This design comes from an exercise in tuning for small area, a short achievable clock period and few clock cycles on the open sky130 flow, not from production work.
RTL that was checked went through simulation tests only; none was proved equivalent to the original.
Not every run is shown, and edits may drop behaviour that the tests do not exercise.
For runs 2, 3, 9 and 10, only the layout was checked, not whether the RTL still works.
Power is estimated from default activity; no workload was simulated.

==> design/flow/design.v <==
package rv32cpu_type;
    typedef struct packed {
        logic   [31:0]      pc;
        logic   [31:0]      ir;
        logic   [1:0]       br_predicted;
    } instr_queue_entry_t;
    typedef struct packed {
        logic               valid;
        logic               rd_valid;
        logic               regf_we;
        logic   [4:0]       rd_s;
        logic   [31:0]      rd_v;
        logic   [31:0]      pc;
        logic               br;
        logic   [1:0]       br_predicted;
        logic               br_actual;
    } rob_entry_t;
    typedef struct packed {
        logic               valid;
        logic   [31:0]      rd_v;
        logic   [4:0]       rob_id;
    } cdb_entry_t;
    typedef struct packed {
        logic               valid;
        logic               br_en;
        logic               jalr;
        logic   [31:0]      pc_jalr;
        logic   [4:0]       rob_id;
    } br_entry_t;
    typedef struct packed {
        logic   [31:0]          inst;
        logic                   valid;  
        logic   [31:0]          pc;
        logic   [4:0]           ard_s;  
        logic   [2:0]           funct3;
        logic   [31:0]          imm;
        logic   [2:0]           funct;  
        logic   [6:0]           funct7;
        logic   [4:0]           ars1_s;
        logic   [4:0]           ars2_s;
        logic   [31:0]          rs1_val;
        logic   [31:0]          rs2_val;
        logic                   regf_we;
    } decode_t;
    typedef struct packed {
        logic         valid;
        logic [2:0]   funct3;
        logic         funct7;
        logic         rs1_renamed; 
        logic [31:0]  rs1_data;
        logic         rs2_renamed; 
        logic [31:0]  rs2_data;
        logic   [4:0] rob_id;
    } rs_entry_t;
    typedef struct packed {
        logic         valid;
        logic         committed;
        logic         resolved;
        logic [2:0]   funct3;
        logic [3:0]   mask;
        logic         rs1_renamed; 
        logic [31:0]  rs1_data;
        logic         rs2_renamed; 
        logic [31:0]  rs2_data;
        logic [11:0]  imm;
        logic   [4:0] rob_id;
    } rs_store_entry_t;
    typedef struct packed {
        logic         valid;
        logic [2:0]   funct3;
        logic         rs1_renamed; 
        logic [31:0]  rs1_data;
        logic [11:0]  imm;
        logic         store_resolved;
        logic [3:0]   store_id;
        logic   [4:0] rob_id;
    } rs_load_entry_t;
    typedef struct packed {
        logic           valid;
        logic   [63:0]  order;
        logic   [31:0]  inst;
        logic   [4:0]   rs1_addr;
        logic   [4:0]   rs2_addr;
        logic           rs1_renamed;
        logic           rs2_renamed;
        logic   [31:0]  rs1_rdata;
        logic   [31:0]  rs2_rdata;
        logic           regf_we;
        logic   [4:0]   rd_addr;
        logic   [31:0]  rd_v;
        logic   [31:0]  pc_rdata;
        logic   [31:0]  pc_wdata;
        logic   [31:0]  mem_addr;
        logic   [3:0]   mem_rmask;
        logic   [3:0]   mem_wmask;
        logic   [31:0]  mem_rdata;
        logic   [31:0]  mem_wdata;
    } monitor_t;
    typedef enum logic [2:0] {
        op_f_alu     =3'b000,
        op_f_mult    =3'b001,
        op_f_div     =3'b010,
        op_f_br      =3'b011,
        op_f_load    =3'b100,
        op_f_store   =3'b101
    } funct_t;
    typedef enum logic [6:0] {
        op_b_lui       = 7'b0110111,  
        op_b_auipc     = 7'b0010111,  
        op_b_jal       = 7'b1101111,  
        op_b_jalr      = 7'b1100111,  
        op_b_br        = 7'b1100011,  
        op_b_load      = 7'b0000011,  
        op_b_store     = 7'b0100011,  
        op_b_imm       = 7'b0010011,  
        op_b_reg       = 7'b0110011   
    } rv32i_opcode;
    typedef enum logic [2:0] {
        arith_f3_add   = 3'b000,  
        arith_f3_sll   = 3'b001,
        arith_f3_slt   = 3'b010,
        arith_f3_sltu  = 3'b011,
        arith_f3_xor   = 3'b100,
        arith_f3_sr    = 3'b101,  
        arith_f3_or    = 3'b110,
        arith_f3_and   = 3'b111
    } arith_f3_t;
    typedef enum logic [2:0]{
        mul_f3_mul     = 3'b000,
        mul_f3_mulh    = 3'b001,  
        mul_f3_mulhsu  = 3'b010,  
        mul_f3_mulhu   = 3'b011,  
        mul_f3_div     = 3'b100,
        mul_f3_divu    = 3'b101,
        mul_f3_rem     = 3'b110,  
        mul_f3_remu    = 3'b111   
    } mul_div_f3_t;
    typedef enum logic [6:0] {
        base           = 7'b0000000,
        multiply       = 7'b0000001,
        variant        = 7'b0100000
    } funct7_t;
    typedef enum logic [2:0] {
        load_f3_lb     = 3'b000,
        load_f3_lh     = 3'b001,
        load_f3_lw     = 3'b010,
        load_f3_lbu    = 3'b100,
        load_f3_lhu    = 3'b101
    } load_f3_t;
    typedef enum logic [2:0] {
        store_f3_sb    = 3'b000,
        store_f3_sh    = 3'b001,
        store_f3_sw    = 3'b010
    } store_f3_t;
    typedef enum logic [2:0] {
        branch_f3_beq  = 3'b000,
        branch_f3_bne  = 3'b001,
        branch_f3_blt  = 3'b100,
        branch_f3_bge  = 3'b101,
        branch_f3_bltu = 3'b110,
        branch_f3_bgeu = 3'b111
    } branch_f3_t;
    typedef enum logic [2:0] {
        alu_op_add     = 3'b000,
        alu_op_sll     = 3'b001,
        alu_op_sra     = 3'b010,
        alu_op_sub     = 3'b011,
        alu_op_xor     = 3'b100,
        alu_op_srl     = 3'b101,
        alu_op_or      = 3'b110,
        alu_op_and     = 3'b111
    } alu_ops;
    typedef union packed {
        logic [31:0] word;
        struct packed {
            logic [11:0] i_imm;
            logic [4:0]  rs1;
            logic [2:0]  funct3;
            logic [4:0]  rd;
            rv32i_opcode opcode;
        } i_type;
        struct packed {
            logic [6:0]  funct7;
            logic [4:0]  rs2;
            logic [4:0]  rs1;
            logic [2:0]  funct3;
            logic [4:0]  rd;
            rv32i_opcode opcode;
        } r_type;
        struct packed {
            logic [11:5] imm_s_top;
            logic [4:0]  rs2;
            logic [4:0]  rs1;
            logic [2:0]  funct3;
            logic [4:0]  imm_s_bot;
            rv32i_opcode opcode;
        } s_type;
        struct packed {
            logic [31:25] imm_b_top;
            logic [4:0] rs2;
            logic [4:0] rs1;
            logic [2:0] funct3;
            logic [11:7] imm_b_bot;
            rv32i_opcode opcode;
        } b_type;
        struct packed {
            logic [31:12] imm;
            logic [4:0]   rd;
            rv32i_opcode  opcode;
        } j_type;
        struct packed {
            logic [31:12] imm;
            logic [4:0]   rd;
            rv32i_opcode  opcode;
        } u_type;                
    } instr_t;
endpackage
module alu32
(
    input   logic   [31:0]      a, b,
    input   logic   [2:0]       op_funct3,
    input   logic               op_funct7,
    output  logic   [31:0]      out
);
    always_comb begin
        unique case (op_funct3)
            rv32cpu_type::arith_f3_add: out = a + (b ^ {32{op_funct7}}) + {31'd0, op_funct7};
            rv32cpu_type::arith_f3_sll: out = a << b[4:0];
            rv32cpu_type::arith_f3_slt: out = (signed'(a) < signed'(b)) ? 32'd1 : 32'd0;
            rv32cpu_type::arith_f3_sltu: out = (unsigned'(a) < unsigned'(b)) ? 32'd1 : 32'd0;
            rv32cpu_type::arith_f3_xor: out = a ^ b;
            rv32cpu_type::arith_f3_sr: out = (op_funct7) ? unsigned'(signed'(a) >>> b[4:0]) : a >> b[4:0];
            rv32cpu_type::arith_f3_or: out = a | b;
            rv32cpu_type::arith_f3_and: out = a & b;
            default: out = 'x;
        endcase
    end
endmodule
module arithmetic_station
#(
    parameter INDEX_WIDTH = 3,                                                       
    parameter WRITE_PORTS_IN = 4,                                                     
    parameter FUNC_UNITS = 2,
    localparam QUEUE_SIZE = 1 << INDEX_WIDTH
)
(
    input logic clk,
    input logic rst,
    input logic [1:0] enqueue,
    input logic [2*76-1:0] data_in,                                                  
    input logic [WRITE_PORTS_IN*38-1:0] broadcast,                                   
    output logic [FUNC_UNITS*38-1:0] data_out,                                       
    output logic [1:0] full
);                                    
    localparam FUNC_INDEX                      = $clog2(FUNC_UNITS);
    logic               slots_valid[0:QUEUE_SIZE-1];
    logic   [2:0]       slots_funct3[0:QUEUE_SIZE-1];
    logic               slots_funct7[0:QUEUE_SIZE-1];
    logic               slots_rs1_renamed[0:QUEUE_SIZE-1];
    logic   [31:0]      slots_rs1_data[0:QUEUE_SIZE-1];
    logic               slots_rs2_renamed[0:QUEUE_SIZE-1];
    logic   [31:0]      slots_rs2_data[0:QUEUE_SIZE-1];
    logic   [4:0]       slots_rob_id[0:QUEUE_SIZE-1];
    rv32cpu_type::rs_entry_t alu_slots_0, alu_slots_1;
    rv32cpu_type::rs_entry_t data_in_0, data_in_1;
    rv32cpu_type::cdb_entry_t bc_0, bc_1, bc_2, bc_3;
    rv32cpu_type::cdb_entry_t data_out_0, data_out_1;
    logic [INDEX_WIDTH-1:0] vacant[0:1], tree2[0:3], tree3[0:1], trees2[0:3], trees3[0:1];
    logic [31:0] tree1[0:7], trees1[0:7];
    logic                   assigned[0:1], treev1[0:7], treev2[0:3], treev3[0:1], treesv1[0:7], treesv2[0:3], treesv3[0:1];
    logic [31:0]            alu_out_0, alu_out_1, temp_i;
    logic                   invalidate[0:QUEUE_SIZE-1];
    logic                   cdb_valid[0:WRITE_PORTS_IN+FUNC_UNITS-1];
    logic   [4:0]           cdb_rob_id[0:WRITE_PORTS_IN+FUNC_UNITS-1];
    logic   [31:0]          cdb_rd_v[0:WRITE_PORTS_IN+FUNC_UNITS-1];
    assign data_in_0 = data_in[75:0];
    assign data_in_1 = data_in[151:76];
    assign bc_0 = broadcast[37:0];
    assign bc_1 = broadcast[75:38];
    assign bc_2 = broadcast[113:76];
    assign bc_3 = broadcast[151:114];
    assign data_out = {data_out_1, data_out_0};
    alu32 alu_array_0(
        .a(alu_slots_0.rs1_data),
        .b(alu_slots_0.rs2_data),
        .op_funct3(alu_slots_0.funct3),
        .op_funct7(alu_slots_0.funct7),
        .out(alu_out_0)
    );
    alu32 alu_array_1(
        .a(alu_slots_1.rs1_data),
        .b(alu_slots_1.rs2_data),
        .op_funct3(alu_slots_1.funct3),
        .op_funct7(alu_slots_1.funct7),
        .out(alu_out_1)
    );
    always_comb begin
        for (integer d = 0; d < 2; d++) vacant[d] = '0;
        for (integer d = 0; d < 2; d++) assigned[d] = 1'b1;
        for (integer d = 0; d < QUEUE_SIZE; d++) invalidate[d] = 1'b0;
        temp_i = '0;
        data_out_0 = '0;
        data_out_1 = '0;
        alu_slots_0 = '0;
        alu_slots_1 = '0;
        for (integer d = 0; d < 8; d++) begin tree1[d] = '0; trees1[d] = '0; treev1[d] = 1'b0; treesv1[d] = 1'b0; end
        for (integer d = 0; d < 4; d++) begin tree2[d] = '0; trees2[d] = '0; treev2[d] = 1'b0; treesv2[d] = 1'b0; end
        for (integer d = 0; d < 2; d++) begin tree3[d] = '0; trees3[d] = '0; treev3[d] = 1'b0; treesv3[d] = 1'b0; end
        for (integer unsigned i = 0; i < QUEUE_SIZE; i+=2) begin
            if(slots_valid[i] && ~slots_rs1_renamed[i] && ~slots_rs2_renamed[i]) begin
                tree1[i/2] = i;
                treev1[i/2] = 1'b1;
            end
            else if(slots_valid[i+1'b1] && ~slots_rs1_renamed[i+1'b1] && ~slots_rs2_renamed[i+1'b1]) begin
                tree1[i/2] = i+1'b1;
                treev1[i/2] = 1'b1;
            end
            else begin
                tree1[i/2] = '0;
                treev1[i/2] = 1'b0;
            end
            if(slots_valid[i+1'b1] && ~slots_rs1_renamed[i+1'b1] && ~slots_rs2_renamed[i+1'b1]) begin
                trees1[i/2] = i+1'b1;
                treesv1[i/2] = 1'b1;
            end
            else if(slots_valid[i] && ~slots_rs1_renamed[i] && ~slots_rs2_renamed[i]) begin
                trees1[i/2] = i;
                treesv1[i/2] = 1'b1;
            end
            else begin
                trees1[i/2] = '0;
                treesv1[i/2] = 1'b0;
            end
        end
        for(integer unsigned i = 0; i < 8; i+=2) begin
            if(treev1[i]) begin
                tree2[i/2] = tree1[i][INDEX_WIDTH-1:0];
                treev2[i/2] = 1'b1;
            end
            else if(treev1[i+1'b1]) begin
                tree2[i/2] = tree1[i+1'b1][INDEX_WIDTH-1:0];
                treev2[i/2] = 1'b1;
            end
            else begin
                tree2[i/2] = '0;
                treev2[i/2] = 1'b0;
            end
            if(treesv1[i+1'b1]) begin
                trees2[i/2] = trees1[i+1'b1][INDEX_WIDTH-1:0];
                treesv2[i/2] = 1'b1;
            end
            else if(treesv1[i]) begin
                trees2[i/2] = trees1[i][INDEX_WIDTH-1:0];
                treesv2[i/2] = 1'b1;
            end
            else begin
                trees2[i/2] = '0;
                treesv2[i/2] = 1'b0;
            end
        end
        for(integer unsigned i = 0; i < 4; i+=2) begin
            if(treev2[i]) begin
                tree3[i/2] = tree2[i];
                treev3[i/2] = 1'b1;
            end
            else if(treev2[i+1'b1]) begin
                tree3[i/2] = tree2[i+1'b1];
                treev3[i/2] = 1'b1;
            end
            else begin
                tree3[i/2] = '0;
                treev3[i/2] = 1'b0;
            end
            if(treesv2[i+1'b1]) begin
                trees3[i/2] = trees2[i+1'b1];
                treesv3[i/2] = 1'b1;
            end
            else if(treesv2[i]) begin
                trees3[i/2] = trees2[i];
                treesv3[i/2] = 1'b1;
            end
            else begin
                trees3[i/2] = '0;
                treesv3[i/2] = 1'b0;
            end
        end
        if(treev3[0]) begin
            alu_slots_0 = {slots_valid[tree3[0]], slots_funct3[tree3[0]], slots_funct7[tree3[0]], slots_rs1_renamed[tree3[0]], slots_rs1_data[tree3[0]],
                           slots_rs2_renamed[tree3[0]], slots_rs2_data[tree3[0]], slots_rob_id[tree3[0]]};
            data_out_0.valid = 1'b1;
            data_out_0.rob_id = alu_slots_0.rob_id;
            data_out_0.rd_v = alu_out_0;
            invalidate[tree3[0]] = 1'b1;
        end
        else if(treev3[1]) begin
            alu_slots_0 = {slots_valid[tree3[1]], slots_funct3[tree3[1]], slots_funct7[tree3[1]], slots_rs1_renamed[tree3[1]], slots_rs1_data[tree3[1]],
                           slots_rs2_renamed[tree3[1]], slots_rs2_data[tree3[1]], slots_rob_id[tree3[1]]};
            data_out_0.valid = 1'b1;
            data_out_0.rob_id = alu_slots_0.rob_id;
            data_out_0.rd_v = alu_out_0;
            invalidate[tree3[1]] = 1'b1;
        end
        if(treesv3[1]) begin
            alu_slots_1 = {slots_valid[trees3[1]], slots_funct3[trees3[1]], slots_funct7[trees3[1]], slots_rs1_renamed[trees3[1]], slots_rs1_data[trees3[1]],
                           slots_rs2_renamed[trees3[1]], slots_rs2_data[trees3[1]], slots_rob_id[trees3[1]]};
            data_out_1.valid = 1'b1;
            data_out_1.rob_id = alu_slots_1.rob_id;
            data_out_1.rd_v = alu_out_1;
            invalidate[trees3[1]] = 1'b1;
        end
        else if(treesv3[0]) begin
            alu_slots_1 = {slots_valid[trees3[0]], slots_funct3[trees3[0]], slots_funct7[trees3[0]], slots_rs1_renamed[trees3[0]], slots_rs1_data[trees3[0]],
                           slots_rs2_renamed[trees3[0]], slots_rs2_data[trees3[0]], slots_rob_id[trees3[0]]};
            data_out_1.valid = 1'b1;
            data_out_1.rob_id = alu_slots_1.rob_id;
            data_out_1.rd_v = alu_out_1;
            invalidate[trees3[0]] = 1'b1;
        end
        for (integer unsigned i = 0; i < QUEUE_SIZE; i++) begin
            if (~slots_valid[i]) begin
                assigned[1] = assigned[0];
                assigned[0] = '0;
                temp_i = i;
                vacant[1] = vacant[0];
                vacant[0] = temp_i[INDEX_WIDTH-1:0];
            end
        end
        full[0] = assigned[0];
        full[1] = assigned[1];
    end
    always_comb begin
        cdb_valid[0] = bc_0.valid; cdb_rob_id[0] = bc_0.rob_id; cdb_rd_v[0] = bc_0.rd_v;
        cdb_valid[1] = bc_1.valid; cdb_rob_id[1] = bc_1.rob_id; cdb_rd_v[1] = bc_1.rd_v;
        cdb_valid[2] = bc_2.valid; cdb_rob_id[2] = bc_2.rob_id; cdb_rd_v[2] = bc_2.rd_v;
        cdb_valid[3] = bc_3.valid; cdb_rob_id[3] = bc_3.rob_id; cdb_rd_v[3] = bc_3.rd_v;
        cdb_valid[4] = data_out_0.valid; cdb_rob_id[4] = data_out_0.rob_id; cdb_rd_v[4] = data_out_0.rd_v;
        cdb_valid[5] = data_out_1.valid; cdb_rob_id[5] = data_out_1.rob_id; cdb_rd_v[5] = data_out_1.rd_v;
    end
    always_ff @(posedge clk) begin
        if (rst) begin
            for (integer i = 0; i < QUEUE_SIZE; i++) begin
                slots_valid[i] <= '0;
                slots_funct3[i] <= '0;
                slots_funct7[i] <= '0;
                slots_rs1_renamed[i] <= '0;
                slots_rs1_data[i] <= '0;
                slots_rs2_renamed[i] <= '0;
                slots_rs2_data[i] <= '0;
                slots_rob_id[i] <= '0;
            end
        end else begin
            for (integer i = 0; i < QUEUE_SIZE; i++) begin
                if (slots_valid[i]) begin
                    for(integer j = 0; j < WRITE_PORTS_IN + FUNC_UNITS; j++) begin
                        if(slots_rs1_renamed[i] && cdb_valid[j] && slots_rs1_data[i][4:0] == cdb_rob_id[j]) begin
                            slots_rs1_data[i] <= cdb_rd_v[j];
                            slots_rs1_renamed[i] <= 1'b0;
                        end
                        if(slots_rs2_renamed[i] && cdb_valid[j] && slots_rs2_data[i][4:0] == cdb_rob_id[j]) begin
                            slots_rs2_data[i] <= cdb_rd_v[j];
                            slots_rs2_renamed[i] <= 1'b0;
                        end
                    end
                end
                if(invalidate[i]) begin
                    slots_valid[i] <= '0;
                    slots_funct3[i] <= '0;
                    slots_funct7[i] <= '0;
                    slots_rs1_renamed[i] <= '0;
                    slots_rs1_data[i] <= '0;
                    slots_rs2_renamed[i] <= '0;
                    slots_rs2_data[i] <= '0;
                    slots_rob_id[i] <= '0;
                end
            end
            if(enqueue[0]) begin
                slots_valid[vacant[0]] <= data_in_0.valid;
                slots_funct3[vacant[0]] <= data_in_0.funct3;
                slots_funct7[vacant[0]] <= data_in_0.funct7;
                slots_rs1_renamed[vacant[0]] <= data_in_0.rs1_renamed;
                slots_rs1_data[vacant[0]] <= data_in_0.rs1_data;
                slots_rs2_renamed[vacant[0]] <= data_in_0.rs2_renamed;
                slots_rs2_data[vacant[0]] <= data_in_0.rs2_data;
                slots_rob_id[vacant[0]] <= data_in_0.rob_id;
            end
            if(enqueue[1]) begin
                slots_valid[vacant[1]] <= data_in_1.valid;
                slots_funct3[vacant[1]] <= data_in_1.funct3;
                slots_funct7[vacant[1]] <= data_in_1.funct7;
                slots_rs1_renamed[vacant[1]] <= data_in_1.rs1_renamed;
                slots_rs1_data[vacant[1]] <= data_in_1.rs1_data;
                slots_rs2_renamed[vacant[1]] <= data_in_1.rs2_renamed;
                slots_rs2_data[vacant[1]] <= data_in_1.rs2_data;
                slots_rob_id[vacant[1]] <= data_in_1.rob_id;
            end
        end
    end
endmodule
==> design/flow/run.sh <==
#!/bin/bash
# synth_recipe.tcl (not shown) runs the flow's synth.tcl, then flattens the netlist and writes it again
# the make line also repeats each setting of config.mk as NAME=value (left out here)
make -C /OpenROAD-flow-scripts/flow DESIGN_CONFIG=/design/flow/config.mk WORK_HOME=/design/flow/orfs CLKGATE_MAP_FILE= SYNTH_SCRIPT=/design/flow/synth_recipe.tcl finish
==> design/flow/config.mk <==
export PLATFORM = sky130hd
export DESIGN_NAME = arithmetic_station
export DESIGN_NICKNAME = arithmetic_station
export VERILOG_FILES = /design/flow/design.v
export SDC_FILE = /design/flow/constraint.sdc
export NUM_CORES = 4
export LEC_CHECK = 0
export CAP_MARGIN = 20
export CORE_MARGIN = 2
export CORE_UTILIZATION = 18
export PLACE_DENSITY = 0.35
export SLEW_MARGIN = 20
==> design/flow/constraint.sdc <==
create_clock -name core_clock -period 11.0 [get_ports {clk}]
set_input_delay 2.2000 -clock core_clock [delete_from_list [all_inputs] [get_ports {clk}]]
set_output_delay 2.2000 -clock core_clock [all_outputs]
set_load 0.01 [all_outputs]
### The metal 3 layer, run 1

Drawn at 1 px/um. Cells faint in the background.
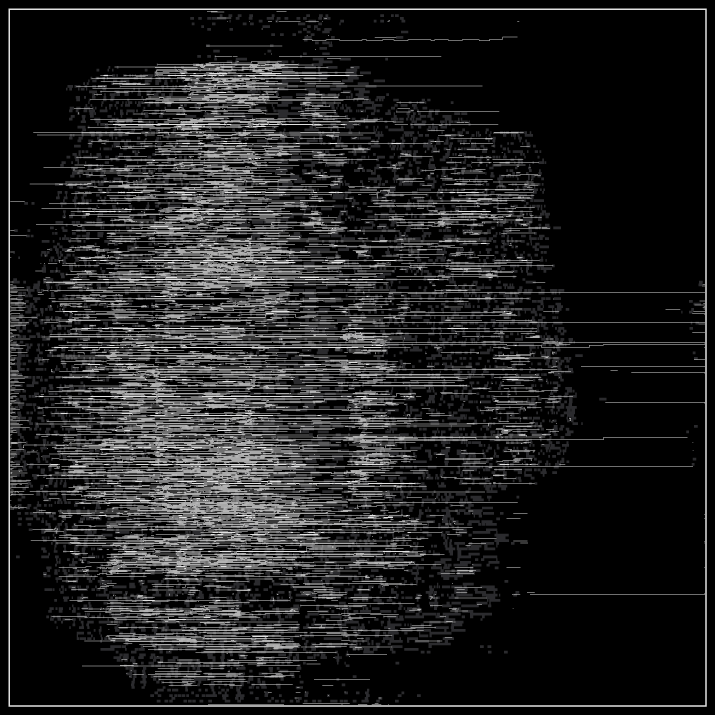
The longest straight run is 494 um. The layer holds 14% of the routed length. The layer carries 114 mm of wire. 2,531 nets have wire on it. The wires run mostly horizontal.

### Clock tree branches, run 1

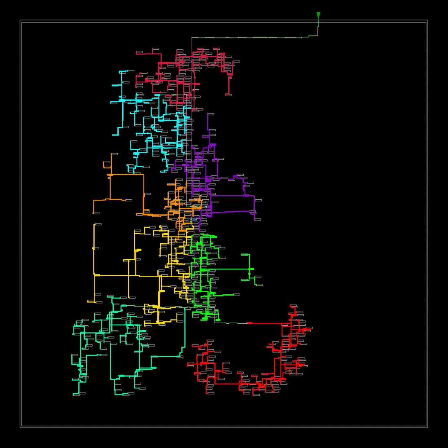
CTS root buf: clkbuf_16
clock tree sinks: 608
num sequential: 608
total CTS buffers: 77

### Clock routing, run 1

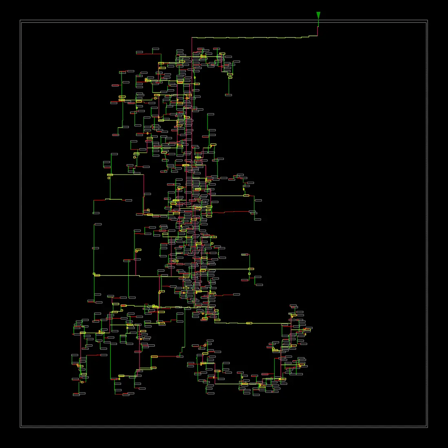
Clock Skews: 0.0636 ns
clock network power: 0.00272 W
CLK BUF: 93
worst-skew pair later-pin latency: 0.75 ns

==> impl_results.md, run 1 <==
* Compound-Gate Fraction of Synth Area at 0.354
* M2 GR Usage at 0.438
* Routability Congestion at 1.07
* Layout cells sized above 1 at 0.121
* Synth cell count leaders: nand2_1, a21oi_1, nor2_1
* Crit-path cells: or3b_2 > a21oi_2 > o22a_4 > buf_4 > nand2_1 > a31oi_1 > nor2_1 > a31oi_1 > buf_4 > xnor2_1 > ha_1 > a21o_1 > a21o_1 > a21oi_1 > o2111ai_1 > nand2_1 > o21a_1 > nand2_1 > a21oi_1 > xor2_1 > a32oi_2 > nand2_1 > inv_1 > clkdlybuf4s50_1
* P&R area growth vs syn at 18.6%
* Max Root-Sink Buffers at 3
* Footprint of the multi-input gates at 0.0622 mm2
* Final HPWL DP at 623,000 um
* Post-Route Setup TNS at 0 ns
* Period utilisation layout at 0.984
* Multi-input combinational area share at 0.610
* Switching share of power at 0.639
* Ports at 386
* Die Ht at 695 um
* # fillers at about 53,000
* Peak VDD IR at 0.000246 V
* Net Sw Power at 0.0187 W
* Largest regs: slots_rs1_data x256, slots_rs2_data x256, slots_rob_id x40
* Initial DRT Pass Iterations at 12
* Final Cell Area at approximately 0.10 mm2
* Min-Delay Path Depth at 2
* Cell with the most instances after synthesis: nand2_1
* Via count of the first global-routing pass at 96,800
* GRT met3 Usage at 0.141
* Final min period at 10.83 ns
* GRT Total Usage at 0.327
* Worst-Margin Slew at 1.32 ns
* Hold Violations, Final at 0
* Status: finished clean
* Sequential cell area at 0.0183 mm2
* Final Worst Setup Slack at about 0.17 ns
* Most frequent cells in the layout: nand2_1, a21oi_1, nor2_1, o21ai_0, buf_4
* Placeable Area at 0.475 mm2
* R2R cell count at 24
* DRC at 0
* Unique masters post-synth at 121
* Worst setup SP type: flop
* Delay-heaviest family, CP: compound AO/OA/AOI/OAI gates
* Synthesized area per cell at 7.46 um2
* Inverters at ~240
* Yosys reg bits at 608
* Largest net degree at the start of global routing at 115
* PortBufs at ~390
* Top power group: combinational logic
* DIE AREA at 0.483 mm2
* Final ANT Viol Nets at 0
* Comb. pwr at 0.0229 W
* Metal-1 WL at 330,000 um
* Worst Path Max Fanout at 24
* Tapcell Cnt at 6,375
* Synthesis warning total at 20
* Met1 Use GR at 0.417
* DRT Wirelength at between 800,000 and 900,000 um
* FP Rows at roughly 250
* Max-cap violations at 0
* CP endpoint kind: primary output
* Top FF cell, synth: edfxtp_1
* Pre-CTS setup slack at ~0.9 ns
* Seq/Total Area, Yosys at 0.212
* Post-synth top area cell: edfxtp_1
* GRT Max-Usage Layer: met2
* Clock Pin Slew Worst Setup and Hold Paths at 0.07 ns
* Initial antenna violation count at between 100 and 150
* 1st-iter DRT viols at 21,500
* Power in sequential cells at 0.00359 W
* Crit path arrival time at 8.63 ns
* CP Data Required Time at approximately 8.8 ns
* Clk tree area frac at 0.0242
* Simple-gate share of the synthesized area at 0.164
* Hold path start: slots_valid[5]
* Cts repair resizes at 0
* Cell Int Power at 0.0105 W
* CTS tree: built
* Max Freq at ~92 MHz
* Top post-synthesis cells by area: edfxtp_1, mux2i_1, a21oi_1
* Metal3 WL at roughly 110,000 um
* Congestion Overflow GR at 0
* Total number of vias at ~110k
* Post-CTS Setup Repair Bufs at 0
* CTS Hold Buffers Added at 0
* Crit. Startpoint: slots_rs2_renamed[2]
* Util after Layout at 0.215
* Synth Area in Adders at 0.0374
* Static Leak at 34.9 nW
* Mux cell area share after synthesis at 0.0904
* Cells after Synth at 11,500
* Crit path buf inv count at 4
* Cell mode on critical path: nand2_1
* EDFF count, synth at 608
* Non-clk bufs at 1,144
* Finish-stage setup viols at 0
* Setup crit end: data_out[26]
* Placement Cell Area at 0.0990 mm2
* Cell area power density at 287 mW/mm2
* H-tree depth at 3
* Headroom to the max-slew limit at 0.115
* Drt wl/cell at 46.6 um
* Hold Path End: slots_valid[5]
* Reg power frac at 0.123
* Fin Hold WS at around 1.2 ns
* Largest stage delay, worst path at 0.74 ns
* Post-Syn Area at about 0.086 mm2
* Total Power at 0.0292 W
* Most common cell after layout, fill and taps aside: nand2_1
* Fin cells at 17,800
* Dominant class by area: multi-input gates
* RSZ-0062 raised after global routing: false
* Max-slew violations at 0
* Nets at 11,900
* Post-synth top area share at 0.212
* Layout non-clock buf frac at 0.0975
* Clock power share at 0.093
* Vias/cell at slightly above 6
* Main combinational cell family by area after synthesis: compound AO/OA/AOI/OAI gates
* Worst hold path type: reg2reg
* Fraction of registers with async set/reset at 0
* Inst Count DP at 17,600
* # diodes at 102
* R2R Setup Slk at 1.93 ns
* #MultiIn Comb at roughly 9,200
* Initial Utilization at 0.181
* DR top layer: met5
* Reg2reg end: slots_rs1_data[7][26]
* Power share of the combinational group at 0.784
* CP Depth at 24
* XOR/XNOR Fraction of Synth Area at 0.0609
* Routed wl met2 at 316,000 um
* WS Path Type: reg2out
* Die X at approximately 700 um
* Worst r2r src: slots_rs2_renamed[2]
* Crit-path slowest cell: or3b_2
* Global-route wire length before repair at roughly 1,100,000 um
* Seq/total area at 0.179
Testbench counts for the RTL of run 1, summed over its fixed seeds: cycles 24,681.
### Wires at chosen ports, followed through buffers, run 1

Drawn at 1 px/um.
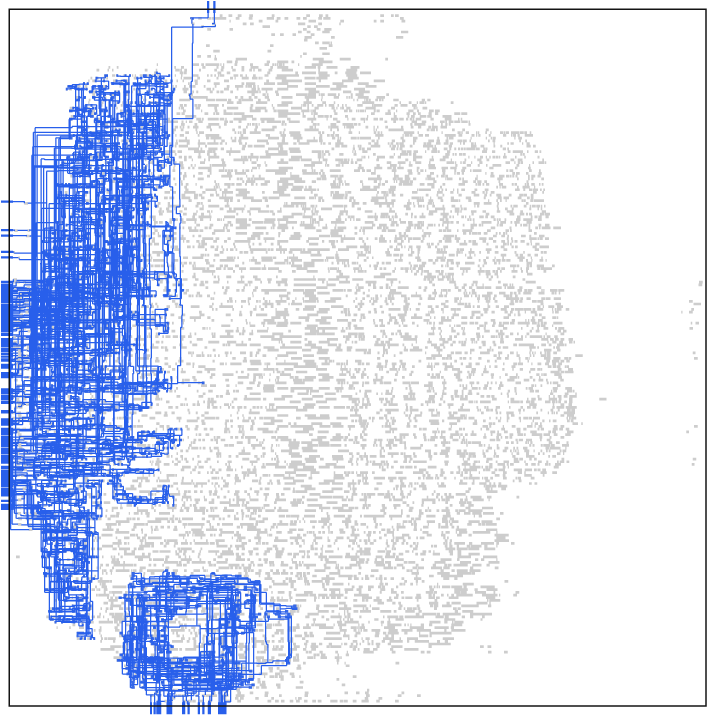

## Run 2: files that changed since run 1, shown whole
==> design/flow/design.v <==
package rv32cpu_type;
    typedef struct packed {
        logic   [31:0]      pc;
        logic   [31:0]      ir;
        logic   [1:0]       br_predicted;
    } instr_queue_entry_t;
    typedef struct packed {
        logic               valid;
        logic               rd_valid;
        logic               regf_we;
        logic   [4:0]       rd_s;
        logic   [31:0]      rd_v;
        logic   [31:0]      pc;
        logic               br;
        logic   [1:0]       br_predicted;
        logic               br_actual;
    } rob_entry_t;
    typedef struct packed {
        logic               valid;
        logic   [31:0]      rd_v;
        logic   [4:0]       rob_id;
    } cdb_entry_t;
    typedef struct packed {
        logic               valid;
        logic               br_en;
        logic               jalr;
        logic   [31:0]      pc_jalr;
        logic   [4:0]       rob_id;
    } br_entry_t;
    typedef struct packed {
        logic   [31:0]          inst;
        logic                   valid;  
        logic   [31:0]          pc;
        logic   [4:0]           ard_s;  
        logic   [2:0]           funct3;
        logic   [31:0]          imm;
        logic   [2:0]           funct;  
        logic   [6:0]           funct7;
        logic   [4:0]           ars1_s;
        logic   [4:0]           ars2_s;
        logic   [31:0]          rs1_val;
        logic   [31:0]          rs2_val;
        logic                   regf_we;
    } decode_t;
    typedef struct packed {
        logic         valid;
        logic [2:0]   funct3;
        logic         funct7;
        logic         rs1_renamed; 
        logic [31:0]  rs1_data;
        logic         rs2_renamed; 
        logic [31:0]  rs2_data;
        logic   [4:0] rob_id;
    } rs_entry_t;
    typedef struct packed {
        logic         valid;
        logic         committed;
        logic         resolved;
        logic [2:0]   funct3;
        logic [3:0]   mask;
        logic         rs1_renamed; 
        logic [31:0]  rs1_data;
        logic         rs2_renamed; 
        logic [31:0]  rs2_data;
        logic [11:0]  imm;
        logic   [4:0] rob_id;
    } rs_store_entry_t;
    typedef struct packed {
        logic         valid;
        logic [2:0]   funct3;
        logic         rs1_renamed; 
        logic [31:0]  rs1_data;
        logic [11:0]  imm;
        logic         store_resolved;
        logic [3:0]   store_id;
        logic   [4:0] rob_id;
    } rs_load_entry_t;
    typedef struct packed {
        logic           valid;
        logic   [63:0]  order;
        logic   [31:0]  inst;
        logic   [4:0]   rs1_addr;
        logic   [4:0]   rs2_addr;
        logic           rs1_renamed;
        logic           rs2_renamed;
        logic   [31:0]  rs1_rdata;
        logic   [31:0]  rs2_rdata;
        logic           regf_we;
        logic   [4:0]   rd_addr;
        logic   [31:0]  rd_v;
        logic   [31:0]  pc_rdata;
        logic   [31:0]  pc_wdata;
        logic   [31:0]  mem_addr;
        logic   [3:0]   mem_rmask;
        logic   [3:0]   mem_wmask;
        logic   [31:0]  mem_rdata;
        logic   [31:0]  mem_wdata;
    } monitor_t;
    typedef enum logic [2:0] {
        op_f_alu     =3'b000,
        op_f_mult    =3'b001,
        op_f_div     =3'b010,
        op_f_br      =3'b011,
        op_f_load    =3'b100,
        op_f_store   =3'b101
    } funct_t;
    typedef enum logic [6:0] {
        op_b_lui       = 7'b0110111,  
        op_b_auipc     = 7'b0010111,  
        op_b_jal       = 7'b1101111,  
        op_b_jalr      = 7'b1100111,  
        op_b_br        = 7'b1100011,  
        op_b_load      = 7'b0000011,  
        op_b_store     = 7'b0100011,  
        op_b_imm       = 7'b0010011,  
        op_b_reg       = 7'b0110011   
    } rv32i_opcode;
    typedef enum logic [2:0] {
        arith_f3_add   = 3'b000,  
        arith_f3_sll   = 3'b001,
        arith_f3_slt   = 3'b010,
        arith_f3_sltu  = 3'b011,
        arith_f3_xor   = 3'b100,
        arith_f3_sr    = 3'b101,  
        arith_f3_or    = 3'b110,
        arith_f3_and   = 3'b111
    } arith_f3_t;
    typedef enum logic [2:0]{
        mul_f3_mul     = 3'b000,
        mul_f3_mulh    = 3'b001,  
        mul_f3_mulhsu  = 3'b010,  
        mul_f3_mulhu   = 3'b011,  
        mul_f3_div     = 3'b100,
        mul_f3_divu    = 3'b101,
        mul_f3_rem     = 3'b110,  
        mul_f3_remu    = 3'b111   
    } mul_div_f3_t;
    typedef enum logic [6:0] {
        base           = 7'b0000000,
        multiply       = 7'b0000001,
        variant        = 7'b0100000
    } funct7_t;
    typedef enum logic [2:0] {
        load_f3_lb     = 3'b000,
        load_f3_lh     = 3'b001,
        load_f3_lw     = 3'b010,
        load_f3_lbu    = 3'b100,
        load_f3_lhu    = 3'b101
    } load_f3_t;
    typedef enum logic [2:0] {
        store_f3_sb    = 3'b000,
        store_f3_sh    = 3'b001,
        store_f3_sw    = 3'b010
    } store_f3_t;
    typedef enum logic [2:0] {
        branch_f3_beq  = 3'b000,
        branch_f3_bne  = 3'b001,
        branch_f3_blt  = 3'b100,
        branch_f3_bge  = 3'b101,
        branch_f3_bltu = 3'b110,
        branch_f3_bgeu = 3'b111
    } branch_f3_t;
    typedef enum logic [2:0] {
        alu_op_add     = 3'b000,
        alu_op_sll     = 3'b001,
        alu_op_sra     = 3'b010,
        alu_op_sub     = 3'b011,
        alu_op_xor     = 3'b100,
        alu_op_srl     = 3'b101,
        alu_op_or      = 3'b110,
        alu_op_and     = 3'b111
    } alu_ops;
    typedef union packed {
        logic [31:0] word;
        struct packed {
            logic [11:0] i_imm;
            logic [4:0]  rs1;
            logic [2:0]  funct3;
            logic [4:0]  rd;
            rv32i_opcode opcode;
        } i_type;
        struct packed {
            logic [6:0]  funct7;
            logic [4:0]  rs2;
            logic [4:0]  rs1;
            logic [2:0]  funct3;
            logic [4:0]  rd;
            rv32i_opcode opcode;
        } r_type;
        struct packed {
            logic [11:5] imm_s_top;
            logic [4:0]  rs2;
            logic [4:0]  rs1;
            logic [2:0]  funct3;
            logic [4:0]  imm_s_bot;
            rv32i_opcode opcode;
        } s_type;
        struct packed {
            logic [31:25] imm_b_top;
            logic [4:0] rs2;
            logic [4:0] rs1;
            logic [2:0] funct3;
            logic [11:7] imm_b_bot;
            rv32i_opcode opcode;
        } b_type;
        struct packed {
            logic [31:12] imm;
            logic [4:0]   rd;
            rv32i_opcode  opcode;
        } j_type;
        struct packed {
            logic [31:12] imm;
            logic [4:0]   rd;
            rv32i_opcode  opcode;
        } u_type;                
    } instr_t;
endpackage
module alu32
(
    input   logic   [31:0]      a, b,
    input   logic   [2:0]       op_funct3,
    input   logic               op_funct7,
    input   logic               sub,         
    output  logic   [31:0]      out
);
    logic        left, arith, lt, ltu;
    logic [31:0] bx, sum, sh_in, sh_out, sh_rev;
    logic [33:0] s;
    assign bx  = b ^ {32{sub}};
    assign s   = {1'b0, a, 1'b1} + {1'b0, bx, sub};
    assign sum = s[32:1];
    assign ltu = ~s[33];
    assign lt  = (a[31] ^ b[31]) ? a[31] : sum[31];
    assign left  = ~op_funct3[2];
    assign arith = op_funct7 & a[31];
    always_comb for (int i = 0; i < 32; i++) sh_in[i] = left ? a[31-i] : a[i];
    assign sh_out = $signed({arith & ~left, sh_in}) >>> b[4:0];
    always_comb for (int i = 0; i < 32; i++) sh_rev[i] = sh_out[31-i];
    always_comb begin
        case (op_funct3)
            3'b000: out = sum;
            3'b001: out = sh_rev;
            3'b010: out = {31'd0, lt};
            3'b011: out = {31'd0, ltu};
            3'b100: out = a ^ b;
            3'b101: out = sh_out;
            3'b110: out = a | b;
            default: out = a & b;
        endcase
    end
endmodule
module arithmetic_station
(
    input  logic clk,
    input  logic rst,
    input  logic [1:0] enqueue,
    input  logic [151:0] data_in,
    input  logic [151:0] broadcast,
    output logic [75:0] data_out,
    output logic [1:0] full
);
    logic        v, r1, r2, f7, sb;
    logic [2:0]  f3;
    logic [31:0] d1, d2;
    logic [4:0]  id;
    logic        qv;
    logic [31:0] qd;
    logic [4:0]  qt;
    logic        go;
    logic [31:0] y;
    assign go = v & ~r1 & ~r2;
    alu32 alu_0(.a(d1), .b(d2), .op_funct3(f3), .op_funct7(f7), .sub(sb), .out(y));
    always_ff @(posedge clk) begin
        if (rst) qv <= 1'b0;
        else     qv <= go;
        qd <= y;
        qt <= id;
    end
    assign data_out = {38'd0, qv, qd, qt};
    assign full[0] = v & ~go;
    assign full[1] = 1'b1;
    logic        enq;
    logic [75:0] in0;
    assign enq = enqueue[0];
    assign in0 = data_in[75:0];
    logic [3:0] h1, h2;              
    always_comb for (int j = 0; j < 4; j++) begin
        h1[j] = broadcast[38*j + 37] && broadcast[38*j +: 5] == d1[4:0];
        h2[j] = broadcast[38*j + 37] && broadcast[38*j +: 5] == d2[4:0];
    end
    logic [3:0]  s1, s2;
    logic        k1, k2;             
    assign s1 = {4{~enq & r1}} & h1;
    assign s2 = {4{~enq & r2}} & h2;
    assign k1 = ~enq & ~(r1 & |h1);
    assign k2 = ~enq & ~(r2 & |h2);
    logic [31:0] n1, n2;
    always_comb begin
        n1 = ({32{enq}} & in0[69:38]) | ({32{k1}} & d1);
        n2 = ({32{enq}} & in0[36:5])  | ({32{k2}} & d2);
        for (int j = 0; j < 4; j++) begin
            n1 = n1 | ({32{s1[j]}} & broadcast[38*j + 5 +: 32]);
            n2 = n2 | ({32{s2[j]}} & broadcast[38*j + 5 +: 32]);
        end
    end
    always_ff @(posedge clk) begin
        d1 <= n1;
        d2 <= n2;
        r1 <= enq ? in0[70] : (r1 & ~|h1);
        r2 <= enq ? in0[37] : (r2 & ~|h2);
        if (enq) begin
            f3 <= in0[74:72]; f7 <= in0[71]; id <= in0[4:0];
            sb <= (~in0[74] & in0[73]) | (in0[74:72] == 3'b000 && in0[71]);
        end
        if (rst) v <= 1'b0;
        else if (enq) v <= 1'b1;
        else if (go) v <= 1'b0;
    end
endmodule
==> design/flow/config.mk <==
export PLATFORM = sky130hd
export DESIGN_NAME = arithmetic_station
export DESIGN_NICKNAME = arithmetic_station
export VERILOG_FILES = /design/flow/design.v
export SDC_FILE = /design/flow/constraint.sdc
export NUM_CORES = 4
export LEC_CHECK = 0
export CAP_MARGIN = 20
export CORE_MARGIN = 2
export CORE_UTILIZATION = 40
export PLACE_DENSITY = 0.6
export SETUP_SLACK_MARGIN = 5
export SLEW_MARGIN = 20
### Wires at chosen ports, followed through buffers, run 2

Drawn at 3 px/um.
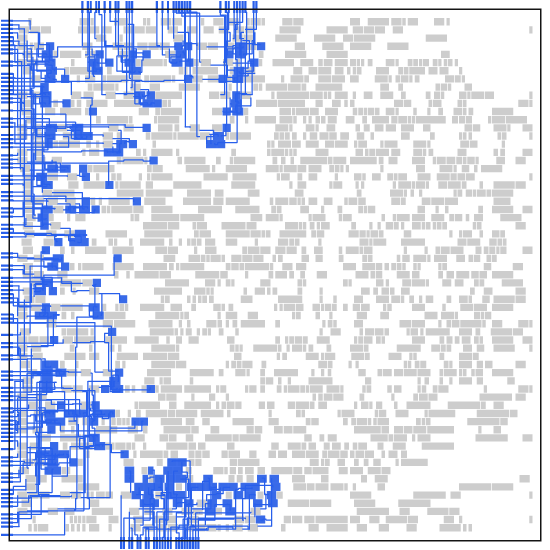
broadcast: shown in blue, bits 152, direction input, edge 96 left, 32 top, 24 bottom, end cells 176, buffers 152, wire 5,400 um.
Ports: 386
PortBufs: 268

==> impl_results.md, run 2 <==
* M2 GR Usage at 0.487 (+0.0490)
* H-tree depth at 4 (+1)
* Reg power frac at 0.261 (+0.138)
* Clock power share at 0.259 (+0.166)
* Initial DRT Pass Iterations at 9 (-3)
* Total number of vias at 13,100 (-88%)
* Pre-CTS setup slack at 6.37 ns (+5.48 ns)
* GRT Max-Usage Layer: met2
* CP Data Required Time at 11.35 ns (+2.55 ns)
* Finish-stage setup viols at 0 (unchanged)
* Min-Delay Path Depth at 0 (-2)
* Cell with the most instances after synthesis: nand2_1
* Setup crit end: d2[0]
* #MultiIn Comb at 1,159 (-87%)
* Initial antenna violation count at 1 (-99%)
* Multi-input combinational area share at 0.565 (-0.0450)
* Sequential cell area at 0.00240 mm2 (-87%)
* Cell mode on critical path: nand3_1
* Top FF cell, synth: dfxtp_1
* Synthesis warning total at 2 (-90%)
* Period utilisation layout at 0.389 (-0.596)
* Comb. pwr at 0.00105 W (-95%)
* Post-Syn Area at 0.0119 mm2 (-86%)
* Layout non-clock buf frac at 0.190 (+0.0923)
* GRT met3 Usage at 0.0704 (-0.0705)
* Largest net degree at the start of global routing at 82 (-29%)
* Most common cell after layout, fill and taps aside: clkdlybuf4s50_1
* Synth cell count leaders: nand2_1, dfxtp_1, ha_1
* Cell area power density at 143 mW/mm2 (-50%)
* Initial Utilization at 0.404 (+0.223)
* Inverters at 75 (-68%)
* Fin cells at 2,070 (-88%)
* # fillers at 2,808 (-95%)
* Post-synth top area share at 0.176 (-0.0360)
* EDFF count, synth at 10 (-98%)
* Status: finished clean
* Final Cell Area at 0.0153 mm2 (-85%)
* Crit. Startpoint: broadcast[40]
* CP endpoint kind: flop
* Top post-synthesis cells by area: dfxtp_1, ha_1, mux4_2
* Footprint of the multi-input gates at 0.00866 mm2 (-86%)
* # diodes at 0 (-100%)
* Headroom to the max-slew limit at 0.240 (+0.125)
* DIE AREA at 0.0312 mm2 (-94%)
* GRT Total Usage at 0.326 (-0.000623)
* Largest regs: d1 x32, d2 x32, qd x32
* Max Freq at 234 MHz (+150%)
* Final HPWL DP at 38,400 um (-94%)
* Num sequential at 115 (-81%)
* DR top layer: met5
* Main combinational cell family by area after synthesis: compound AO/OA/AOI/OAI gates
* Dominant class by area: multi-input gates
* CTS Hold Buffers Added at 0 (unchanged)
* Most frequent cells in the layout: clkdlybuf4s50_1, nand2_1, dfxtp_1, ha_1, a21oi_1
* Switching share of power at 0.409 (-0.230)
* Metal3 WL at 6240 um (-95%)
* Power in sequential cells at 0.000573 W (-84%)
* Worst setup SP type: primary input
* Largest stage delay, worst path at 0.76 ns (+0.02 ns)
* Seq/total area at 0.157 (-0.0222)
* Drt wl/cell at 25.0 um (-46%)
* Congestion Overflow GR at 0 (unchanged)
* Reg2reg end: qd[0]
* Clock tree sinks at 115 (-81%)
* Non-clk bufs at 299 (-74%)
* Static Leak at 6.31 nW (-82%)
* Vias/cell at 6.31 (+2.4%)
* Worst Path Max Fanout at 32 (+33%)
* DRC at 0 (unchanged)
* R2R cell count at 12 (-50%)
* CTS root buf: clkbuf_16
* Worst-Margin Slew at 1.14 ns (-0.185 ns)
* Cells after Synth at 1,462 (-87%)
* XOR/XNOR Fraction of Synth Area at 0.0749 (+0.0140)
* WS Path Type: in2reg
* Met1 Use GR at 0.464 (+0.0469)
* Net Sw Power at 0.000897 W (-95%)
* Util after Layout at 0.520 (+0.306)
* Synthesized area per cell at 8.16 um2 (+9.3%)
* Routability Congestion at 0.967 (-9.2%)
* Mux cell area share after synthesis at 0.125 (+0.0343)
* Hold path start: id[3]
* Hold Path End: qt[3]
* Clock Skews at 0.0146 ns (-0.0490 ns)
* CP Depth at 7 (-71%)
* Top power group: combinational logic
* CLK BUF at 18 (-81%)
* Power share of the combinational group at 0.480 (-0.304)
* CTS tree: built
* DRT Wirelength at 51,700 um (-94%)
* Worst-skew pair later-pin latency at 0.44 ns (-0.31 ns)
* Placement Cell Area at 0.0147 mm2 (-85%)
* Clock Pin Slew Worst Setup and Hold Paths at 0.05 ns (-0.02 ns)
* Fin Hold WS at 0.338 ns (-0.865 ns)
* Final ANT Viol Nets at 0 (unchanged)
* Compound-Gate Fraction of Synth Area at 0.260 (-0.0941)
* P&R area growth vs syn at 28.6%
* Total CTS buffers at 17 (-78%)
* Post-Route Setup TNS at 0 ns (unchanged)
* Inst Count DP at 2,038 (-88%)
* Hold Violations, Final at 0 (unchanged)
* Post-synth top area cell: dfxtp_1
* Yosys reg bits at 115 (-81%)
* Layout cells sized above 1 at 0.0905 (-0.0306)
* Max-cap violations at 0 (unchanged)
* Max-slew violations at 0 (unchanged)
* Worst r2r src: sb
* Global-route wire length before repair at 76,800 um (-93%)
* Via count of the first global-routing pass at 12,300 (-87%)
* Final Worst Setup Slack at 6.73 ns (+6.55 ns)
* Delay-heaviest family, CP: simple AND/OR/NAND/NOR gates
* Placeable Area at 0.0295 mm2 (-94%)
* Clock network power at 0.000567 W (-79%)
* Crit path buf inv count at 1 (-3)
* Crit-path cells: clkdlybuf4s50_1 > xor2_1 > nor4_1 > nand3_1 > nor2_4 > a222oi_1 > nand3_1
* RSZ-0062 raised after global routing: false
* Total Power at 0.00219 W (-92%)
* Metal-1 WL at 21,300 um (-94%)
* Worst hold path type: reg2reg
* Cts repair resizes at 0 (unchanged)
* Cell Int Power at 0.00130 W (-88%)
* Simple-gate share of the synthesized area at 0.146 (-0.0185)
* Fraction of registers with async set/reset at 0 (unchanged)
* Routed wl met2 at 22,700 um (-93%)
* Nets at 2,075 (-83%)
* Unique masters post-synth at 76 (-37%)
* Crit-path slowest cell: nor2_4
* Seq/Total Area, Yosys at 0.201 (-0.0108)
* Max Root-Sink Buffers at 2 (-1)
* Tapcell Cnt at 390 (-94%)
* Final min period at 4.27 ns (-6.55 ns)
* Crit path arrival time at 4.63 ns (-4.00 ns)
* Clk tree area frac at 0.0385 (+0.0144)
* FP Rows at 63 (-75%)
* R2R Setup Slk at 6.79 ns (+4.86 ns)
* Post-CTS Setup Repair Bufs at 0 (unchanged)
* Synth Area in Adders at 0.105 (+0.0675)
### Power grid, run 2

Drawn at 3 px/um. Pins as bars on the die edge. Tap cells in grey.
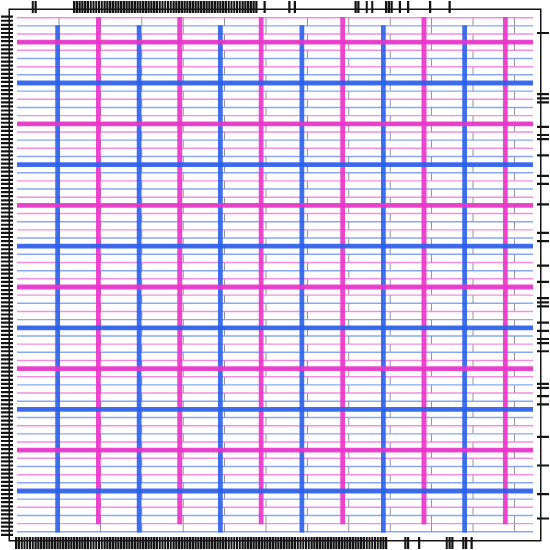
VDD: shown in magenta. VSS: shown in blue.
12 straps on met5. 64 met1 rails follow the rows. 386 signal pins sit on the boundary.
Peak VDD IR: 0.000112 V
Die X: 177 um

### Clock tree branches, run 2

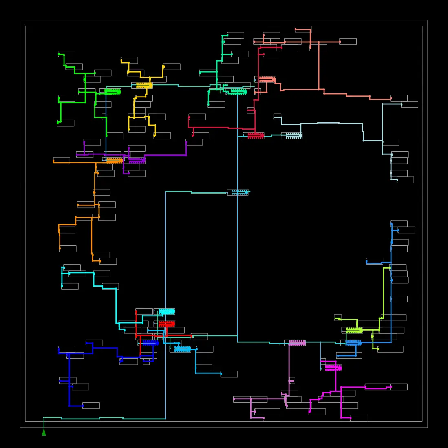

==> run 3, diff against run 2 <==
==> design/flow/flow/run.sh (new file) <==
#!/bin/bash
# Layout flow: the standard ORFS flow (standard.sh, all steps from the
# standard synthesis to finish) with two changes made through ORFS's own
# variables:
#  - every input and output port still gets a buffer, but a
#    sky130_fd_sc_hd__buf_1 instead of the default delay-buffer cell;
#  - timing repair (after CTS and after global routing) aims for extra setup
#    slack, so the layout runs faster than the 11 ns clock it is built for.
# The full output of the flow goes to standard.log in the work folder; ORFS
# keeps each tool's own log under orfs/logs/.
set -euo pipefail
export BUFFER_PORTS_ARGS="-buffer_cell sky130_fd_sc_hd__buf_1"
export SETUP_SLACK_MARGIN=8
bash standard.sh > standard.log 2>&1
==> design/flow/standard.sh (new file) <==
#!/bin/bash
# synth_recipe.tcl (not shown) runs the flow's synth.tcl, then flattens the netlist and writes it again
# the make line also repeats each setting of config.mk as NAME=value (left out here)
make -C /OpenROAD-flow-scripts/flow DESIGN_CONFIG=/design/flow/config.mk WORK_HOME=/design/flow/orfs CLKGATE_MAP_FILE= SYNTH_SCRIPT=/design/flow/synth_recipe.tcl "${@:-finish}"
--- a/design/flow/config.mk
+++ b/design/flow/config.mk
@@ -10,4 +10,3 @@
 export CORE_UTILIZATION = 40
 export PLACE_DENSITY = 0.6
-export SETUP_SLACK_MARGIN = 5
 export SLEW_MARGIN = 20
removed: design/flow/run.sh
### Clock tree branches, run 3

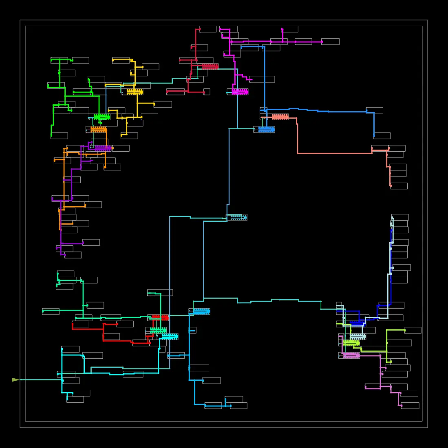
total CTS buffers: 17
H-tree depth: 4

==> impl_results.md, run 3 <==
* Status: finished clean
* Fin Hold WS at 0.338 ns (+0.000118 ns)
* Placement Cell Area at 0.0132 mm2 (-10%)
* Post-synth top area cell: dfxtp_1
* Top post-synthesis cells by area: dfxtp_1, ha_1, mux4_2
* Largest regs: d1 x32, d2 x32, qd x32
* RSZ-0062 raised after global routing: true
* Worst Path Max Fanout at 16 (-50%)
* R2R Setup Slk at 7.66 ns (+0.87 ns)
* Largest stage delay, worst path at 0.38 ns (-0.38 ns)
* Cells after Synth at 1,462 (unchanged)
* Drt wl/cell at 25.6 um (+2.4%)
* CP Depth at 9 (+2)
* Worst-skew pair later-pin latency at 0.44 ns (about the same)
* Seq/total area at 0.154 (-0.00266)
* Reg power frac at 0.248 (-0.013)
* Yosys reg bits at 115 (unchanged)
* Max-cap violations at 0 (unchanged)
* Cell with the most instances after synthesis: nand2_1
* Routability Congestion at 1.03 (+6.8%)
* Worst-Margin Slew at 1.04 ns (-0.0986 ns)
* Clock tree sinks at 115 (unchanged)
* Initial antenna violation count at 2 (+1)
* Most frequent cells in the layout: buf_1, nand2_1, ha_1, dfxtp_1
* Routed wl met2 at 24,200 um (+6.6%)
* Metal3 WL at 6930 um (+11%)
* Top FF cell, synth: dfxtp_1
* Final HPWL DP at 37,200 um (-3.0%)
* Dominant class by area: multi-input gates
* Clock power share at 0.252 (-0.007)
* Cell Int Power at 0.00138 W (+6.6%)
* Initial Utilization at 0.404 (unchanged)
* Clk tree area frac at 0.0394 (+0.000900)
* CLK BUF at 19 (+1)
* Met1 Use GR at 0.441 (-0.0236)
* GRT Total Usage at 0.328 (+0.00208)
* Setup crit end: d1[28]
* Max Freq at 296 MHz (+26%)
* Post-Route Setup TNS at 0 ns (unchanged)
* Min-Delay Path Depth at 0 (unchanged)
* DRT Wirelength at 54,400 um (+5.2%)
* Layout non-clock buf frac at 0.150 (-0.0401)
* Worst hold path type: reg2reg
* Mux cell area share after synthesis at 0.125 (unchanged)
* Footprint of the multi-input gates at 0.00959 mm2 (+11%)
* EDFF count, synth at 10 (unchanged)
* Cell area power density at 151 mW/mm2 (+5.5%)
* Power share of the combinational group at 0.500 (+0.020)
* Placeable Area at 0.0295 mm2 (unchanged)
* Final Cell Area at 0.0158 mm2 (+3.1%)
* CTS root buf: clkbuf_16
* CTS Hold Buffers Added at 0 (unchanged)
* Inst Count DP at 2,036 (-0.098%)
* Clock Skews at 0.00818 ns (-0.00639 ns)
* Die X at 177 um (unchanged)
* Crit-path cells: buf_6 > xor2_1 > nor4_2 > nand3_2 > nand4_1 > a21oi_4 > clkbuf_16 > nand2_1 > nand3_1
* Clock network power at 0.000600 W (+5.8%)
* GRT met3 Usage at 0.0889 (+0.0185)
* Crit path buf inv count at 2 (+1)
* Delay-heaviest family, CP: simple AND/OR/NAND/NOR gates
* Switching share of power at 0.421 (+0.0115)
* Worst r2r src: sb
* Metal-1 WL at 21,300 um (+0.32%)
* Synth cell count leaders: nand2_1, dfxtp_1, ha_1
* DRC at 0 (unchanged)
* Pre-CTS setup slack at 6.35 ns (-0.0200 ns)
* Crit-path slowest cell: nor4_2
* Power in sequential cells at 0.000592 W (+3%)
* M2 GR Usage at 0.512 (+0.0249)
* Top power group: combinational logic
* Fin cells at 2,127 (+2.8%)
* Total Power at 0.00239 W (+8.7%)
* Most common cell after layout, fill and taps aside: buf_1
* XOR/XNOR Fraction of Synth Area at 0.0749 (unchanged)
* WS Path Type: in2reg
* Compound-Gate Fraction of Synth Area at 0.260 (unchanged)
* Initial DRT Pass Iterations at 7 (-2)
* Headroom to the max-slew limit at 0.305 (+0.0656)
* Multi-input combinational area share at 0.607 (+0.0421)
* Worst setup SP type: primary input
* Main combinational cell family by area after synthesis: compound AO/OA/AOI/OAI gates
### The metal 3 layer, run 3

Drawn at 4 px/um. Cells faint in the background.
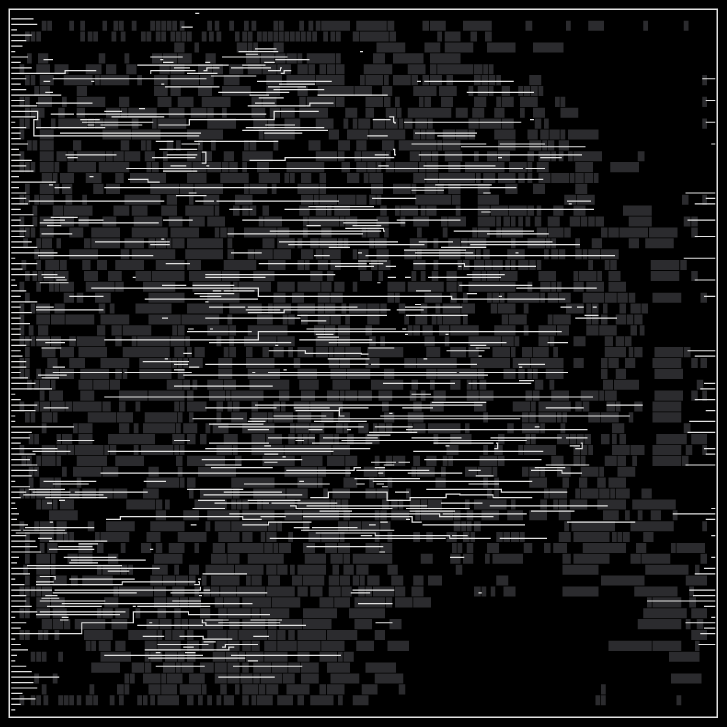
The wires run mostly horizontal. 417 nets have wire on it.

### Routed clock nets over the placement, run 3

Drawn at 3 px/um.
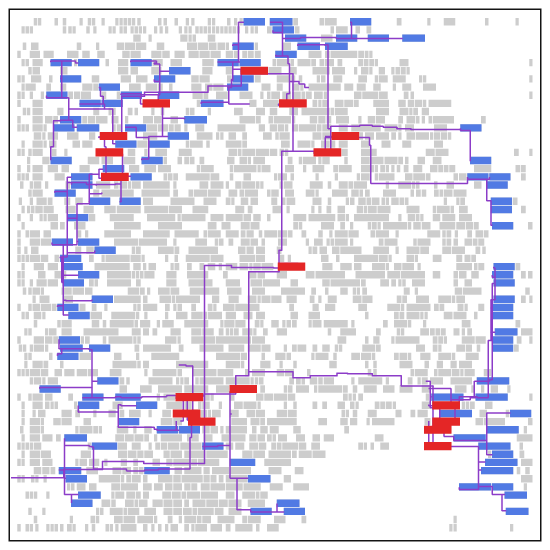

==> run 4, diff against run 3 <==
--- a/design/flow/design.v
+++ b/design/flow/design.v
@@ -235,5 +235,5 @@
     assign arith = op_funct7 & a[31];
     always_comb for (int i = 0; i < 32; i++) sh_in[i] = left ? a[31-i] : a[i];
-    assign sh_out = $signed({arith & ~left, sh_in}) >>> b[4:0];
+    assign sh_out = signed'({arith & ~left, sh_in}) >>> b[4:0];
     always_comb for (int i = 0; i < 32; i++) sh_rev[i] = sh_out[31-i];
     always_comb begin
@@ -260,22 +260,26 @@
     output logic [1:0] full
 );
+    logic [0:0]  e;                      
+    logic [0:0]  k;                      
+    assign e = 1'b0;
+    assign k = 1'b0;
+    logic [32:0] opa  [0:0];
+    logic [32:0] opb  [0:0];
+    logic [9:0]  ctl  [0:0];             
+    logic        vld  [0:0];
+    logic [37:0] res  [0:0];
     logic        v, r1, r2, f7, sb;
     logic [2:0]  f3;
     logic [31:0] d1, d2;
     logic [4:0]  id;
-    logic        qv;
-    logic [31:0] qd;
-    logic [4:0]  qt;
+    assign {r1, d1} = opa[e];
+    assign {r2, d2} = opb[e];
+    assign {f3, f7, sb, id} = ctl[e];
+    assign v = vld[e];
     logic        go;
     logic [31:0] y;
     assign go = v & ~r1 & ~r2;
     alu32 alu_0(.a(d1), .b(d2), .op_funct3(f3), .op_funct7(f7), .sub(sb), .out(y));
-    always_ff @(posedge clk) begin
-        if (rst) qv <= 1'b0;
-        else     qv <= go;
-        qd <= y;
-        qt <= id;
-    end
-    assign data_out = {38'd0, qv, qd, qt};
+    assign data_out = {38'd0, res[k]};
     assign full[0] = v & ~go;
     assign full[1] = 1'b1;
@@ -304,16 +308,12 @@
         end
     end
+    logic [9:0] ctl_in;
+    assign ctl_in = {in0[74:71], (~in0[74] & in0[73]) | (in0[74:72] == 3'b000 && in0[71]), in0[4:0]};
     always_ff @(posedge clk) begin
-        d1 <= n1;
-        d2 <= n2;
-        r1 <= enq ? in0[70] : (r1 & ~|h1);
-        r2 <= enq ? in0[37] : (r2 & ~|h2);
-        if (enq) begin
-            f3 <= in0[74:72]; f7 <= in0[71]; id <= in0[4:0];
-            sb <= (~in0[74] & in0[73]) | (in0[74:72] == 3'b000 && in0[71]);
-        end
-        if (rst) v <= 1'b0;
-        else if (enq) v <= 1'b1;
-        else if (go) v <= 1'b0;
+        opa[e] <= {enq ? in0[70] : (r1 & ~|h1), n1};
+        opb[e] <= {enq ? in0[37] : (r2 & ~|h2), n2};
+        ctl[e] <= enq ? ctl_in : {f3, f7, sb, id};
+        vld[e] <= ~rst & (enq | (v & ~go));
+        res[k] <= {~rst & go, y, id};
     end
 endmodule
--- a/design/flow/config.mk
+++ b/design/flow/config.mk
@@ -8,5 +8,5 @@
 export CAP_MARGIN = 20
 export CORE_MARGIN = 2
-export CORE_UTILIZATION = 40
-export PLACE_DENSITY = 0.6
+export CORE_UTILIZATION = 55
+export PLACE_DENSITY = 0.7
 export SLEW_MARGIN = 20
### Routed clock nets over the placement, run 4

Drawn at 3 px/um.
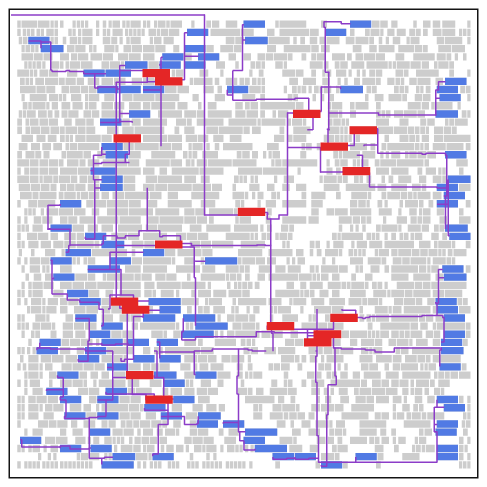
clock wires: shown in purple, length 2,100 um. clock-net drivers: shown in red, count 17. flip-flops: shown in blue, count 115.
There are 18 routed clock nets. Position of the flops: all over the die.
clock network power: 0.000586 W
clock power share: 0.232
Clock Skews: 0.0191 ns
worst-skew pair later-pin latency: 0.45 ns

==> impl_results.md, run 4 <==
* Status: finished clean
* Fin cells at 2,104 (-1.1%)
* Crit-path slowest cell: a222oi_1
* Fraction of registers with async set/reset at 0
* Max Freq at 283 MHz (-4.5%)
* RSZ-0062 raised after global routing: true
* Period utilisation layout at 0.322
* Cells after Synth at 1,516 (+3.7%)
* Die Ht at 156 um
* Via count of the first global-routing pass at 13,400
* Static Leak at 7.37 nW
* GRT met3 Usage at 0.111 (+0.0219)
* Worst-Margin Slew at 0.993 ns (-0.0453 ns)
* Top power group: combinational logic
* Headroom to the max-slew limit at 0.337 (+0.0320)
* H-tree depth at 4 (unchanged)
* Sequential cell area at 0.00243 mm2
* Simple-gate share of the synthesized area at 0.139
* R2R Setup Slk at 7.63 ns (-0.03 ns)
* Crit-path cells: buf_6 > xor2_1 > nor4_1 > nand3_1 > buf_4 > nor2_4 > buf_12 > buf_12 > a222oi_1 > nand3_2
* GRT Max-Usage Layer: met2
* Compound-Gate Fraction of Synth Area at 0.259 (-0.00123)
* Worst setup SP type: primary input
* Metal3 WL at 8110 um (+17%)
* Total number of vias at 14,900
* Unique masters post-synth at 80
* Util after Layout at 0.754
* Min-Delay Path Depth at 0 (unchanged)
* Worst r2r src: ctl[0][5]
* Num sequential at 115
* Final Cell Area at 0.0171 mm2 (+8.0%)
* Cell Int Power at 0.00139 W (+0.59%)
* Main combinational cell family by area after synthesis: compound AO/OA/AOI/OAI gates
* Non-clk bufs at 386
* DRC at 0 (unchanged)
* Metal-1 WL at 20,100 um (-5.6%)
* Post-Syn Area at 0.0127 mm2
* Initial DRT Pass Iterations at 17 (+10)
* Footprint of the multi-input gates at 0.0106 mm2 (+11%)
* Cell area power density at 148 mW/mm2 (-1.8%)
* Layout cells sized above 1 at 0.304
* Clock tree sinks at 115 (unchanged)
* Total Power at 0.00253 W (+6.1%)
* Nets at between 2,000 and 2,500
* CTS Hold Buffers Added at 0 (unchanged)
* Drt wl/cell at 27.9 um (+8.9%)
* Clk tree area frac at 0.0352 (-0.00418)
* Initial Utilization at 0.559 (+0.155)
* Most frequent cells in the layout: buf_1, a21oi_1, dfxtp_1, nand2_1, ha_1
* Switching share of power at 0.450 (+0.0298)
* Top FF cell, synth: dfxtp_1
* Fin Hold WS at 0.346 ns (+0.00761 ns)
* Seq/total area at 0.142 (-0.0118)
* Routed wl met2 at 25,000 um (+3.5%)
* Hold path start: ctl[0][1]
* Layout non-clock buf frac at 0.159 (+0.00958)
* Hold Path End: res[0][1]
* Multi-input combinational area share at 0.623 (+0.0162)
* Post-synth top area cell: dfxtp_1
* Crit. Startpoint: broadcast[76]
* Most common cell after layout, fill and taps aside: buf_1
* CP Depth at 10 (+1)
* Placement Cell Area at 0.0135 mm2 (+2.0%)
* Cell mode on critical path: buf_12
* Post-CTS Setup Repair Bufs at 42
* Net Sw Power at 0.00114 W
* CTS tree: built
* Worst Path Max Fanout at 6 (-10)
* CTS root buf: clkbuf_16
* Inverters at just over 80
* XOR/XNOR Fraction of Synth Area at 0.0671 (-0.00780)
* CLK BUF at 17 (-2)
* Power share of the combinational group at 0.532 (+0.032)
* Initial antenna violation count at 4 (+2)
* Inst Count DP at 1,980 (-2.8%)
* Synthesis warning total at 2
* M2 GR Usage at 0.680 (+0.168)
* Final ANT Viol Nets at 0
* DRT Wirelength at 58,600 um (+7.8%)
* Reg power frac at 0.236 (-0.012)
* Post-synth top area share at 0.166
* Yosys reg bits at 115 (unchanged)
* Worst hold path type: reg2reg
* Largest stage delay, worst path at 0.49 ns (+0.11 ns)
* Final HPWL DP at 38,000 um (+2.0%)
* GRT Total Usage at 0.447 (+0.119)
* Vias/cell at 7.10
* Setup crit end: opa[0][11]
* Total CTS buffers at 17 (unchanged)
* Max-cap violations at 0 (unchanged)
* Synth cell count leaders: nand2_1, a21oi_1, dfxtp_1
* Register with the most flip-flops: res
* Largest register FFs at 38
* Reg2reg end: res[0][36]
* Power in sequential cells at 0.000597 W (+0.8%)
* Routability Congestion at 1.01 (-2.5%)
* Cell with the most instances after synthesis: nand2_1
* PortBufs at 268
* EDFF count, synth at 10 (unchanged)
* WS Path Type: in2reg
* Post-Route Setup TNS at 0 ns (unchanged)
* Largest regs: res x38, opa x33, opb x33
* Dominant class by area: multi-input gates
* Synthesized area per cell at roughly 8.3 um2
* Crit path arrival time at 3.83 ns
* Die X at 156 um (-12%)
* Met1 Use GR at 0.568 (+0.128)
* Largest net degree at the start of global routing at 43
* Global-route wire length before repair at between 80,000 and 90,000 um
* Synth Area in Adders at 0.0989
* DR top layer: met5
* Mux cell area share after synthesis at 0.141 (+0.0167)
* Max Root-Sink Buffers at 2
* Ports at 386
* Top post-synthesis cells by area: dfxtp_1, ha_1, mux4_2
* Placeable Area at 0.0226 mm2 (-23%)
* Pre-CTS setup slack at 6.60 ns (+0.242 ns)
* Delay-heaviest family, CP: buffers and inverters
* Crit path buf inv count at 4 (+2)
Testbench counts for the RTL of run 4, summed over its fixed seeds: cycles 48,072.
### Wires at chosen ports, followed through buffers, run 4

Drawn at 3 px/um.
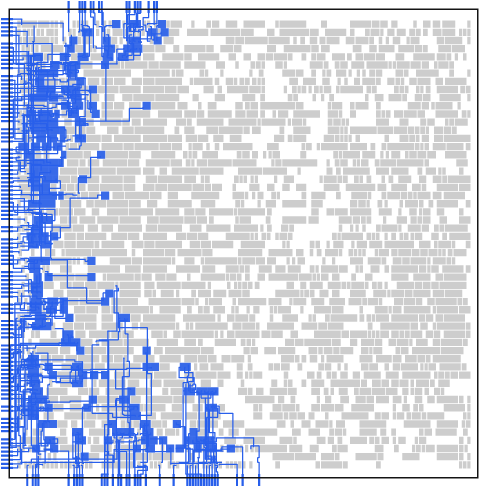
broadcast: shown in blue, bits 152, direction input, edge 98 left, 38 bottom, 16 top, end cells 176, buffers 152, wire 4,750 um.

### Clock tree branches, run 4

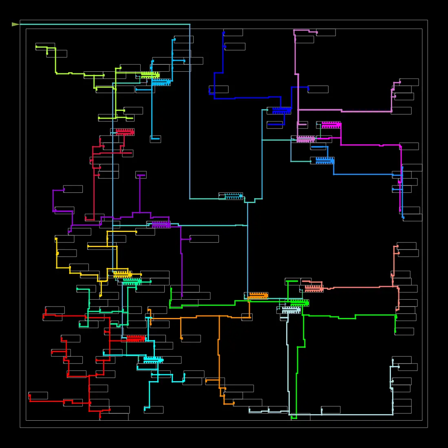

==> run 5, diff against run 4 <==
--- a/design/flow/flow/run.sh
+++ b/design/flow/flow/run.sh
@@ -11,4 +11,4 @@
 set -euo pipefail
 export BUFFER_PORTS_ARGS="-buffer_cell sky130_fd_sc_hd__buf_1"
-export SETUP_SLACK_MARGIN=8
+export SETUP_SLACK_MARGIN=7.5
 bash standard.sh > standard.log 2>&1
### Clock tree branches, run 5

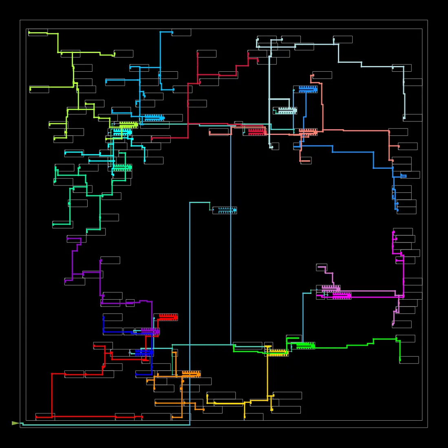
num sequential: 115
clock tree sinks: 115

### Routed clock nets over the placement, run 5

Drawn at 3 px/um.
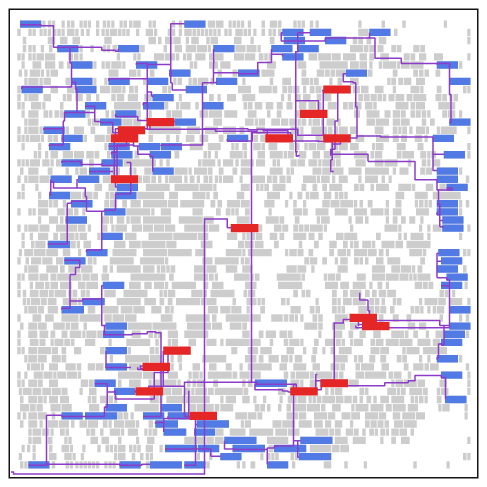
clock wires: shown in purple, length 2,050 um. clock-net drivers: shown in red, count 17. flip-flops: shown in blue, count 115.
There are 18 routed clock nets. Position of the flops: all over the die.
clock network power: 0.000600 W
clock power share: 0.271

==> impl_results.md, run 5 <==
* Routed wl met2 at 22,400 um (-11%)
* Synthesis warning total at 2 (unchanged)
* GRT Total Usage at 0.409 (-0.0387)
* Post-Syn Area at 0.0127 mm2 (unchanged)
* Synth Area in Adders at 0.0989 (unchanged)
* DR top layer: met4
* Met1 Use GR at 0.557 (-0.0116)
* Layout non-clock buf frac at 0.105 (-0.0543)
* DRT Wirelength at 51,500 um (-12%)
* Nets at 2,136 (-3.3%)
* Initial antenna violation count at 2 (-2)
* WS Path Type: in2reg
* Mux cell area share after synthesis at 0.141 (unchanged)
* Top FF cell, synth: dfxtp_1
* Total Power at 0.00221 W (-12%)
* Switching share of power at 0.436 (-0.0143)
* Max Root-Sink Buffers at 2 (unchanged)
* Largest register FFs at 38 (unchanged)
* Worst setup SP type: primary input
* GRT met3 Usage at 0.0911 (-0.0197)
* Power in sequential cells at 0.000581 W (-3%)
* Dominant class by area: multi-input gates
* Crit path buf inv count at 3 (-1)
* CTS root buf: clkbuf_16
* Final HPWL DP at 37,100 um (-2.3%)
* Largest regs: res x38, opa x33, opb x33
* Routability Congestion at 1.01 (+0.13%)
* Metal3 WL at 6920 um (-15%)
* Top post-synthesis cells by area: dfxtp_1, ha_1, mux4_2
* Seq/total area at 0.167 (+0.0247)
* Footprint of the multi-input gates at 0.00920 mm2 (-13%)
* Die Ht at 156 um (unchanged)
* Crit-path slowest cell: a222oi_1
* Max Freq at 283 MHz (+0.21%)
* Worst-Margin Slew at 0.928 ns (-0.0647 ns)
* Most frequent cells in the layout: buf_1, nand2_1, a21oi_1, ha_1, dfxtp_1
* Crit path arrival time at 3.82 ns (about the same)
* Post-CTS Setup Repair Bufs at 2 (-95%)
* Max-cap violations at 0 (unchanged)
* Clock Skews at 0.0176 ns (-0.00151 ns)
* Largest stage delay, worst path at 0.53 ns (+0.04 ns)
* Fin cells at 2,028 (-3.6%)
* Top power group: combinational logic
* Metal-1 WL at 19,300 um (-4.4%)
* Initial Utilization at 0.559 (unchanged)
* Yosys reg bits at 115 (unchanged)
* Total number of vias at 13,800 (-7.6%)
* Cts repair resizes at 19
* RSZ-0062 raised after global routing: true
* Initial DRT Pass Iterations at 13 (-4)
* Crit. Startpoint: enqueue[0]
* Layout cells sized above 1 at 0.108 (-0.196)
* Unique masters post-synth at 80 (unchanged)
* Clk tree area frac at 0.0424 (+0.00712)
* Util after Layout at 0.637 (-0.118)
* Vias/cell at 6.81 (-4.1%)
* Seq/Total Area, Yosys at 0.190
* Multi-input combinational area share at 0.638 (+0.0156)
* Main combinational cell family by area after synthesis: compound AO/OA/AOI/OAI gates
* Post-synth top area share at 0.166 (unchanged)
* Register with the most flip-flops: res
* Cell Int Power at 0.00125 W (-10%)
* Reg power frac at 0.263 (+0.027)
* Global-route wire length before repair at 75,000 um (-7.7%)
* Headroom to the max-slew limit at 0.381 (+0.0432)
* CTS tree: built
* Most common cell after layout, fill and taps aside: buf_1
* Worst-skew pair later-pin latency at 0.44 ns (about the same)
* Fraction of registers with async set/reset at 0 (unchanged)
* Worst hold path type: reg2reg
* Sequential cell area at 0.00241 mm2 (-0.98%)
* Min-Delay Path Depth at 0 (unchanged)
* Synthesized area per cell at 8.35 um2 (unchanged)
* Synth cell count leaders: nand2_1, a21oi_1, dfxtp_1
* Post-synth top area cell: dfxtp_1
* Reg2reg end: res[0][34]
* DRC at 0 (unchanged)
* Placement Cell Area at 0.0134 mm2 (-0.28%)
* Static Leak at 5.95 nW (-19%)
* Status: finished clean
* Final Cell Area at 0.0144 mm2 (-16%)
* Inverters at 81 (unchanged)
* Simple-gate share of the synthesized area at 0.139 (unchanged)
* CP Depth at 7 (-3)
* H-tree depth at 4 (unchanged)
* Ports at 386 (unchanged)
* Post-Route Setup TNS at 0 ns (unchanged)
* Cell area power density at 154 mW/mm2 (+3.7%)
* Cells after Synth at 1,516 (unchanged)
* Drt wl/cell at 25.4 um (-8.9%)
* Via count of the first global-routing pass at 12,400 (-7.2%)
* Hold Path End: res[0][2]
* Compound-Gate Fraction of Synth Area at 0.259 (unchanged)
* XOR/XNOR Fraction of Synth Area at 0.0671 (unchanged)
* Fin Hold WS at 0.341 ns (-0.00475 ns)
* M2 GR Usage at 0.615 (-0.0655)
* Inst Count DP at 1,981 (+0.051%)
* Power share of the combinational group at 0.466 (-0.066)
* Total CTS buffers at 17 (unchanged)
* Final ANT Viol Nets at 0 (unchanged)
* CLK BUF at 17 (unchanged)
* Period utilisation layout at 0.321 (-0.000674)
* Net Sw Power at 0.000965 W (-15%)
* Worst r2r src: ctl[0][9]
* Non-clk bufs at 314 (-19%)
* Hold path start: ctl[0][2]
* R2R Setup Slk at 7.54 ns (-0.09 ns)
* Largest net degree at the start of global routing at 69 (+60%)
* Die X at 156 um (unchanged)
* GRT Max-Usage Layer: met2
* Pre-CTS setup slack at 6.56 ns (-0.0388 ns)
* Setup crit end: opa[0][12]
* Crit-path cells: buf_2 > buf_12 > nand2b_4 > nor2_4 > buf_6 > a222oi_1 > nand3_1
* Hold Violations, Final at 0
* Delay-heaviest family, CP: buffers and inverters
* Worst Path Max Fanout at 27 (+21)
### Power grid, run 5

Drawn at 3 px/um. Pins as bars on the die edge. Tap cells in grey.
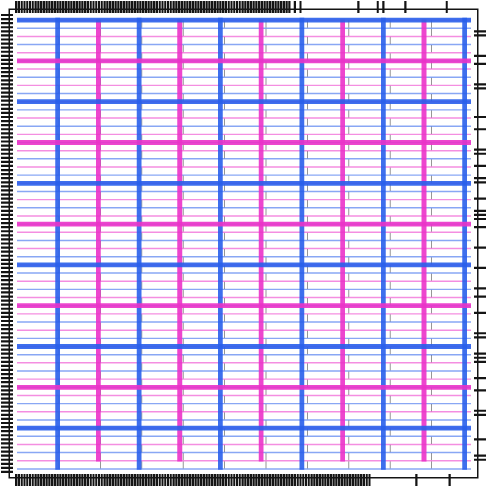

==> run 6, diff against run 5 <==
--- a/design/flow/design.v
+++ b/design/flow/design.v
@@ -293,17 +293,19 @@
         h2[j] = broadcast[38*j + 37] && broadcast[38*j +: 5] == d2[4:0];
     end
-    logic [3:0]  s1, s2;
+    logic        fr;                 
+    logic        c1, c2;             
     logic        k1, k2;             
-    assign s1 = {4{~enq & r1}} & h1;
-    assign s2 = {4{~enq & r2}} & h2;
-    assign k1 = ~enq & ~(r1 & |h1);
-    assign k2 = ~enq & ~(r2 & |h2);
+    assign fr = ~v | go;
+    assign c1 = r1 & |h1;
+    assign c2 = r2 & |h2;
+    assign k1 = ~fr & ~c1;
+    assign k2 = ~fr & ~c2;
     logic [31:0] n1, n2;
     always_comb begin
-        n1 = ({32{enq}} & in0[69:38]) | ({32{k1}} & d1);
-        n2 = ({32{enq}} & in0[36:5])  | ({32{k2}} & d2);
+        n1 = ({32{fr}} & in0[69:38]) | ({32{k1}} & d1);
+        n2 = ({32{fr}} & in0[36:5])  | ({32{k2}} & d2);
         for (int j = 0; j < 4; j++) begin
-            n1 = n1 | ({32{s1[j]}} & broadcast[38*j + 5 +: 32]);
-            n2 = n2 | ({32{s2[j]}} & broadcast[38*j + 5 +: 32]);
+            n1 = n1 | ({32{~fr & r1 & h1[j]}} & broadcast[38*j + 5 +: 32]);
+            n2 = n2 | ({32{~fr & r2 & h2[j]}} & broadcast[38*j + 5 +: 32]);
         end
     end
@@ -311,8 +313,8 @@
     assign ctl_in = {in0[74:71], (~in0[74] & in0[73]) | (in0[74:72] == 3'b000 && in0[71]), in0[4:0]};
     always_ff @(posedge clk) begin
-        opa[e] <= {enq ? in0[70] : (r1 & ~|h1), n1};
-        opb[e] <= {enq ? in0[37] : (r2 & ~|h2), n2};
-        ctl[e] <= enq ? ctl_in : {f3, f7, sb, id};
-        vld[e] <= ~rst & (enq | (v & ~go));
+        opa[e] <= {fr ? in0[70] : r1 & ~c1, n1};
+        opb[e] <= {fr ? in0[37] : r2 & ~c2, n2};
+        ctl[e] <= fr ? ctl_in : {f3, f7, sb, id};
+        vld[e] <= ~rst & (enq | ~fr);
         res[k] <= {~rst & go, y, id};
     end
### Power grid, run 6

Drawn at 3 px/um. Pins as bars on the die edge. Tap cells in grey.
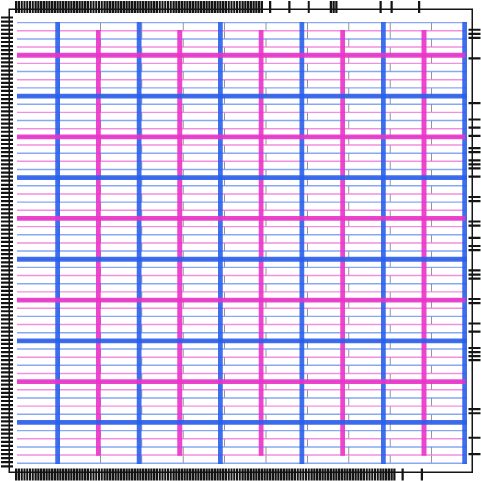
VSS: shown in blue. VDD: shown in magenta.
280 tap cells. 386 signal pins sit on the boundary. 11 straps on met4.

### The metal 3 layer, run 6

Drawn at 4 px/um. Cells faint in the background.
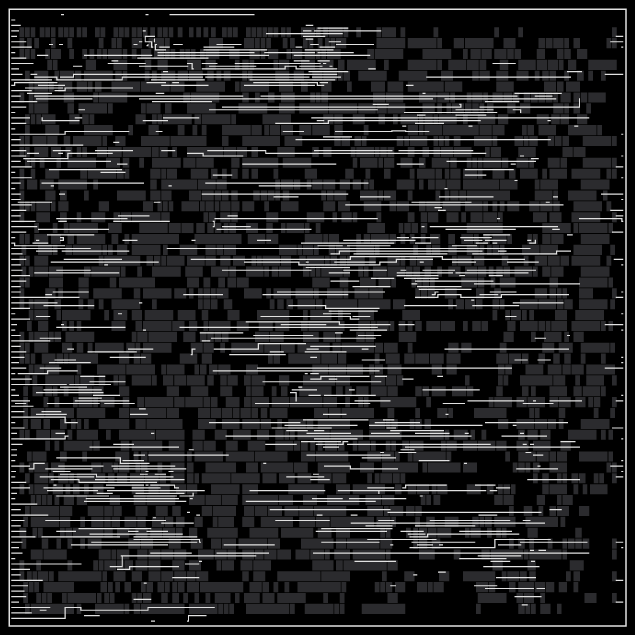
DRT Wirelength: 51,300 um
total number of vias: 13,700
GRT met3 Usage: 0.0967

==> impl_results.md, run 6 <==
* Util after Layout at 0.646 (+0.00906)
* P&R area growth vs syn at 14.9%
* PortBufs at 268
* Static Leak at 5.94 nW (-0.32%)
* Drt wl/cell at 25.4 um (+0.14%)
* Worst-Margin Slew at 1.12 ns (+0.189 ns)
* Crit path buf inv count at 2 (-1)
* Main combinational cell family by area after synthesis: compound AO/OA/AOI/OAI gates
* Synthesis warning total at 2 (unchanged)
* Layout cells sized above 1 at 0.106 (-0.00193)
* M2 GR Usage at 0.636 (+0.0209)
* GRT Total Usage at 0.419 (+0.0106)
* Reg power frac at 0.254 (-0.009)
* Multi-input combinational area share at 0.641 (+0.00230)
* Via count of the first global-routing pass at 12,700 (+2.6%)
* Post-synth top area cell: dfxtp_1
* Final Cell Area at 0.0142 mm2 (-1.6%)
* Initial Utilization at 0.562 (+0.00306)
* Routed wl met2 at 22,200 um (-0.92%)
* Top power group: combinational logic
* Ports at 386 (unchanged)
* Clock power share at 0.230 (-0.041)
* Final ANT Viol Nets at 0 (unchanged)
* Post-Syn Area at 0.0123 mm2 (-2.5%)
* Worst Path Max Fanout at 32 (+19%)
* Fin Hold WS at 0.342 ns (+0.000875 ns)
* Worst hold path type: reg2reg
* Crit-path cells: clkbuf_2 > xor2_1 > nor4_1 > and3_1 > and3_4 > buf_12 > a222oi_1 > nand3_1
* Crit-path slowest cell: a222oi_1
* CTS root buf: clkbuf_16
* H-tree depth at 4 (unchanged)
* Nets at 2,130 (-0.28%)
* Post-synth top area share at 0.170 (+0.00423)
* Metal3 WL at 6460 um (-6.7%)
* Post-CTS Setup Repair Bufs at 5 (+3)
* Most common cell after layout, fill and taps aside: buf_1
* Crit. Startpoint: broadcast[40]
* Pre-CTS setup slack at 6.78 ns (+0.221 ns)
* Largest stage delay, worst path at 0.57 ns (+0.04 ns)
* Max-slew violations at 0
* Largest regs: res x38, opa x33, opb x33
* Hold Path End: res[0][2]
* XOR/XNOR Fraction of Synth Area at 0.0710 (+0.00384)
* Routability Congestion at 1.02 (+0.91%)
* Die X at 154 um (-1.2%)
* CP Depth at 8 (+1)
* Die Ht at 154 um (-1.2%)
* Register with the most flip-flops: res
* Non-clk bufs at 304 (-3.2%)
* Seq/total area at 0.170 (+0.00277)
* R2R Setup Slk at 7.60 ns (+0.06 ns)
* Hold path start: ctl[0][2]
* Mux cell area share after synthesis at 0.122 (-0.0191)
* Met1 Use GR at 0.562 (+0.00520)
* Congestion Overflow GR at 0
* Fraction of registers with async set/reset at 0 (unchanged)
* DIE AREA at 0.0237 mm2
* Synthesized area per cell at 8.09 um2 (-3.1%)
* Reg2reg end: res[0][18]
* #MultiIn Comb at between 1,000 and 1,500
* Footprint of the multi-input gates at 0.00909 mm2 (-1.3%)
* WS Path Type: in2reg
* Initial antenna violation count at 2 (unchanged)
* Hold Violations, Final at 0 (unchanged)
* Setup crit end: opb[0][24]
* Power in sequential cells at 0.000611 W (+5.2%)
* Net Sw Power at 0.00110 W (+14%)
* Cell Int Power at 0.00131 W (+4.6%)
* Fin cells at 2,017 (-0.54%)
* Clock tree sinks at 115 (unchanged)
* CTS tree: built
* Clk tree area frac at 0.0401 (-0.00230)
* Layout non-clock buf frac at 0.104 (-0.000641)
* Compound-Gate Fraction of Synth Area at 0.275 (+0.0158)
* Synth cell count leaders: nand2_1, a21oi_1, dfxtp_1
* Largest net degree at the start of global routing at 78 (+13%)
* Sequential cell area at 0.00241 mm2 (unchanged)
* Dominant class by area: multi-input gates
* Status: finished clean
* Placement Cell Area at 0.0132 mm2 (-1.9%)
* RSZ-0062 raised after global routing: true
* Max-cap violations at 0 (unchanged)
* Period utilisation layout at 0.322 (+0.000647)
* DR top layer: met4
* Unique masters post-synth at 83 (+3.8%)
* Crit path arrival time at 3.83 ns (about the same)
* Cell area power density at 170 mW/mm2 (+11%)
* Cts repair resizes at 25 (+6)
* Headroom to the max-slew limit at 0.252 (-0.128)
* Vias/cell at 6.78 (-0.43%)
* Worst r2r src: ctl[0][7]
* Power share of the combinational group at 0.516 (+0.050)
* Post-Route Setup TNS at 0 ns (unchanged)
* Top post-synthesis cells by area: dfxtp_1, ha_1, mux4_2
* GRT Max-Usage Layer: met2
* Yosys reg bits at 115 (unchanged)
* Worst-skew pair later-pin latency at 0.43 ns (about the same)
* Min-Delay Path Depth at 0 (unchanged)
* Global-route wire length before repair at 76,000 um (+1.3%)
* DRC at 0 (unchanged)
* Most frequent cells in the layout: buf_1, nand2_1, a21oi_1, ha_1, dfxtp_1
* Switching share of power at 0.458 (+0.0215)
* Total Power at 0.00241 W (+8.7%)
* Worst setup SP type: primary input
* Simple-gate share of the synthesized area at 0.143 (+0.00374)
* Final min period at 3.54 ns
* Clock network power at 0.000553 W (-7.8%)
* Num sequential at 115 (unchanged)
* Metal-1 WL at 19,700 um (+2.3%)
* Cells after Synth at 1,525 (+0.59%)
* Largest register FFs at 38 (unchanged)
* Seq/Total Area, Yosys at 0.195 (+0.00483)
* Synth Area in Adders at 0.101 (+0.00252)
* Max Freq at 283 MHz (-0.20%)
* Initial DRT Pass Iterations at 12 (-1)
* Delay-heaviest family, CP: simple AND/OR/NAND/NOR gates
* Inverters at 75 (-7.4%)
* CLK BUF at 18 (+1)
* Clock Skews at 0.0114 ns (-0.00618 ns)
* Final HPWL DP at 37,000 um (-0.21%)
* Inst Count DP at 1,971 (-0.50%)
* Top FF cell, synth: dfxtp_1
* Max Root-Sink Buffers at 2 (unchanged)
* Total CTS buffers at 17 (unchanged)
Testbench counts for the RTL of run 6, summed over its fixed seeds: cycles 48,072.
### Routed clock nets over the placement, run 6

Drawn at 3 px/um.
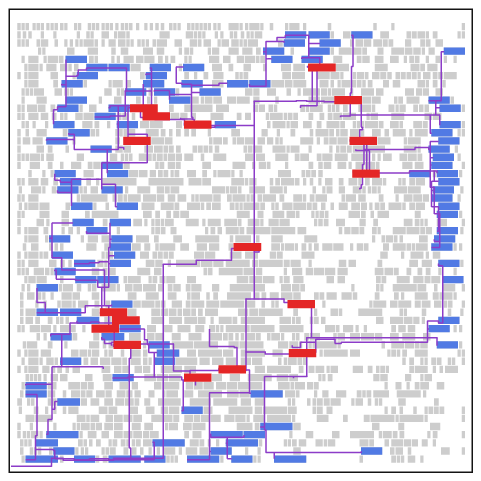

==> run 7, diff against run 6 <==
--- a/design/flow/config.mk
+++ b/design/flow/config.mk
@@ -9,4 +9,5 @@
 export CORE_MARGIN = 2
 export CORE_UTILIZATION = 55
+export CTS_BUF_LIST = sky130_fd_sc_hd__clkbuf_8
 export PLACE_DENSITY = 0.7
 export SLEW_MARGIN = 20
### Routed clock nets over the placement, run 7

Drawn at 3 px/um.
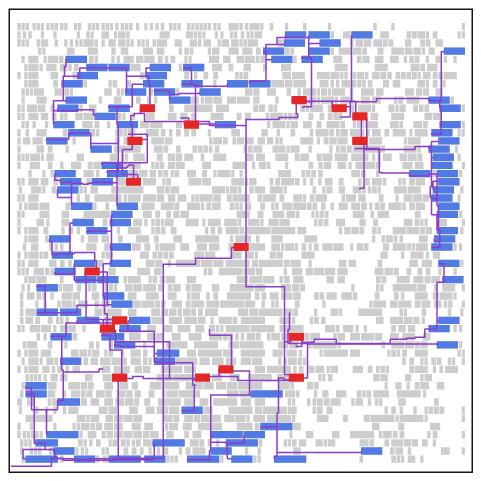
clock network power: 0.000402 W
Clock Skews: 0.0159 ns
clock power share: 0.179
worst-skew pair later-pin latency: 0.48 ns

==> impl_results.md, run 7 <==
* Inverters at 75 (unchanged)
* Hold Violations, Final at 0 (unchanged)
* Fin cells at 2,016 (-0.050%)
* Power share of the combinational group at 0.550 (+0.034)
* Cells after Synth at 1,525 (unchanged)
* FP Rows at 54
* Top post-synthesis cells by area: dfxtp_1, ha_1, mux4_2
* Main combinational cell family by area after synthesis: compound AO/OA/AOI/OAI gates
* RSZ-0062 raised after global routing: true
* Fin Hold WS at 0.348 ns (+0.00573 ns)
* Cell area power density at 162 mW/mm2 (-4.8%)
* Crit-path cells: mux2i_1 > mux4_2 > and2_1 > o31ai_1 > mux2i_1 > nor2_1 > a211o_1 > o211a_1
* Metal-1 WL at 19,500 um (-1.3%)
* CTS Hold Buffers Added at 0
* Largest stage delay, worst path at 0.89 ns (+0.32 ns)
* # diodes at 1
* Placeable Area at 0.0220 mm2
* Top FF cell, synth: dfxtp_1
* DRT Wirelength at 51,400 um (+0.16%)
* Synth cell count leaders: nand2_1, a21oi_1, dfxtp_1
* Top power group: combinational logic
* H-tree depth at 4 (unchanged)
* Synth Area in Adders at 0.101 (unchanged)
* Final min period at 3.48 ns (-0.0585 ns)
* EDFF count, synth at 10
* Crit. Startpoint: opa[0][2]
* Seq/total area at 0.173 (+0.00303)
* Fraction of registers with async set/reset at 0 (unchanged)
* CLK BUF at 18 (unchanged)
* Max Freq at 287 MHz (+1.7%)
* Initial Utilization at 0.562 (unchanged)
* Synthesized area per cell at 8.09 um2 (unchanged)
* Switching share of power at 0.480 (+0.0226)
* # fillers at around 2,000
* Nets at 2,130 (unchanged)
* Finish-stage setup viols at 0
* Vias/cell at 6.81 (+0.44%)
* Max Root-Sink Buffers at 2 (unchanged)
* CTS root buf: clkbuf_8
* Post-synth top area share at 0.170 (unchanged)
* Worst-Margin Slew at 1.11 ns (-0.00681 ns)
* Unique masters post-synth at 83 (unchanged)
* Sequential cell area at 0.00241 mm2 (unchanged)
* Largest net degree at the start of global routing at 78 (unchanged)
* Net Sw Power at 0.00108 W (-1.9%)
* Placement Cell Area at 0.0132 mm2 (unchanged)
* Post-Syn Area at 0.0123 mm2 (unchanged)
* P&R area growth vs syn at 12.9%
* Total CTS buffers at 17 (unchanged)
* Static Leak at 5.80 nW (-2.2%)
* Min-Delay Path Depth at 0 (unchanged)
* Headroom to the max-slew limit at 0.257 (+0.00456)
* Die X at 154 um (unchanged)
* Reg power frac at 0.271 (+0.017)
* Most frequent cells in the layout: buf_1, nand2_1, a21oi_1, ha_1, dfxtp_1
* R2R Setup Slk at 7.52 ns (-0.08 ns)
* Synthesis warning total at 2 (unchanged)
* Post-CTS Setup Repair Bufs at 3 (-2)
* PortBufs at 268 (unchanged)
* Global-route wire length before repair at 75,200 um (-1.0%)
* Worst hold path type: reg2reg
* Tapcell Cnt at 280
* Compound-Gate Fraction of Synth Area at 0.275 (unchanged)
* WS Path Type: reg2reg
* Clock tree sinks at 115 (unchanged)
* Post-Route Setup TNS at 0 ns (unchanged)
* Footprint of the multi-input gates at 0.00904 mm2 (-0.45%)
* R2R cell count at 8
* Clock Pin Slew Worst Setup and Hold Paths at 0.08 ns
* DR top layer: met4
* Initial DRT Pass Iterations at 14 (+2)
* Delay-heaviest family, CP: multiplexers
* Period utilisation layout at 0.316 (-0.00531)
* Dominant class by area: multi-input gates
* DRC at 0 (unchanged)
* Worst Path Max Fanout at 14 (-56%)
* M2 GR Usage at 0.631 (-0.00493)
* Comb. pwr at between 0.001 and 0.0015 W
* Largest register FFs at 38 (unchanged)
* Multi-input combinational area share at 0.649 (+0.00848)
* Yosys reg bits at 115 (unchanged)
* GRT Total Usage at 0.415 (-0.00467)
* Register with the most flip-flops: res
* Drt wl/cell at 25.5 um (+0.21%)
* Via count of the first global-routing pass at 12,700 (-0.38%)
* Seq/Total Area, Yosys at 0.195 (unchanged)
* Clk tree area frac at 0.0270 (-0.0130)
* Met1 Use GR at 0.558 (-0.00413)
* Total number of vias at 13,700 (+0.39%)
* Worst r2r src: opa[0][2]
* Final Cell Area at 0.0139 mm2 (-1.8%)
* Cell mode on critical path: mux2i_1
* CP endpoint kind: flop
* Ports at 386 (unchanged)
* CP Data Required Time at 11.41 ns
* Setup crit end: res[0][11]
* Mux cell area share after synthesis at 0.122 (unchanged)
* GRT met3 Usage at 0.0924 (-0.00423)
* Final Worst Setup Slack at roughly 7.5 ns
* Hold Path End: res[0][4]
* Most common cell after layout, fill and taps aside: buf_1
* Pre-CTS setup slack at 6.78 ns (unchanged)
* Congestion Overflow GR at 0 (unchanged)
* Metal3 WL at 6900 um (+6.8%)
* CTS tree: built
* Final ANT Viol Nets at 0 (unchanged)
* CP Depth at 8 (unchanged)
* Crit path buf inv count at 0 (-2)
* DIE AREA at 0.0237 mm2 (unchanged)
* Die Ht at 154 um (unchanged)
* Crit-path slowest cell: dfxtp_1
* Max-cap violations at 0 (unchanged)
* Util after Layout at 0.634 (-0.0113)
* Hold path start: ctl[0][4]
* #MultiIn Comb at 1,209 (unchanged)
* Routability Congestion at 1.02 (unchanged)
* Non-clk bufs at 304 (unchanged)
* Worst setup SP type: flop
* Status: finished clean
* Inst Count DP at 1,971 (unchanged)
* Initial antenna violation count at 1 (-1)
* Peak VDD IR at 0.0000945 V
* Cell with the most instances after synthesis: nand2_1
* Total Power at 0.00225 W (-6.5%)
* Crit path arrival time at 3.89 ns (+0.06 ns)
* Routed wl met2 at 22,200 um (+0.23%)
* Power in sequential cells at 0.000610 W (about the same)
* Reg2reg end: res[0][11]
* Max-slew violations at 0 (unchanged)
* Final HPWL DP at 37,000 um (unchanged)
* Layout cells sized above 1 at 0.101 (-0.00519)
* Cts repair resizes at 18 (-28%)
* 1st-iter DRT viols at 2,123
* Simple-gate share of the synthesized area at 0.143 (unchanged)
* XOR/XNOR Fraction of Synth Area at 0.0710 (unchanged)
* Post-synth top area cell: dfxtp_1
* Layout non-clock buf frac at 0.105 (+0.000876)
* Largest regs: res x38, opa x33, opb x33
* Num sequential at 115 (unchanged)
* GRT Max-Usage Layer: met2
* Cell Int Power at 0.00117 W (-10%)
### Wires at chosen ports, followed through buffers, run 7

Drawn at 3 px/um.
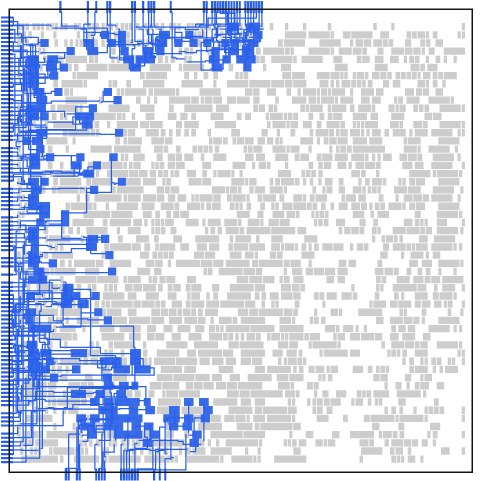
broadcast: shown in blue, bits 152, direction input, edge 102 left, 32 top, 18 bottom, end cells 176, buffers 152, wire 4,710 um.

### The metal 3 layer, run 7

Drawn at 4 px/um. Cells faint in the background.
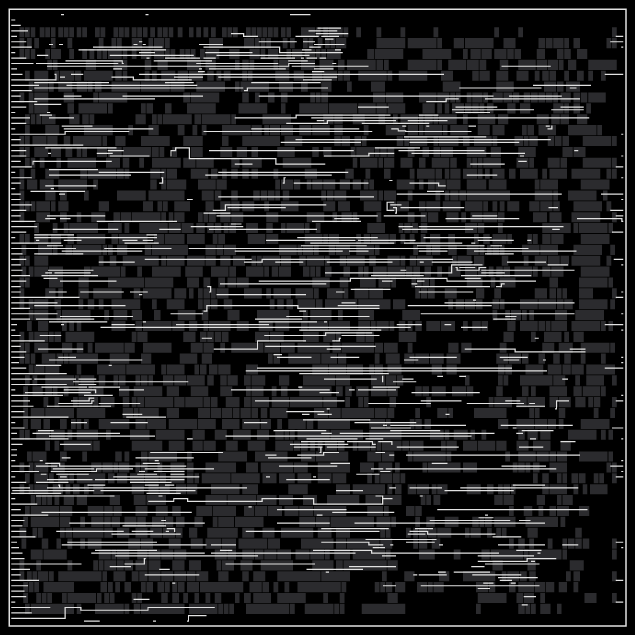

==> run 8, diff against run 7 <==
==> design/flow/run.sh (new file) <==
#!/bin/bash
# synth_recipe.tcl (not shown) runs the flow's synth.tcl, then flattens the netlist and writes it again
# the make line also repeats each setting of config.mk as NAME=value (left out here)
make -C /OpenROAD-flow-scripts/flow DESIGN_CONFIG=/design/flow/config.mk WORK_HOME=/design/flow/orfs CLKGATE_MAP_FILE= SYNTH_SCRIPT=/design/flow/synth_recipe.tcl finish
--- a/design/flow/config.mk
+++ b/design/flow/config.mk
@@ -11,3 +11,4 @@
 export CTS_BUF_LIST = sky130_fd_sc_hd__clkbuf_8
 export PLACE_DENSITY = 0.7
+export SETUP_SLACK_MARGIN = 5
 export SLEW_MARGIN = 20
removed: design/flow/flow/run.sh
removed: design/flow/standard.sh
### The metal 3 layer, run 8

Drawn at 4 px/um. Cells faint in the background.
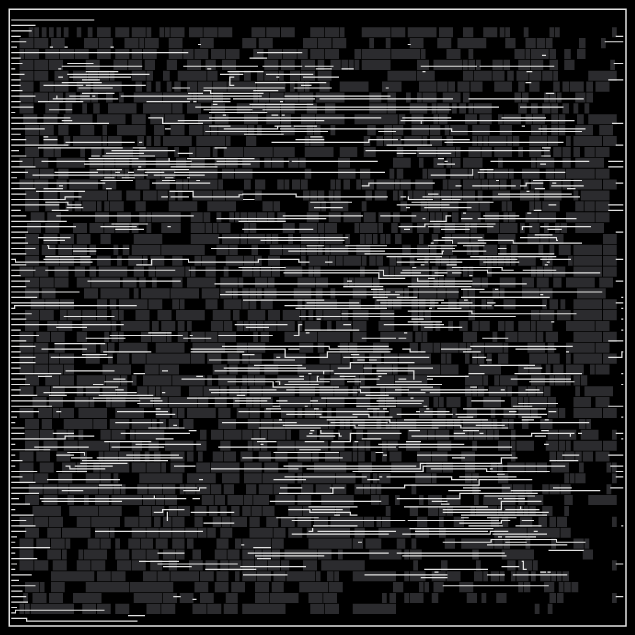
GRT met3 Usage: 0.114
DRT Wirelength: 52,800 um
total number of vias: 14,000

==> impl_results.md, run 8 <==
* Most frequent cells in the layout: clkdlybuf4s50_1, nand2_1, a21oi_1, dfxtp_1, ha_1
* Worst Path Max Fanout at 32 (+18)
* XOR/XNOR Fraction of Synth Area at 0.0710 (unchanged)
* R2R cell count at 8 (unchanged)
* Yosys reg bits at 115 (unchanged)
* Synthesized area per cell at 8.09 um2 (unchanged)
* Total CTS buffers at 17 (unchanged)
* Max Freq at 222 MHz (-23%)
* Final Cell Area at 0.0153 mm2 (+10%)
* CLK BUF at 17 (-1)
* Worst-skew pair later-pin latency at 0.48 ns (about the same)
* Comb. pwr at 0.00132 W (+6%)
* Hold path start: ctl[0][4]
* Status: finished clean
* Largest net degree at the start of global routing at 77 (-1.3%)
* Top post-synthesis cells by area: dfxtp_1, ha_1, mux4_2
* DR top layer: met4
* Post-CTS Setup Repair Bufs at 0 (-3)
* CTS tree: built
* Main combinational cell family by area after synthesis: compound AO/OA/AOI/OAI gates
* Clk tree area frac at 0.0302 (+0.00321)
* Top power group: combinational logic
* DRC at 0 (unchanged)
* Post-Route Setup TNS at 0 ns (unchanged)
* 1st-iter DRT viols at 2,518 (+19%)
* Cell with the most instances after synthesis: nand2_1
* Headroom to the max-slew limit at 0.318 (+0.0612)
* Max-cap violations at 0 (unchanged)
* Metal-1 WL at 18,800 um (-3.1%)
* Setup crit end: opb[0][12]
* Reg power frac at 0.254 (-0.017)
* Crit path arrival time at 4.90 ns (+1.01 ns)
* Static Leak at 6.40 nW (+10%)
* M2 GR Usage at 0.651 (+0.0199)
* Simple-gate share of the synthesized area at 0.143 (unchanged)
* Power share of the combinational group at 0.543 (-0.007)
* Inverters at 75 (unchanged)
* P&R area growth vs syn at 24.4%
* CP Data Required Time at 11.40 ns (about the same)
* Clock Skews at 0.0241 ns (+0.00815 ns)
* DIE AREA at 0.0237 mm2 (unchanged)
* Placement Cell Area at 0.0149 mm2 (+13%)
* Largest register FFs at 38 (unchanged)
* Cell mode on critical path: nor4_1
* CP Depth at 9 (+1)
* # diodes at 4 (+3)
* Max Root-Sink Buffers at 2 (unchanged)
* Initial Utilization at 0.562 (unchanged)
* Layout cells sized above 1 at 0.0755 (-0.0253)
* Final min period at 4.50 ns (+1.02 ns)
* Switching share of power at 0.449 (-0.0309)
* # fillers at 1,883 (-6.2%)
* Cells after Synth at 1,525 (unchanged)
* Seq/Total Area, Yosys at 0.195 (unchanged)
* Synthesis warning total at 2 (unchanged)
* R2R Setup Slk at 6.79 ns (-0.73 ns)
* Mux cell area share after synthesis at 0.122 (unchanged)
* GRT Total Usage at 0.429 (+0.0139)
* Util after Layout at 0.699 (+0.0645)
* Worst-Margin Slew at 1.02 ns (-0.0915 ns)
* Clock network power at 0.000492 W (+22%)
* Hold Violations, Final at 0 (unchanged)
* Largest stage delay, worst path at 0.82 ns (-0.07 ns)
* Layout non-clock buf frac at 0.186 (+0.0804)
* CTS Hold Buffers Added at 0 (unchanged)
* Top FF cell, synth: dfxtp_1
* Net Sw Power at 0.00109 W (+0.92%)
* Min-Delay Path Depth at 0 (unchanged)
* Crit path buf inv count at 2 (+2)
* Sequential cell area at 0.00240 mm2 (-0.16%)
* Crit-path cells: clkdlybuf4s50_1 > xor2_1 > nor4_1 > and3_1 > nor4_1 > inv_1 > a21oi_4 > nand2_1 > nand3_1
* Power in sequential cells at 0.000617 W (+1%)
* Hold Path End: res[0][4]
* Cts repair resizes at 0 (-18)
* H-tree depth at 4 (unchanged)
* Via count of the first global-routing pass at 12,900 (+1.3%)
* Reg2reg end: res[0][6]
* Fraction of registers with async set/reset at 0 (unchanged)
* Worst hold path type: reg2reg
* FP Rows at 54 (unchanged)
* Vias/cell at 6.99 (+2.7%)
* Dominant class by area: multi-input gates
* Synth cell count leaders: nand2_1, a21oi_1, dfxtp_1
* Cell Int Power at 0.00134 W (+14%)
* Congestion Overflow GR at 0 (unchanged)
* Non-clk bufs at 290 (-4.6%)
* CP endpoint kind: flop
* Most common cell after layout, fill and taps aside: clkdlybuf4s50_1
* Total Power at 0.00243 W (+7.9%)
* Fin Hold WS at 0.349 ns (+0.000844 ns)
* Synth Area in Adders at 0.101 (unchanged)
* Worst r2r src: ctl[0][9]
* Post-synth top area share at 0.170 (unchanged)
* RSZ-0062 raised after global routing: false
* Met1 Use GR at 0.558 (about the same)
* #MultiIn Comb at 1,209 (unchanged)
* Post-Syn Area at 0.0123 mm2 (unchanged)
* WS Path Type: in2reg
* Final HPWL DP at 38,100 um (+3.0%)
* Drt wl/cell at 26.3 um (+3.3%)
* Initial antenna violation count at 4 (+3)
* Register with the most flip-flops: res
* GRT Max-Usage Layer: met2
* Crit-path slowest cell: a21oi_4
* Ports at 386 (unchanged)
* Final ANT Viol Nets at 0 (unchanged)
* Clock Pin Slew Worst Setup and Hold Paths at 0.08 ns (about the same)
* Initial DRT Pass Iterations at 9 (-5)
* Routability Congestion at 1.05 (+3.5%)
* Global-route wire length before repair at 77,300 um (+2.8%)
* CTS root buf: clkbuf_8
* Clock power share at 0.202 (+0.023)
* Nets at 2,116 (-0.66%)
* Fin cells at 2,005 (-0.55%)
* Routed wl met2 at 22,800 um (+2.9%)
* Max-slew violations at 0 (unchanged)
* Seq/total area at 0.157 (-0.0162)
* Cell area power density at 158 mW/mm2 (-2.1%)
* Multi-input combinational area share at 0.586 (-0.0636)
* PortBufs at 268 (unchanged)
* Worst setup SP type: primary input
* Finish-stage setup viols at 0 (unchanged)
* EDFF count, synth at 10 (unchanged)
* Pre-CTS setup slack at 6.16 ns (-0.623 ns)
### Power grid, run 8

Drawn at 3 px/um. Pins as bars on the die edge. Tap cells in grey.
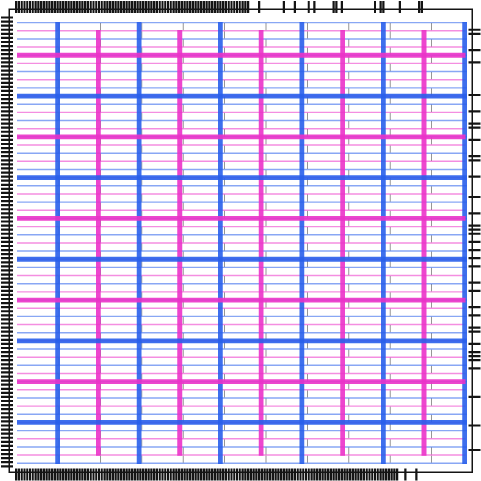
VDD: shown in magenta. VSS: shown in blue.
10 straps on met5. 11 straps on met4. 386 signal pins sit on the boundary.
Die X: 154 um
Placeable Area: 0.0220 mm2
Die Ht: 154 um
Peak VDD IR: 0.000106 V

### Clock tree branches, run 8

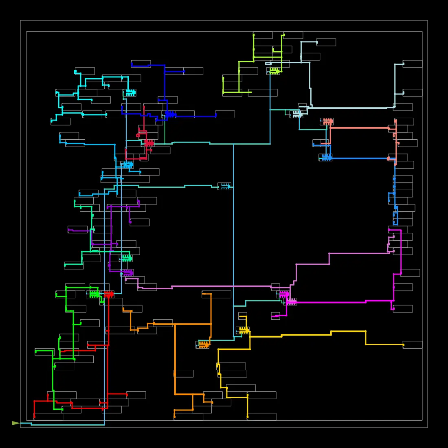

--- run 9 (changed files replaced; the others as in run 8) ---
==> design/flow/design.v <==
package rv32cpu_type;
    typedef struct packed {
        logic   [31:0]      pc;
        logic   [31:0]      ir;
        logic   [1:0]       br_predicted;
    } instr_queue_entry_t;
    typedef struct packed {
        logic               valid;
        logic               rd_valid;
        logic               regf_we;
        logic   [4:0]       rd_s;
        logic   [31:0]      rd_v;
        logic   [31:0]      pc;
        logic               br;
        logic   [1:0]       br_predicted;
        logic               br_actual;
    } rob_entry_t;
    typedef struct packed {
        logic               valid;
        logic   [31:0]      rd_v;
        logic   [4:0]       rob_id;
    } cdb_entry_t;
    typedef struct packed {
        logic               valid;
        logic               br_en;
        logic               jalr;
        logic   [31:0]      pc_jalr;
        logic   [4:0]       rob_id;
    } br_entry_t;
    typedef struct packed {
        logic   [31:0]          inst;
        logic                   valid;  
        logic   [31:0]          pc;
        logic   [4:0]           ard_s;  
        logic   [2:0]           funct3;
        logic   [31:0]          imm;
        logic   [2:0]           funct;  
        logic   [6:0]           funct7;
        logic   [4:0]           ars1_s;
        logic   [4:0]           ars2_s;
        logic   [31:0]          rs1_val;
        logic   [31:0]          rs2_val;
        logic                   regf_we;
    } decode_t;
    typedef struct packed {
        logic         valid;
        logic [2:0]   funct3;
        logic         funct7;
        logic         rs1_renamed; 
        logic [31:0]  rs1_data;
        logic         rs2_renamed; 
        logic [31:0]  rs2_data;
        logic   [4:0] rob_id;
    } rs_entry_t;
    typedef struct packed {
        logic         valid;
        logic         committed;
        logic         resolved;
        logic [2:0]   funct3;
        logic [3:0]   mask;
        logic         rs1_renamed; 
        logic [31:0]  rs1_data;
        logic         rs2_renamed; 
        logic [31:0]  rs2_data;
        logic [11:0]  imm;
        logic   [4:0] rob_id;
    } rs_store_entry_t;
    typedef struct packed {
        logic         valid;
        logic [2:0]   funct3;
        logic         rs1_renamed; 
        logic [31:0]  rs1_data;
        logic [11:0]  imm;
        logic         store_resolved;
        logic [3:0]   store_id;
        logic   [4:0] rob_id;
    } rs_load_entry_t;
    typedef struct packed {
        logic           valid;
        logic   [63:0]  order;
        logic   [31:0]  inst;
        logic   [4:0]   rs1_addr;
        logic   [4:0]   rs2_addr;
        logic           rs1_renamed;
        logic           rs2_renamed;
        logic   [31:0]  rs1_rdata;
        logic   [31:0]  rs2_rdata;
        logic           regf_we;
        logic   [4:0]   rd_addr;
        logic   [31:0]  rd_v;
        logic   [31:0]  pc_rdata;
        logic   [31:0]  pc_wdata;
        logic   [31:0]  mem_addr;
        logic   [3:0]   mem_rmask;
        logic   [3:0]   mem_wmask;
        logic   [31:0]  mem_rdata;
        logic   [31:0]  mem_wdata;
    } monitor_t;
    typedef enum logic [2:0] {
        op_f_alu     =3'b000,
        op_f_mult    =3'b001,
        op_f_div     =3'b010,
        op_f_br      =3'b011,
        op_f_load    =3'b100,
        op_f_store   =3'b101
    } funct_t;
    typedef enum logic [6:0] {
        op_b_lui       = 7'b0110111,  
        op_b_auipc     = 7'b0010111,  
        op_b_jal       = 7'b1101111,  
        op_b_jalr      = 7'b1100111,  
        op_b_br        = 7'b1100011,  
        op_b_load      = 7'b0000011,  
        op_b_store     = 7'b0100011,  
        op_b_imm       = 7'b0010011,  
        op_b_reg       = 7'b0110011   
    } rv32i_opcode;
    typedef enum logic [2:0] {
        arith_f3_add   = 3'b000,  
        arith_f3_sll   = 3'b001,
        arith_f3_slt   = 3'b010,
        arith_f3_sltu  = 3'b011,
        arith_f3_xor   = 3'b100,
        arith_f3_sr    = 3'b101,  
        arith_f3_or    = 3'b110,
        arith_f3_and   = 3'b111
    } arith_f3_t;
    typedef enum logic [2:0]{
        mul_f3_mul     = 3'b000,
        mul_f3_mulh    = 3'b001,  
        mul_f3_mulhsu  = 3'b010,  
        mul_f3_mulhu   = 3'b011,  
        mul_f3_div     = 3'b100,
        mul_f3_divu    = 3'b101,
        mul_f3_rem     = 3'b110,  
        mul_f3_remu    = 3'b111   
    } mul_div_f3_t;
    typedef enum logic [6:0] {
        base           = 7'b0000000,
        multiply       = 7'b0000001,
        variant        = 7'b0100000
    } funct7_t;
    typedef enum logic [2:0] {
        load_f3_lb     = 3'b000,
        load_f3_lh     = 3'b001,
        load_f3_lw     = 3'b010,
        load_f3_lbu    = 3'b100,
        load_f3_lhu    = 3'b101
    } load_f3_t;
    typedef enum logic [2:0] {
        store_f3_sb    = 3'b000,
        store_f3_sh    = 3'b001,
        store_f3_sw    = 3'b010
    } store_f3_t;
    typedef enum logic [2:0] {
        branch_f3_beq  = 3'b000,
        branch_f3_bne  = 3'b001,
        branch_f3_blt  = 3'b100,
        branch_f3_bge  = 3'b101,
        branch_f3_bltu = 3'b110,
        branch_f3_bgeu = 3'b111
    } branch_f3_t;
    typedef enum logic [2:0] {
        alu_op_add     = 3'b000,
        alu_op_sll     = 3'b001,
        alu_op_sra     = 3'b010,
        alu_op_sub     = 3'b011,
        alu_op_xor     = 3'b100,
        alu_op_srl     = 3'b101,
        alu_op_or      = 3'b110,
        alu_op_and     = 3'b111
    } alu_ops;
    typedef union packed {
        logic [31:0] word;
        struct packed {
            logic [11:0] i_imm;
            logic [4:0]  rs1;
            logic [2:0]  funct3;
            logic [4:0]  rd;
            rv32i_opcode opcode;
        } i_type;
        struct packed {
            logic [6:0]  funct7;
            logic [4:0]  rs2;
            logic [4:0]  rs1;
            logic [2:0]  funct3;
            logic [4:0]  rd;
            rv32i_opcode opcode;
        } r_type;
        struct packed {
            logic [11:5] imm_s_top;
            logic [4:0]  rs2;
            logic [4:0]  rs1;
            logic [2:0]  funct3;
            logic [4:0]  imm_s_bot;
            rv32i_opcode opcode;
        } s_type;
        struct packed {
            logic [31:25] imm_b_top;
            logic [4:0] rs2;
            logic [4:0] rs1;
            logic [2:0] funct3;
            logic [11:7] imm_b_bot;
            rv32i_opcode opcode;
        } b_type;
        struct packed {
            logic [31:12] imm;
            logic [4:0]   rd;
            rv32i_opcode  opcode;
        } j_type;
        struct packed {
            logic [31:12] imm;
            logic [4:0]   rd;
            rv32i_opcode  opcode;
        } u_type;                
    } instr_t;
endpackage
module alu32
(
    input   logic   [31:0]      a, b,
    input   logic   [2:0]       op_funct3,
    input   logic               op_funct7,
    output  logic   [31:0]      out
);
    logic        sub, left, arith;
    logic [31:0] bx, sum, sh_in, sh_out, sh_rev;
    logic        cout, lt, ltu;
    assign sub   = (op_funct3 == 3'b000) ? op_funct7 : op_funct3[1];
    assign bx    = b ^ {32{sub}};
    assign {cout, sum} = {1'b0, a} + {1'b0, bx} + {32'd0, sub};
    assign ltu   = ~cout;
    assign lt    = (a[31] ^ b[31]) ? a[31] : sum[31];
    assign left  = ~op_funct3[2];
    assign arith = op_funct7 & a[31];
    always_comb for (int i = 0; i < 32; i++) sh_in[i] = left ? a[31-i] : a[i];
    assign sh_out = $signed({arith & ~left, sh_in}) >>> b[4:0];
    always_comb for (int i = 0; i < 32; i++) sh_rev[i] = sh_out[31-i];
    always_comb begin
        case (op_funct3)
            3'b000: out = sum;
            3'b001: out = sh_rev;
            3'b010: out = {31'd0, lt};
            3'b011: out = {31'd0, ltu};
            3'b100: out = a ^ b;
            3'b101: out = sh_out;
            3'b110: out = a | b;
            default: out = a & b;
        endcase
    end
endmodule
module arithmetic_station
#(
    parameter N    = 2,      
    parameter AGE  = 0,      
    parameter SELF = 0       
)
(
    input  logic clk,
    input  logic rst,
    input  logic [1:0] enqueue,
    input  logic [151:0] data_in,
    input  logic [151:0] broadcast,
    output logic [75:0] data_out,
    output logic [1:0] full
);
    logic [N-1:0]        v, r1, r2, f7;
    logic [N-1:0][2:0]   f3;
    logic [N-1:0][31:0]  d1, d2;
    logic [N-1:0][4:0]   id;
    logic [N-1:0][N-1:0] older;      
    logic [N-1:0] rdy, g;
    always_comb begin
        rdy = v & ~r1 & ~r2;
        for (int i = 0; i < N; i++) begin
            g[i] = rdy[i];
            for (int j = 0; j < N; j++) if (j != i) begin
                if (AGE) begin
                    if (older[j][i]) g[i] = g[i] & ~rdy[j];
                end else if (j < i) g[i] = g[i] & ~rdy[j];
            end
        end
    end
    logic [31:0] a, b, y;
    logic [2:0]  op3;
    logic        op7;
    logic [4:0]  tag;
    always_comb begin
        a = '0; b = '0; op3 = '0; op7 = 1'b0; tag = '0;
        for (int i = 0; i < N; i++) begin
            a   = a   | ({32{g[i]}} & d1[i]);
            b   = b   | ({32{g[i]}} & d2[i]);
            op3 = op3 | ({3{g[i]}}  & f3[i]);
            op7 = op7 | (g[i] & f7[i]);
            tag = tag | ({5{g[i]}}  & id[i]);
        end
    end
    alu32 alu_0(.a(a), .b(b), .op_funct3(op3), .op_funct7(op7), .out(y));
    logic        qv;
    logic [31:0] qd;
    logic [4:0]  qt;
    always_ff @(posedge clk) begin
        if (rst) qv <= 1'b0;
        else     qv <= |g;
        qd <= y;
        qt <= tag;
    end
    assign data_out = {38'd0, qv, qd, qt};
    localparam NC = SELF ? 5 : 4;
    logic [NC-1:0]        cv;
    logic [NC-1:0][4:0]   ct;
    logic [NC-1:0][31:0]  cd;
    always_comb begin
        for (int j = 0; j < 4; j++) begin
            cv[j] = broadcast[38*j + 37];
            cd[j] = broadcast[38*j + 5 +: 32];
            ct[j] = broadcast[38*j +: 5];
        end
        if (SELF) begin
            cv[NC-1] = qv; cd[NC-1] = qd; ct[NC-1] = qt;
        end
    end
    logic [N-1:0] avail, e0, e1;
    logic         any0, any1;
    always_comb begin
        avail = ~v | g;
        any0 = 1'b0; any1 = 1'b0;
        for (int i = 0; i < N; i++) begin
            e0[i] = avail[i] & ~any0;
            e1[i] = avail[i] & any0 & ~any1;
            any1 = any1 | (avail[i] & any0);
            any0 = any0 | avail[i];
        end
    end
    assign full[0] = ~any0;
    assign full[1] = ~any1;
    logic [75:0] in0, in1;
    assign in0 = data_in[75:0];
    assign in1 = data_in[151:76];
    logic [N-1:0] we0, we1;
    assign we0 = enqueue[0] ? e0 : '0;
    assign we1 = enqueue[1] ? (enqueue[0] ? e1 : e0) : '0;
    always_ff @(posedge clk) begin
        for (int i = 0; i < N; i++) begin
            logic        m1, m2;
            logic [31:0] c1, c2;
            m1 = 1'b0; m2 = 1'b0; c1 = '0; c2 = '0;
            for (int j = 0; j < NC; j++) begin
                if (cv[j] && d1[i][4:0] == ct[j]) begin m1 = 1'b1; c1 = c1 | cd[j]; end
                if (cv[j] && d2[i][4:0] == ct[j]) begin m2 = 1'b1; c2 = c2 | cd[j]; end
            end
            if (we0[i]) begin
                f3[i] <= in0[74:72]; f7[i] <= in0[71]; id[i] <= in0[4:0];
                r1[i] <= in0[70]; d1[i] <= in0[69:38];
                r2[i] <= in0[37]; d2[i] <= in0[36:5];
            end else if (we1[i]) begin
                f3[i] <= in1[74:72]; f7[i] <= in1[71]; id[i] <= in1[4:0];
                r1[i] <= in1[70]; d1[i] <= in1[69:38];
                r2[i] <= in1[37]; d2[i] <= in1[36:5];
            end else begin
                if (r1[i] && m1) begin r1[i] <= 1'b0; d1[i] <= c1; end
                if (r2[i] && m2) begin r2[i] <= 1'b0; d2[i] <= c2; end
            end
            if (rst) v[i] <= 1'b0;
            else if (we0[i] || we1[i]) v[i] <= 1'b1;
            else if (g[i]) v[i] <= 1'b0;
            for (int j = 0; j < N; j++) begin
                if (we0[i] || we1[i]) older[i][j] <= we1[i] && we0[j];
                else if (we0[j] || we1[j]) older[i][j] <= 1'b1;
            end
        end
    end
endmodule
==> design/flow/config.mk <==
export PLATFORM = sky130hd
export DESIGN_NAME = arithmetic_station
export DESIGN_NICKNAME = arithmetic_station
export VERILOG_FILES = /design/flow/design.v
export SDC_FILE = /design/flow/constraint.sdc
export NUM_CORES = 4
export LEC_CHECK = 0
export CAP_MARGIN = 20
export CORE_MARGIN = 2
export CORE_UTILIZATION = 40
export PLACE_DENSITY = 0.6
export SLEW_MARGIN = 20
### Clock tree branches, run 9

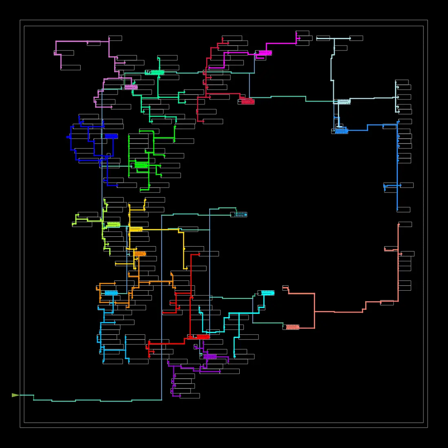
clock tree sinks: 190
num sequential: 190

### Wires at chosen ports, followed through buffers, run 9

Drawn at 2 px/um.
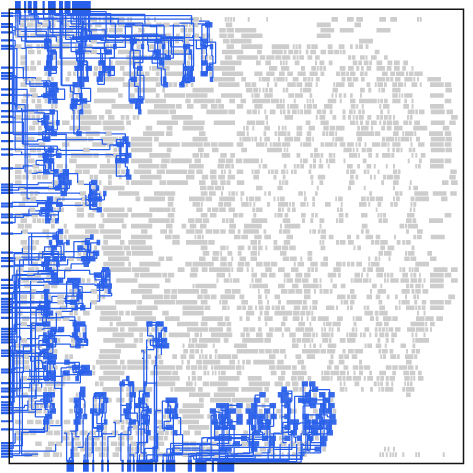
PortBufs: 345

==> impl_results.md, run 9 <==
* Synthesized area per cell at 8.60 um2 (+6.2%)
* Simple-gate share of the synthesized area at 0.108 (-0.0350)
* Post-Route Setup TNS at 0 ns (unchanged)
* Initial DRT Pass Iterations at 10 (+1)
* Finish-stage setup viols at 0 (unchanged)
* P&R area growth vs syn at 21.6%
* 1st-iter DRT viols at 4,391 (+74%)
* CTS tree: built
* Min-Delay Path Depth at 1 (+1)
* Worst r2r src: r1[0]
* Initial Utilization at 0.405 (-0.157)
* Comb. pwr at 0.00162 W (+23%)
* Seq/total area at 0.221 (+0.0638)
* Mux cell area share after synthesis at 0.0838 (-0.0384)
* FP Rows at 81 (+50%)
* Non-clk bufs at 399 (+38%)
* Synth cell count leaders: a21oi_1, clkbuf_1, edfxtp_1
* Reg2reg end: qd[28]
* EDFF count, synth at 150 (+140)
* Fin Hold WS at 0.466 ns (+0.117 ns)
* Die X at 226 um (+47%)
* Cell mode on critical path: buf_4
* Cells after Synth at 2,301 (+51%)
* Routed wl met2 at 41,800 um (+83%)
* Nets at 2,890 (+37%)
* R2R cell count at 17 (+9)
* Global-route wire length before repair at 142,000 um (+84%)
* Ports at 386 (unchanged)
* Clk tree area frac at 0.0236 (-0.00668)
* Top power group: combinational logic
* Fraction of registers with async set/reset at 0 (unchanged)
* Metal-1 WL at 39,200 um (+110%)
* Final ANT Viol Nets at 0 (unchanged)
* Power share of the combinational group at 0.497 (-0.046)
* Worst hold path type: reg2reg
* Final HPWL DP at 71,000 um (+86%)
* Net Sw Power at 0.00136 W (+24%)
* XOR/XNOR Fraction of Synth Area at 0.0580 (-0.0130)
* Cts repair resizes at 0 (unchanged)
* Final Cell Area at 0.0241 mm2 (+57%)
* Via count of the first global-routing pass at 20,700 (+61%)
* Seq/Total Area, Yosys at 0.268 (+0.0736)
* Cell Int Power at 0.00190 W (+42%)
* Static Leak at 9.06 nW (+42%)
* Hold path start: id[7]
* Crit-path cells: buf_4 > or3b_2 > buf_4 > a31oi_1 > buf_4 > o21ai_4 > buf_4 > xnor2_1 > ha_1 > o2111ai_1 > a2111oi_1 > o211ai_1 > a21oi_1 > a211oi_1 > o21a_1 > o21ai_0 > a31oi_1
* Drt wl/cell at 31.1 um (+18%)
* Clock Pin Slew Worst Setup and Hold Paths at 0.08 ns (about the same)
* CP endpoint kind: flop
* CTS root buf: clkbuf_16
* Crit-path slowest cell: a2111oi_1
* Routability Congestion at 1.01 (-4.3%)
* #MultiIn Comb at 1,805 (+49%)
* WS Path Type: reg2reg
* Initial antenna violation count at 17 (+13)
* Total number of vias at 22,200 (+58%)
* Hold Path End: qt[2]
* # diodes at 7 (+3)
* Multi-input combinational area share at 0.548 (-0.0379)
* R2R Setup Slk at 4.36 ns (-2.43 ns)
* Post-synth top area share at 0.228 (+0.0574)
* Post-Syn Area at 0.0198 mm2 (+60%)
* Inverters at 73 (-2.7%)
* Most common cell after layout, fill and taps aside: clkdlybuf4s50_1
* Peak VDD IR at 0.000122 V (+15%)
* Crit path arrival time at 6.97 ns (+2.07 ns)
* CP Depth at 17 (+8)
* Layout cells sized above 1 at 0.0812 (+0.00570)
* Most frequent cells in the layout: clkdlybuf4s50_1, a21oi_1, edfxtp_1, o22ai_1, nand2_1
* CLK BUF at 17 (unchanged)
* Main combinational cell family by area after synthesis: compound AO/OA/AOI/OAI gates
* Max-cap violations at 0 (unchanged)
* Largest stage delay, worst path at 0.85 ns (+0.03 ns)
* Headroom to the max-slew limit at 0.206 (-0.112)
* Cell area power density at 135 mW/mm2 (-15%)
* Status: finished clean
* Sequential cell area at 0.00531 mm2 (+120%)
* DRT Wirelength at 98,500 um (+87%)
* Total Power at 0.00325 W (+34%)
* Worst-Margin Slew at 1.17 ns (+0.155 ns)
### The metal 3 layer, run 9

Drawn at 3 px/um. Cells faint in the background.
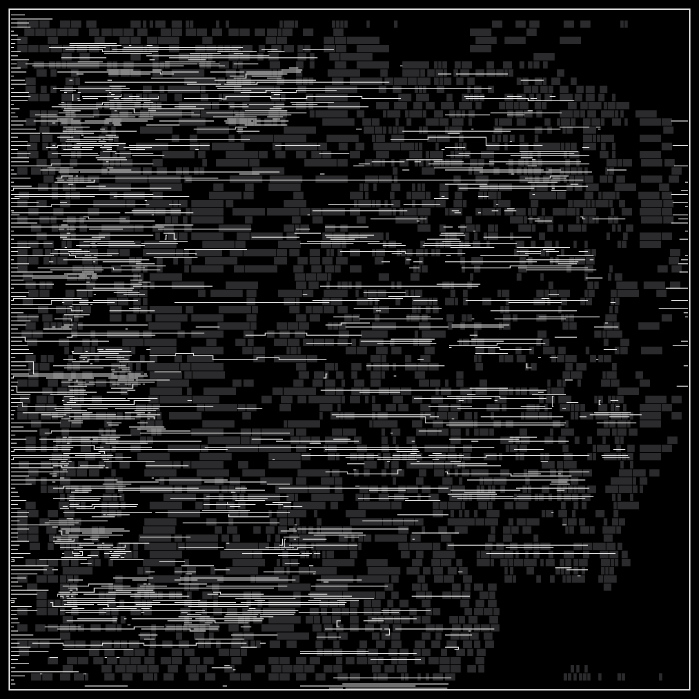

==> run 10, diff against run 9 <==
--- a/design/flow/config.mk
+++ b/design/flow/config.mk
@@ -10,3 +10,4 @@
 export CORE_UTILIZATION = 40
 export PLACE_DENSITY = 0.6
+export SETUP_SLACK_MARGIN = 5
 export SLEW_MARGIN = 20
### The metal 3 layer, run 10

Drawn at 3 px/um. Cells faint in the background.
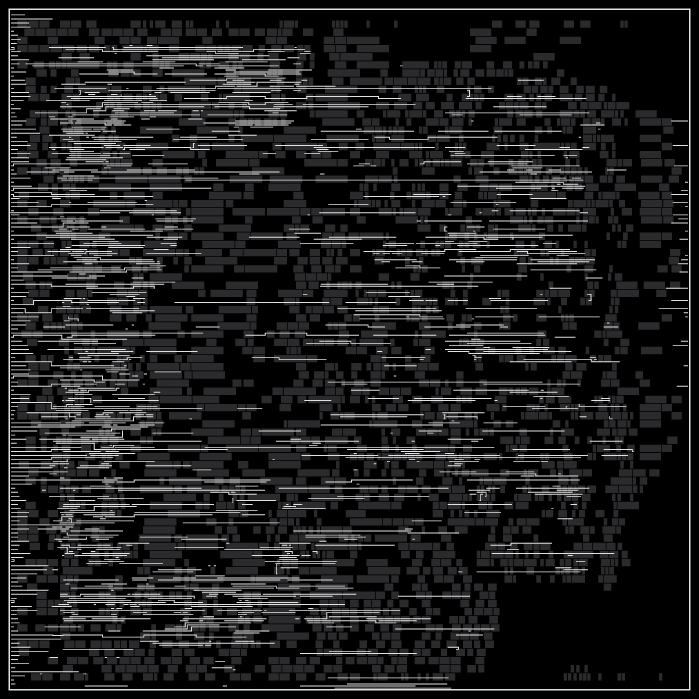
The layer holds 13% of the routed length. The longest straight run is 132 um. 594 nets have wire on it.

==> impl_results.md, run 10 <==
* # diodes at 7 (unchanged)
* Metal-1 WL at 39,300 um (+0.11%)
* Reg power frac at 0.312
* Worst hold path type: reg2reg
* Post-Route Setup TNS at 0 ns (unchanged)
* Top power group: combinational logic
* Top post-synthesis cells by area: edfxtp_1, a21oi_1, ha_1
* Simple-gate share of the synthesized area at 0.108 (unchanged)
* 1st-iter DRT viols at 4,222 (-3.8%)
* Initial DRT Pass Iterations at 10 (unchanged)
* Fin cells at 3,170
* Footprint of the multi-input gates at 0.0132 mm2
* Min-Delay Path Depth at 1 (unchanged)
* RSZ-0062 raised after global routing: false
* # fillers at 4,686
* Final min period at 5.84 ns
* Sequential cell area at 0.00531 mm2 (unchanged)
* Compound-Gate Fraction of Synth Area at 0.343
* Headroom to the max-slew limit at 0.249 (+0.0425)
* GRT Max-Usage Layer: met2
* Final ANT Viol Nets at 0 (unchanged)
* Total number of vias at 22,200 (+0.054%)
* Power share of the combinational group at 0.498 (about the same)
* Synth cell count leaders: a21oi_1, clkbuf_1, edfxtp_1
* Setup crit end: qd[28]
* Synthesis warning total at 2
* Clk tree area frac at 0.0235 (-0.0000416)
* DIE AREA at 0.0512 mm2
* Non-clk bufs at 399 (unchanged)
* CP Data Required Time at between 10 and 15 ns
* Die X at 226 um (unchanged)
* Util after Layout at 0.493
* #MultiIn Comb at 1,805 (unchanged)
* DR top layer: met5
* Static Leak at 9.07 nW (about the same)
* WS Path Type: reg2reg
* Met1 Use GR at 0.514
* Initial Utilization at 0.405 (unchanged)
* CTS root buf: clkbuf_16
* FP Rows at 81 (unchanged)
* Post-synth top area cell: edfxtp_1
* Global-route wire length before repair at 142,000 um (about the same)
* Cell Int Power at 0.00190 W (about the same)
* CP endpoint kind: flop
* Synthesized area per cell at 8.60 um2 (unchanged)
* Dominant class by area: multi-input gates
* Placement Cell Area at 0.0234 mm2
* Peak VDD IR at 0.000121 V (-0.13%)
* H-tree depth at 4
* R2R Setup Slk at 5.16 ns (+0.80 ns)
* Drt wl/cell at 31.2 um (+0.32%)
* EDFF count, synth at 150 (unchanged)
* R2R cell count at 17 (unchanged)
* GRT met3 Usage at 0.0974
* DRT Wirelength at 98,800 um (+0.32%)
* Seq/total area at 0.220 (-0.000389)
* Crit. Startpoint: r2[1]
* Die Ht at 226 um
* Layout cells sized above 1 at 0.0824 (+0.00120)
* Inst Count DP at 3,130
* Worst r2r src: r2[1]
* Metal3 WL at 12,600 um
* Via count of the first global-routing pass at 20,700 (+0.029%)
* Nets at 2,890 (unchanged)
* Status: finished clean
* Fraction of registers with async set/reset at 0 (unchanged)
* Finish-stage setup viols at 0 (unchanged)
* Worst Path Max Fanout at 36
* Largest stage delay, worst path at 0.55 ns (-0.30 ns)
* Pre-CTS setup slack at 4.31 ns
* Hold path start: id[7]
* Multi-input combinational area share at 0.548 (about the same)
* Hold Path End: qt[2]
* Post-CTS Setup Repair Bufs at 0
* Post-Syn Area at 0.0198 mm2 (unchanged)
* Inverters at 73 (unchanged)
* Max-cap violations at 0 (unchanged)
* CLK BUF at 17 (unchanged)
* PortBufs at 345 (unchanged)
* Final Cell Area at 0.0241 mm2 (+0.18%)
* Main combinational cell family by area after synthesis: compound AO/OA/AOI/OAI gates
* Largest net degree at the start of global routing at 76
* Yosys reg bits at 190
* Post-synth top area share at 0.228 (unchanged)
* Ports at 386 (unchanged)
* Clock tree sinks at 190 (unchanged)
* Crit-path slowest cell: or3b_2
* P&R area growth vs syn at 21.8%
* Top FF cell, synth: edfxtp_1
* Most common cell after layout, fill and taps aside: clkdlybuf4s50_1
* Worst-Margin Slew at 1.12 ns (-0.0558 ns)
* GRT Total Usage at 0.376
* Tapcell Cnt at 664
* Vias/cell at 7.00
* DRC at 0
* Reg2reg end: qd[28]
* Num sequential at 190 (unchanged)
* Net Sw Power at 0.00136 W (+0.19%)
* Seq/Total Area, Yosys at 0.268 (unchanged)
* CP Depth at 17 (unchanged)
* Switching share of power at 0.417
* Mux cell area share after synthesis at 0.0838 (unchanged)
* Total Power at 0.00326 W (+0.13%)
* Cell mode on critical path: buf_4
* Cell with the most instances after synthesis: a21oi_1
* Worst setup SP type: flop
* Initial antenna violation count at 17 (unchanged)
* Cts repair resizes at 4 (+4)
* XOR/XNOR Fraction of Synth Area at 0.0580 (unchanged)
* Delay-heaviest family, CP: compound AO/OA/AOI/OAI gates
* Max Root-Sink Buffers at 2
* Fin Hold WS at 0.462 ns (-0.00348 ns)
* Final HPWL DP at 71,000 um (unchanged)
* Largest regs: d1 x64, d2 x64, qd x32
* Most frequent cells in the layout: clkdlybuf4s50_1, a21oi_1, edfxtp_1, o22ai_1, nand2_1
* Congestion Overflow GR at 0
* M2 GR Usage at 0.558
* Routed wl met2 at 42,000 um (+0.38%)
* CTS Hold Buffers Added at 0
* Period utilisation layout at 0.531
* Max Freq at 171 MHz
* Total CTS buffers at 17
* Crit path buf inv count at 3
* CTS tree: built
* Synth Area in Adders at 0.0611
* Max-slew violations at 0
* Clock Pin Slew Worst Setup and Hold Paths at 0.08 ns (about the same)
* Comb. pwr at 0.00162 W (about the same)
* Cell area power density at 135 mW/mm2 (about the same)
* Crit-path cells: or3b_2 > nor2_2 > buf_4 > a22oi_1 > buf_4 > o21ai_4 > buf_6 > xnor2_1 > ha_1 > o2111ai_1 > a2111oi_4 > o211ai_1 > a21oi_2 > a211oi_1 > o21a_1 > o21ai_0 > a31oi_1
* Crit path arrival time at 6.17 ns (-0.80 ns)
* Hold Violations, Final at 0
* Routability Congestion at 1.01 (unchanged)
* Layout non-clock buf frac at 0.162
* Cells after Synth at 2,301 (unchanged)
### Routed clock nets over the placement, run 10

Drawn at 2 px/um.
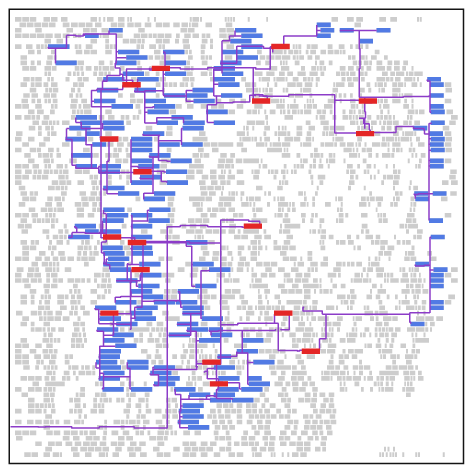
clock power share: 0.190
clock network power: 0.000619 W
worst-skew pair later-pin latency: 0.49 ns
Clock Skews: 0.0171 ns

## port drivers added, routing unchanged
No port has a modelled driver above. Below, the same layouts with a new extraction and two added sets of constraints. Step 1: set_driving_cell puts a clkbuf_16 on clk and a buf_2 on each other input, an assumption about the parent block. Step 2, shift: input delay + t, output delay - t, t = (earliest + latest rising clock arrival at the registers) / 2. This alone moves slack from input paths to output paths. Slacks: ideal ports / drivers / drivers and shift; pairs: ideal ports / drivers.
run | t, ns | setup slack, ns
run 1 | 0.824 | 0.173 / 0.065 / 0.889
run 2 | 0.484 | 6.726 / 6.748 / 6.263
run 3 | 0.485 | 7.619 / 7.625 / 7.150
run 4 | 0.487 | 7.460 / 7.474 / 6.987
run 5 | 0.477 | 7.468 / 7.496 / 7.018
run 6 | 0.474 | 7.461 / 7.485 / 7.012
run 7 | 0.515 | 7.519 / 7.499 / 7.009
run 8 | 0.521 | 6.497 / 6.512 / 5.991
run 9 | 0.544 | 4.355 / 4.355 / 4.355
run 10 | 0.542 | 5.156 / 5.156 / 5.156
After both steps every run listed still meets setup and hold.
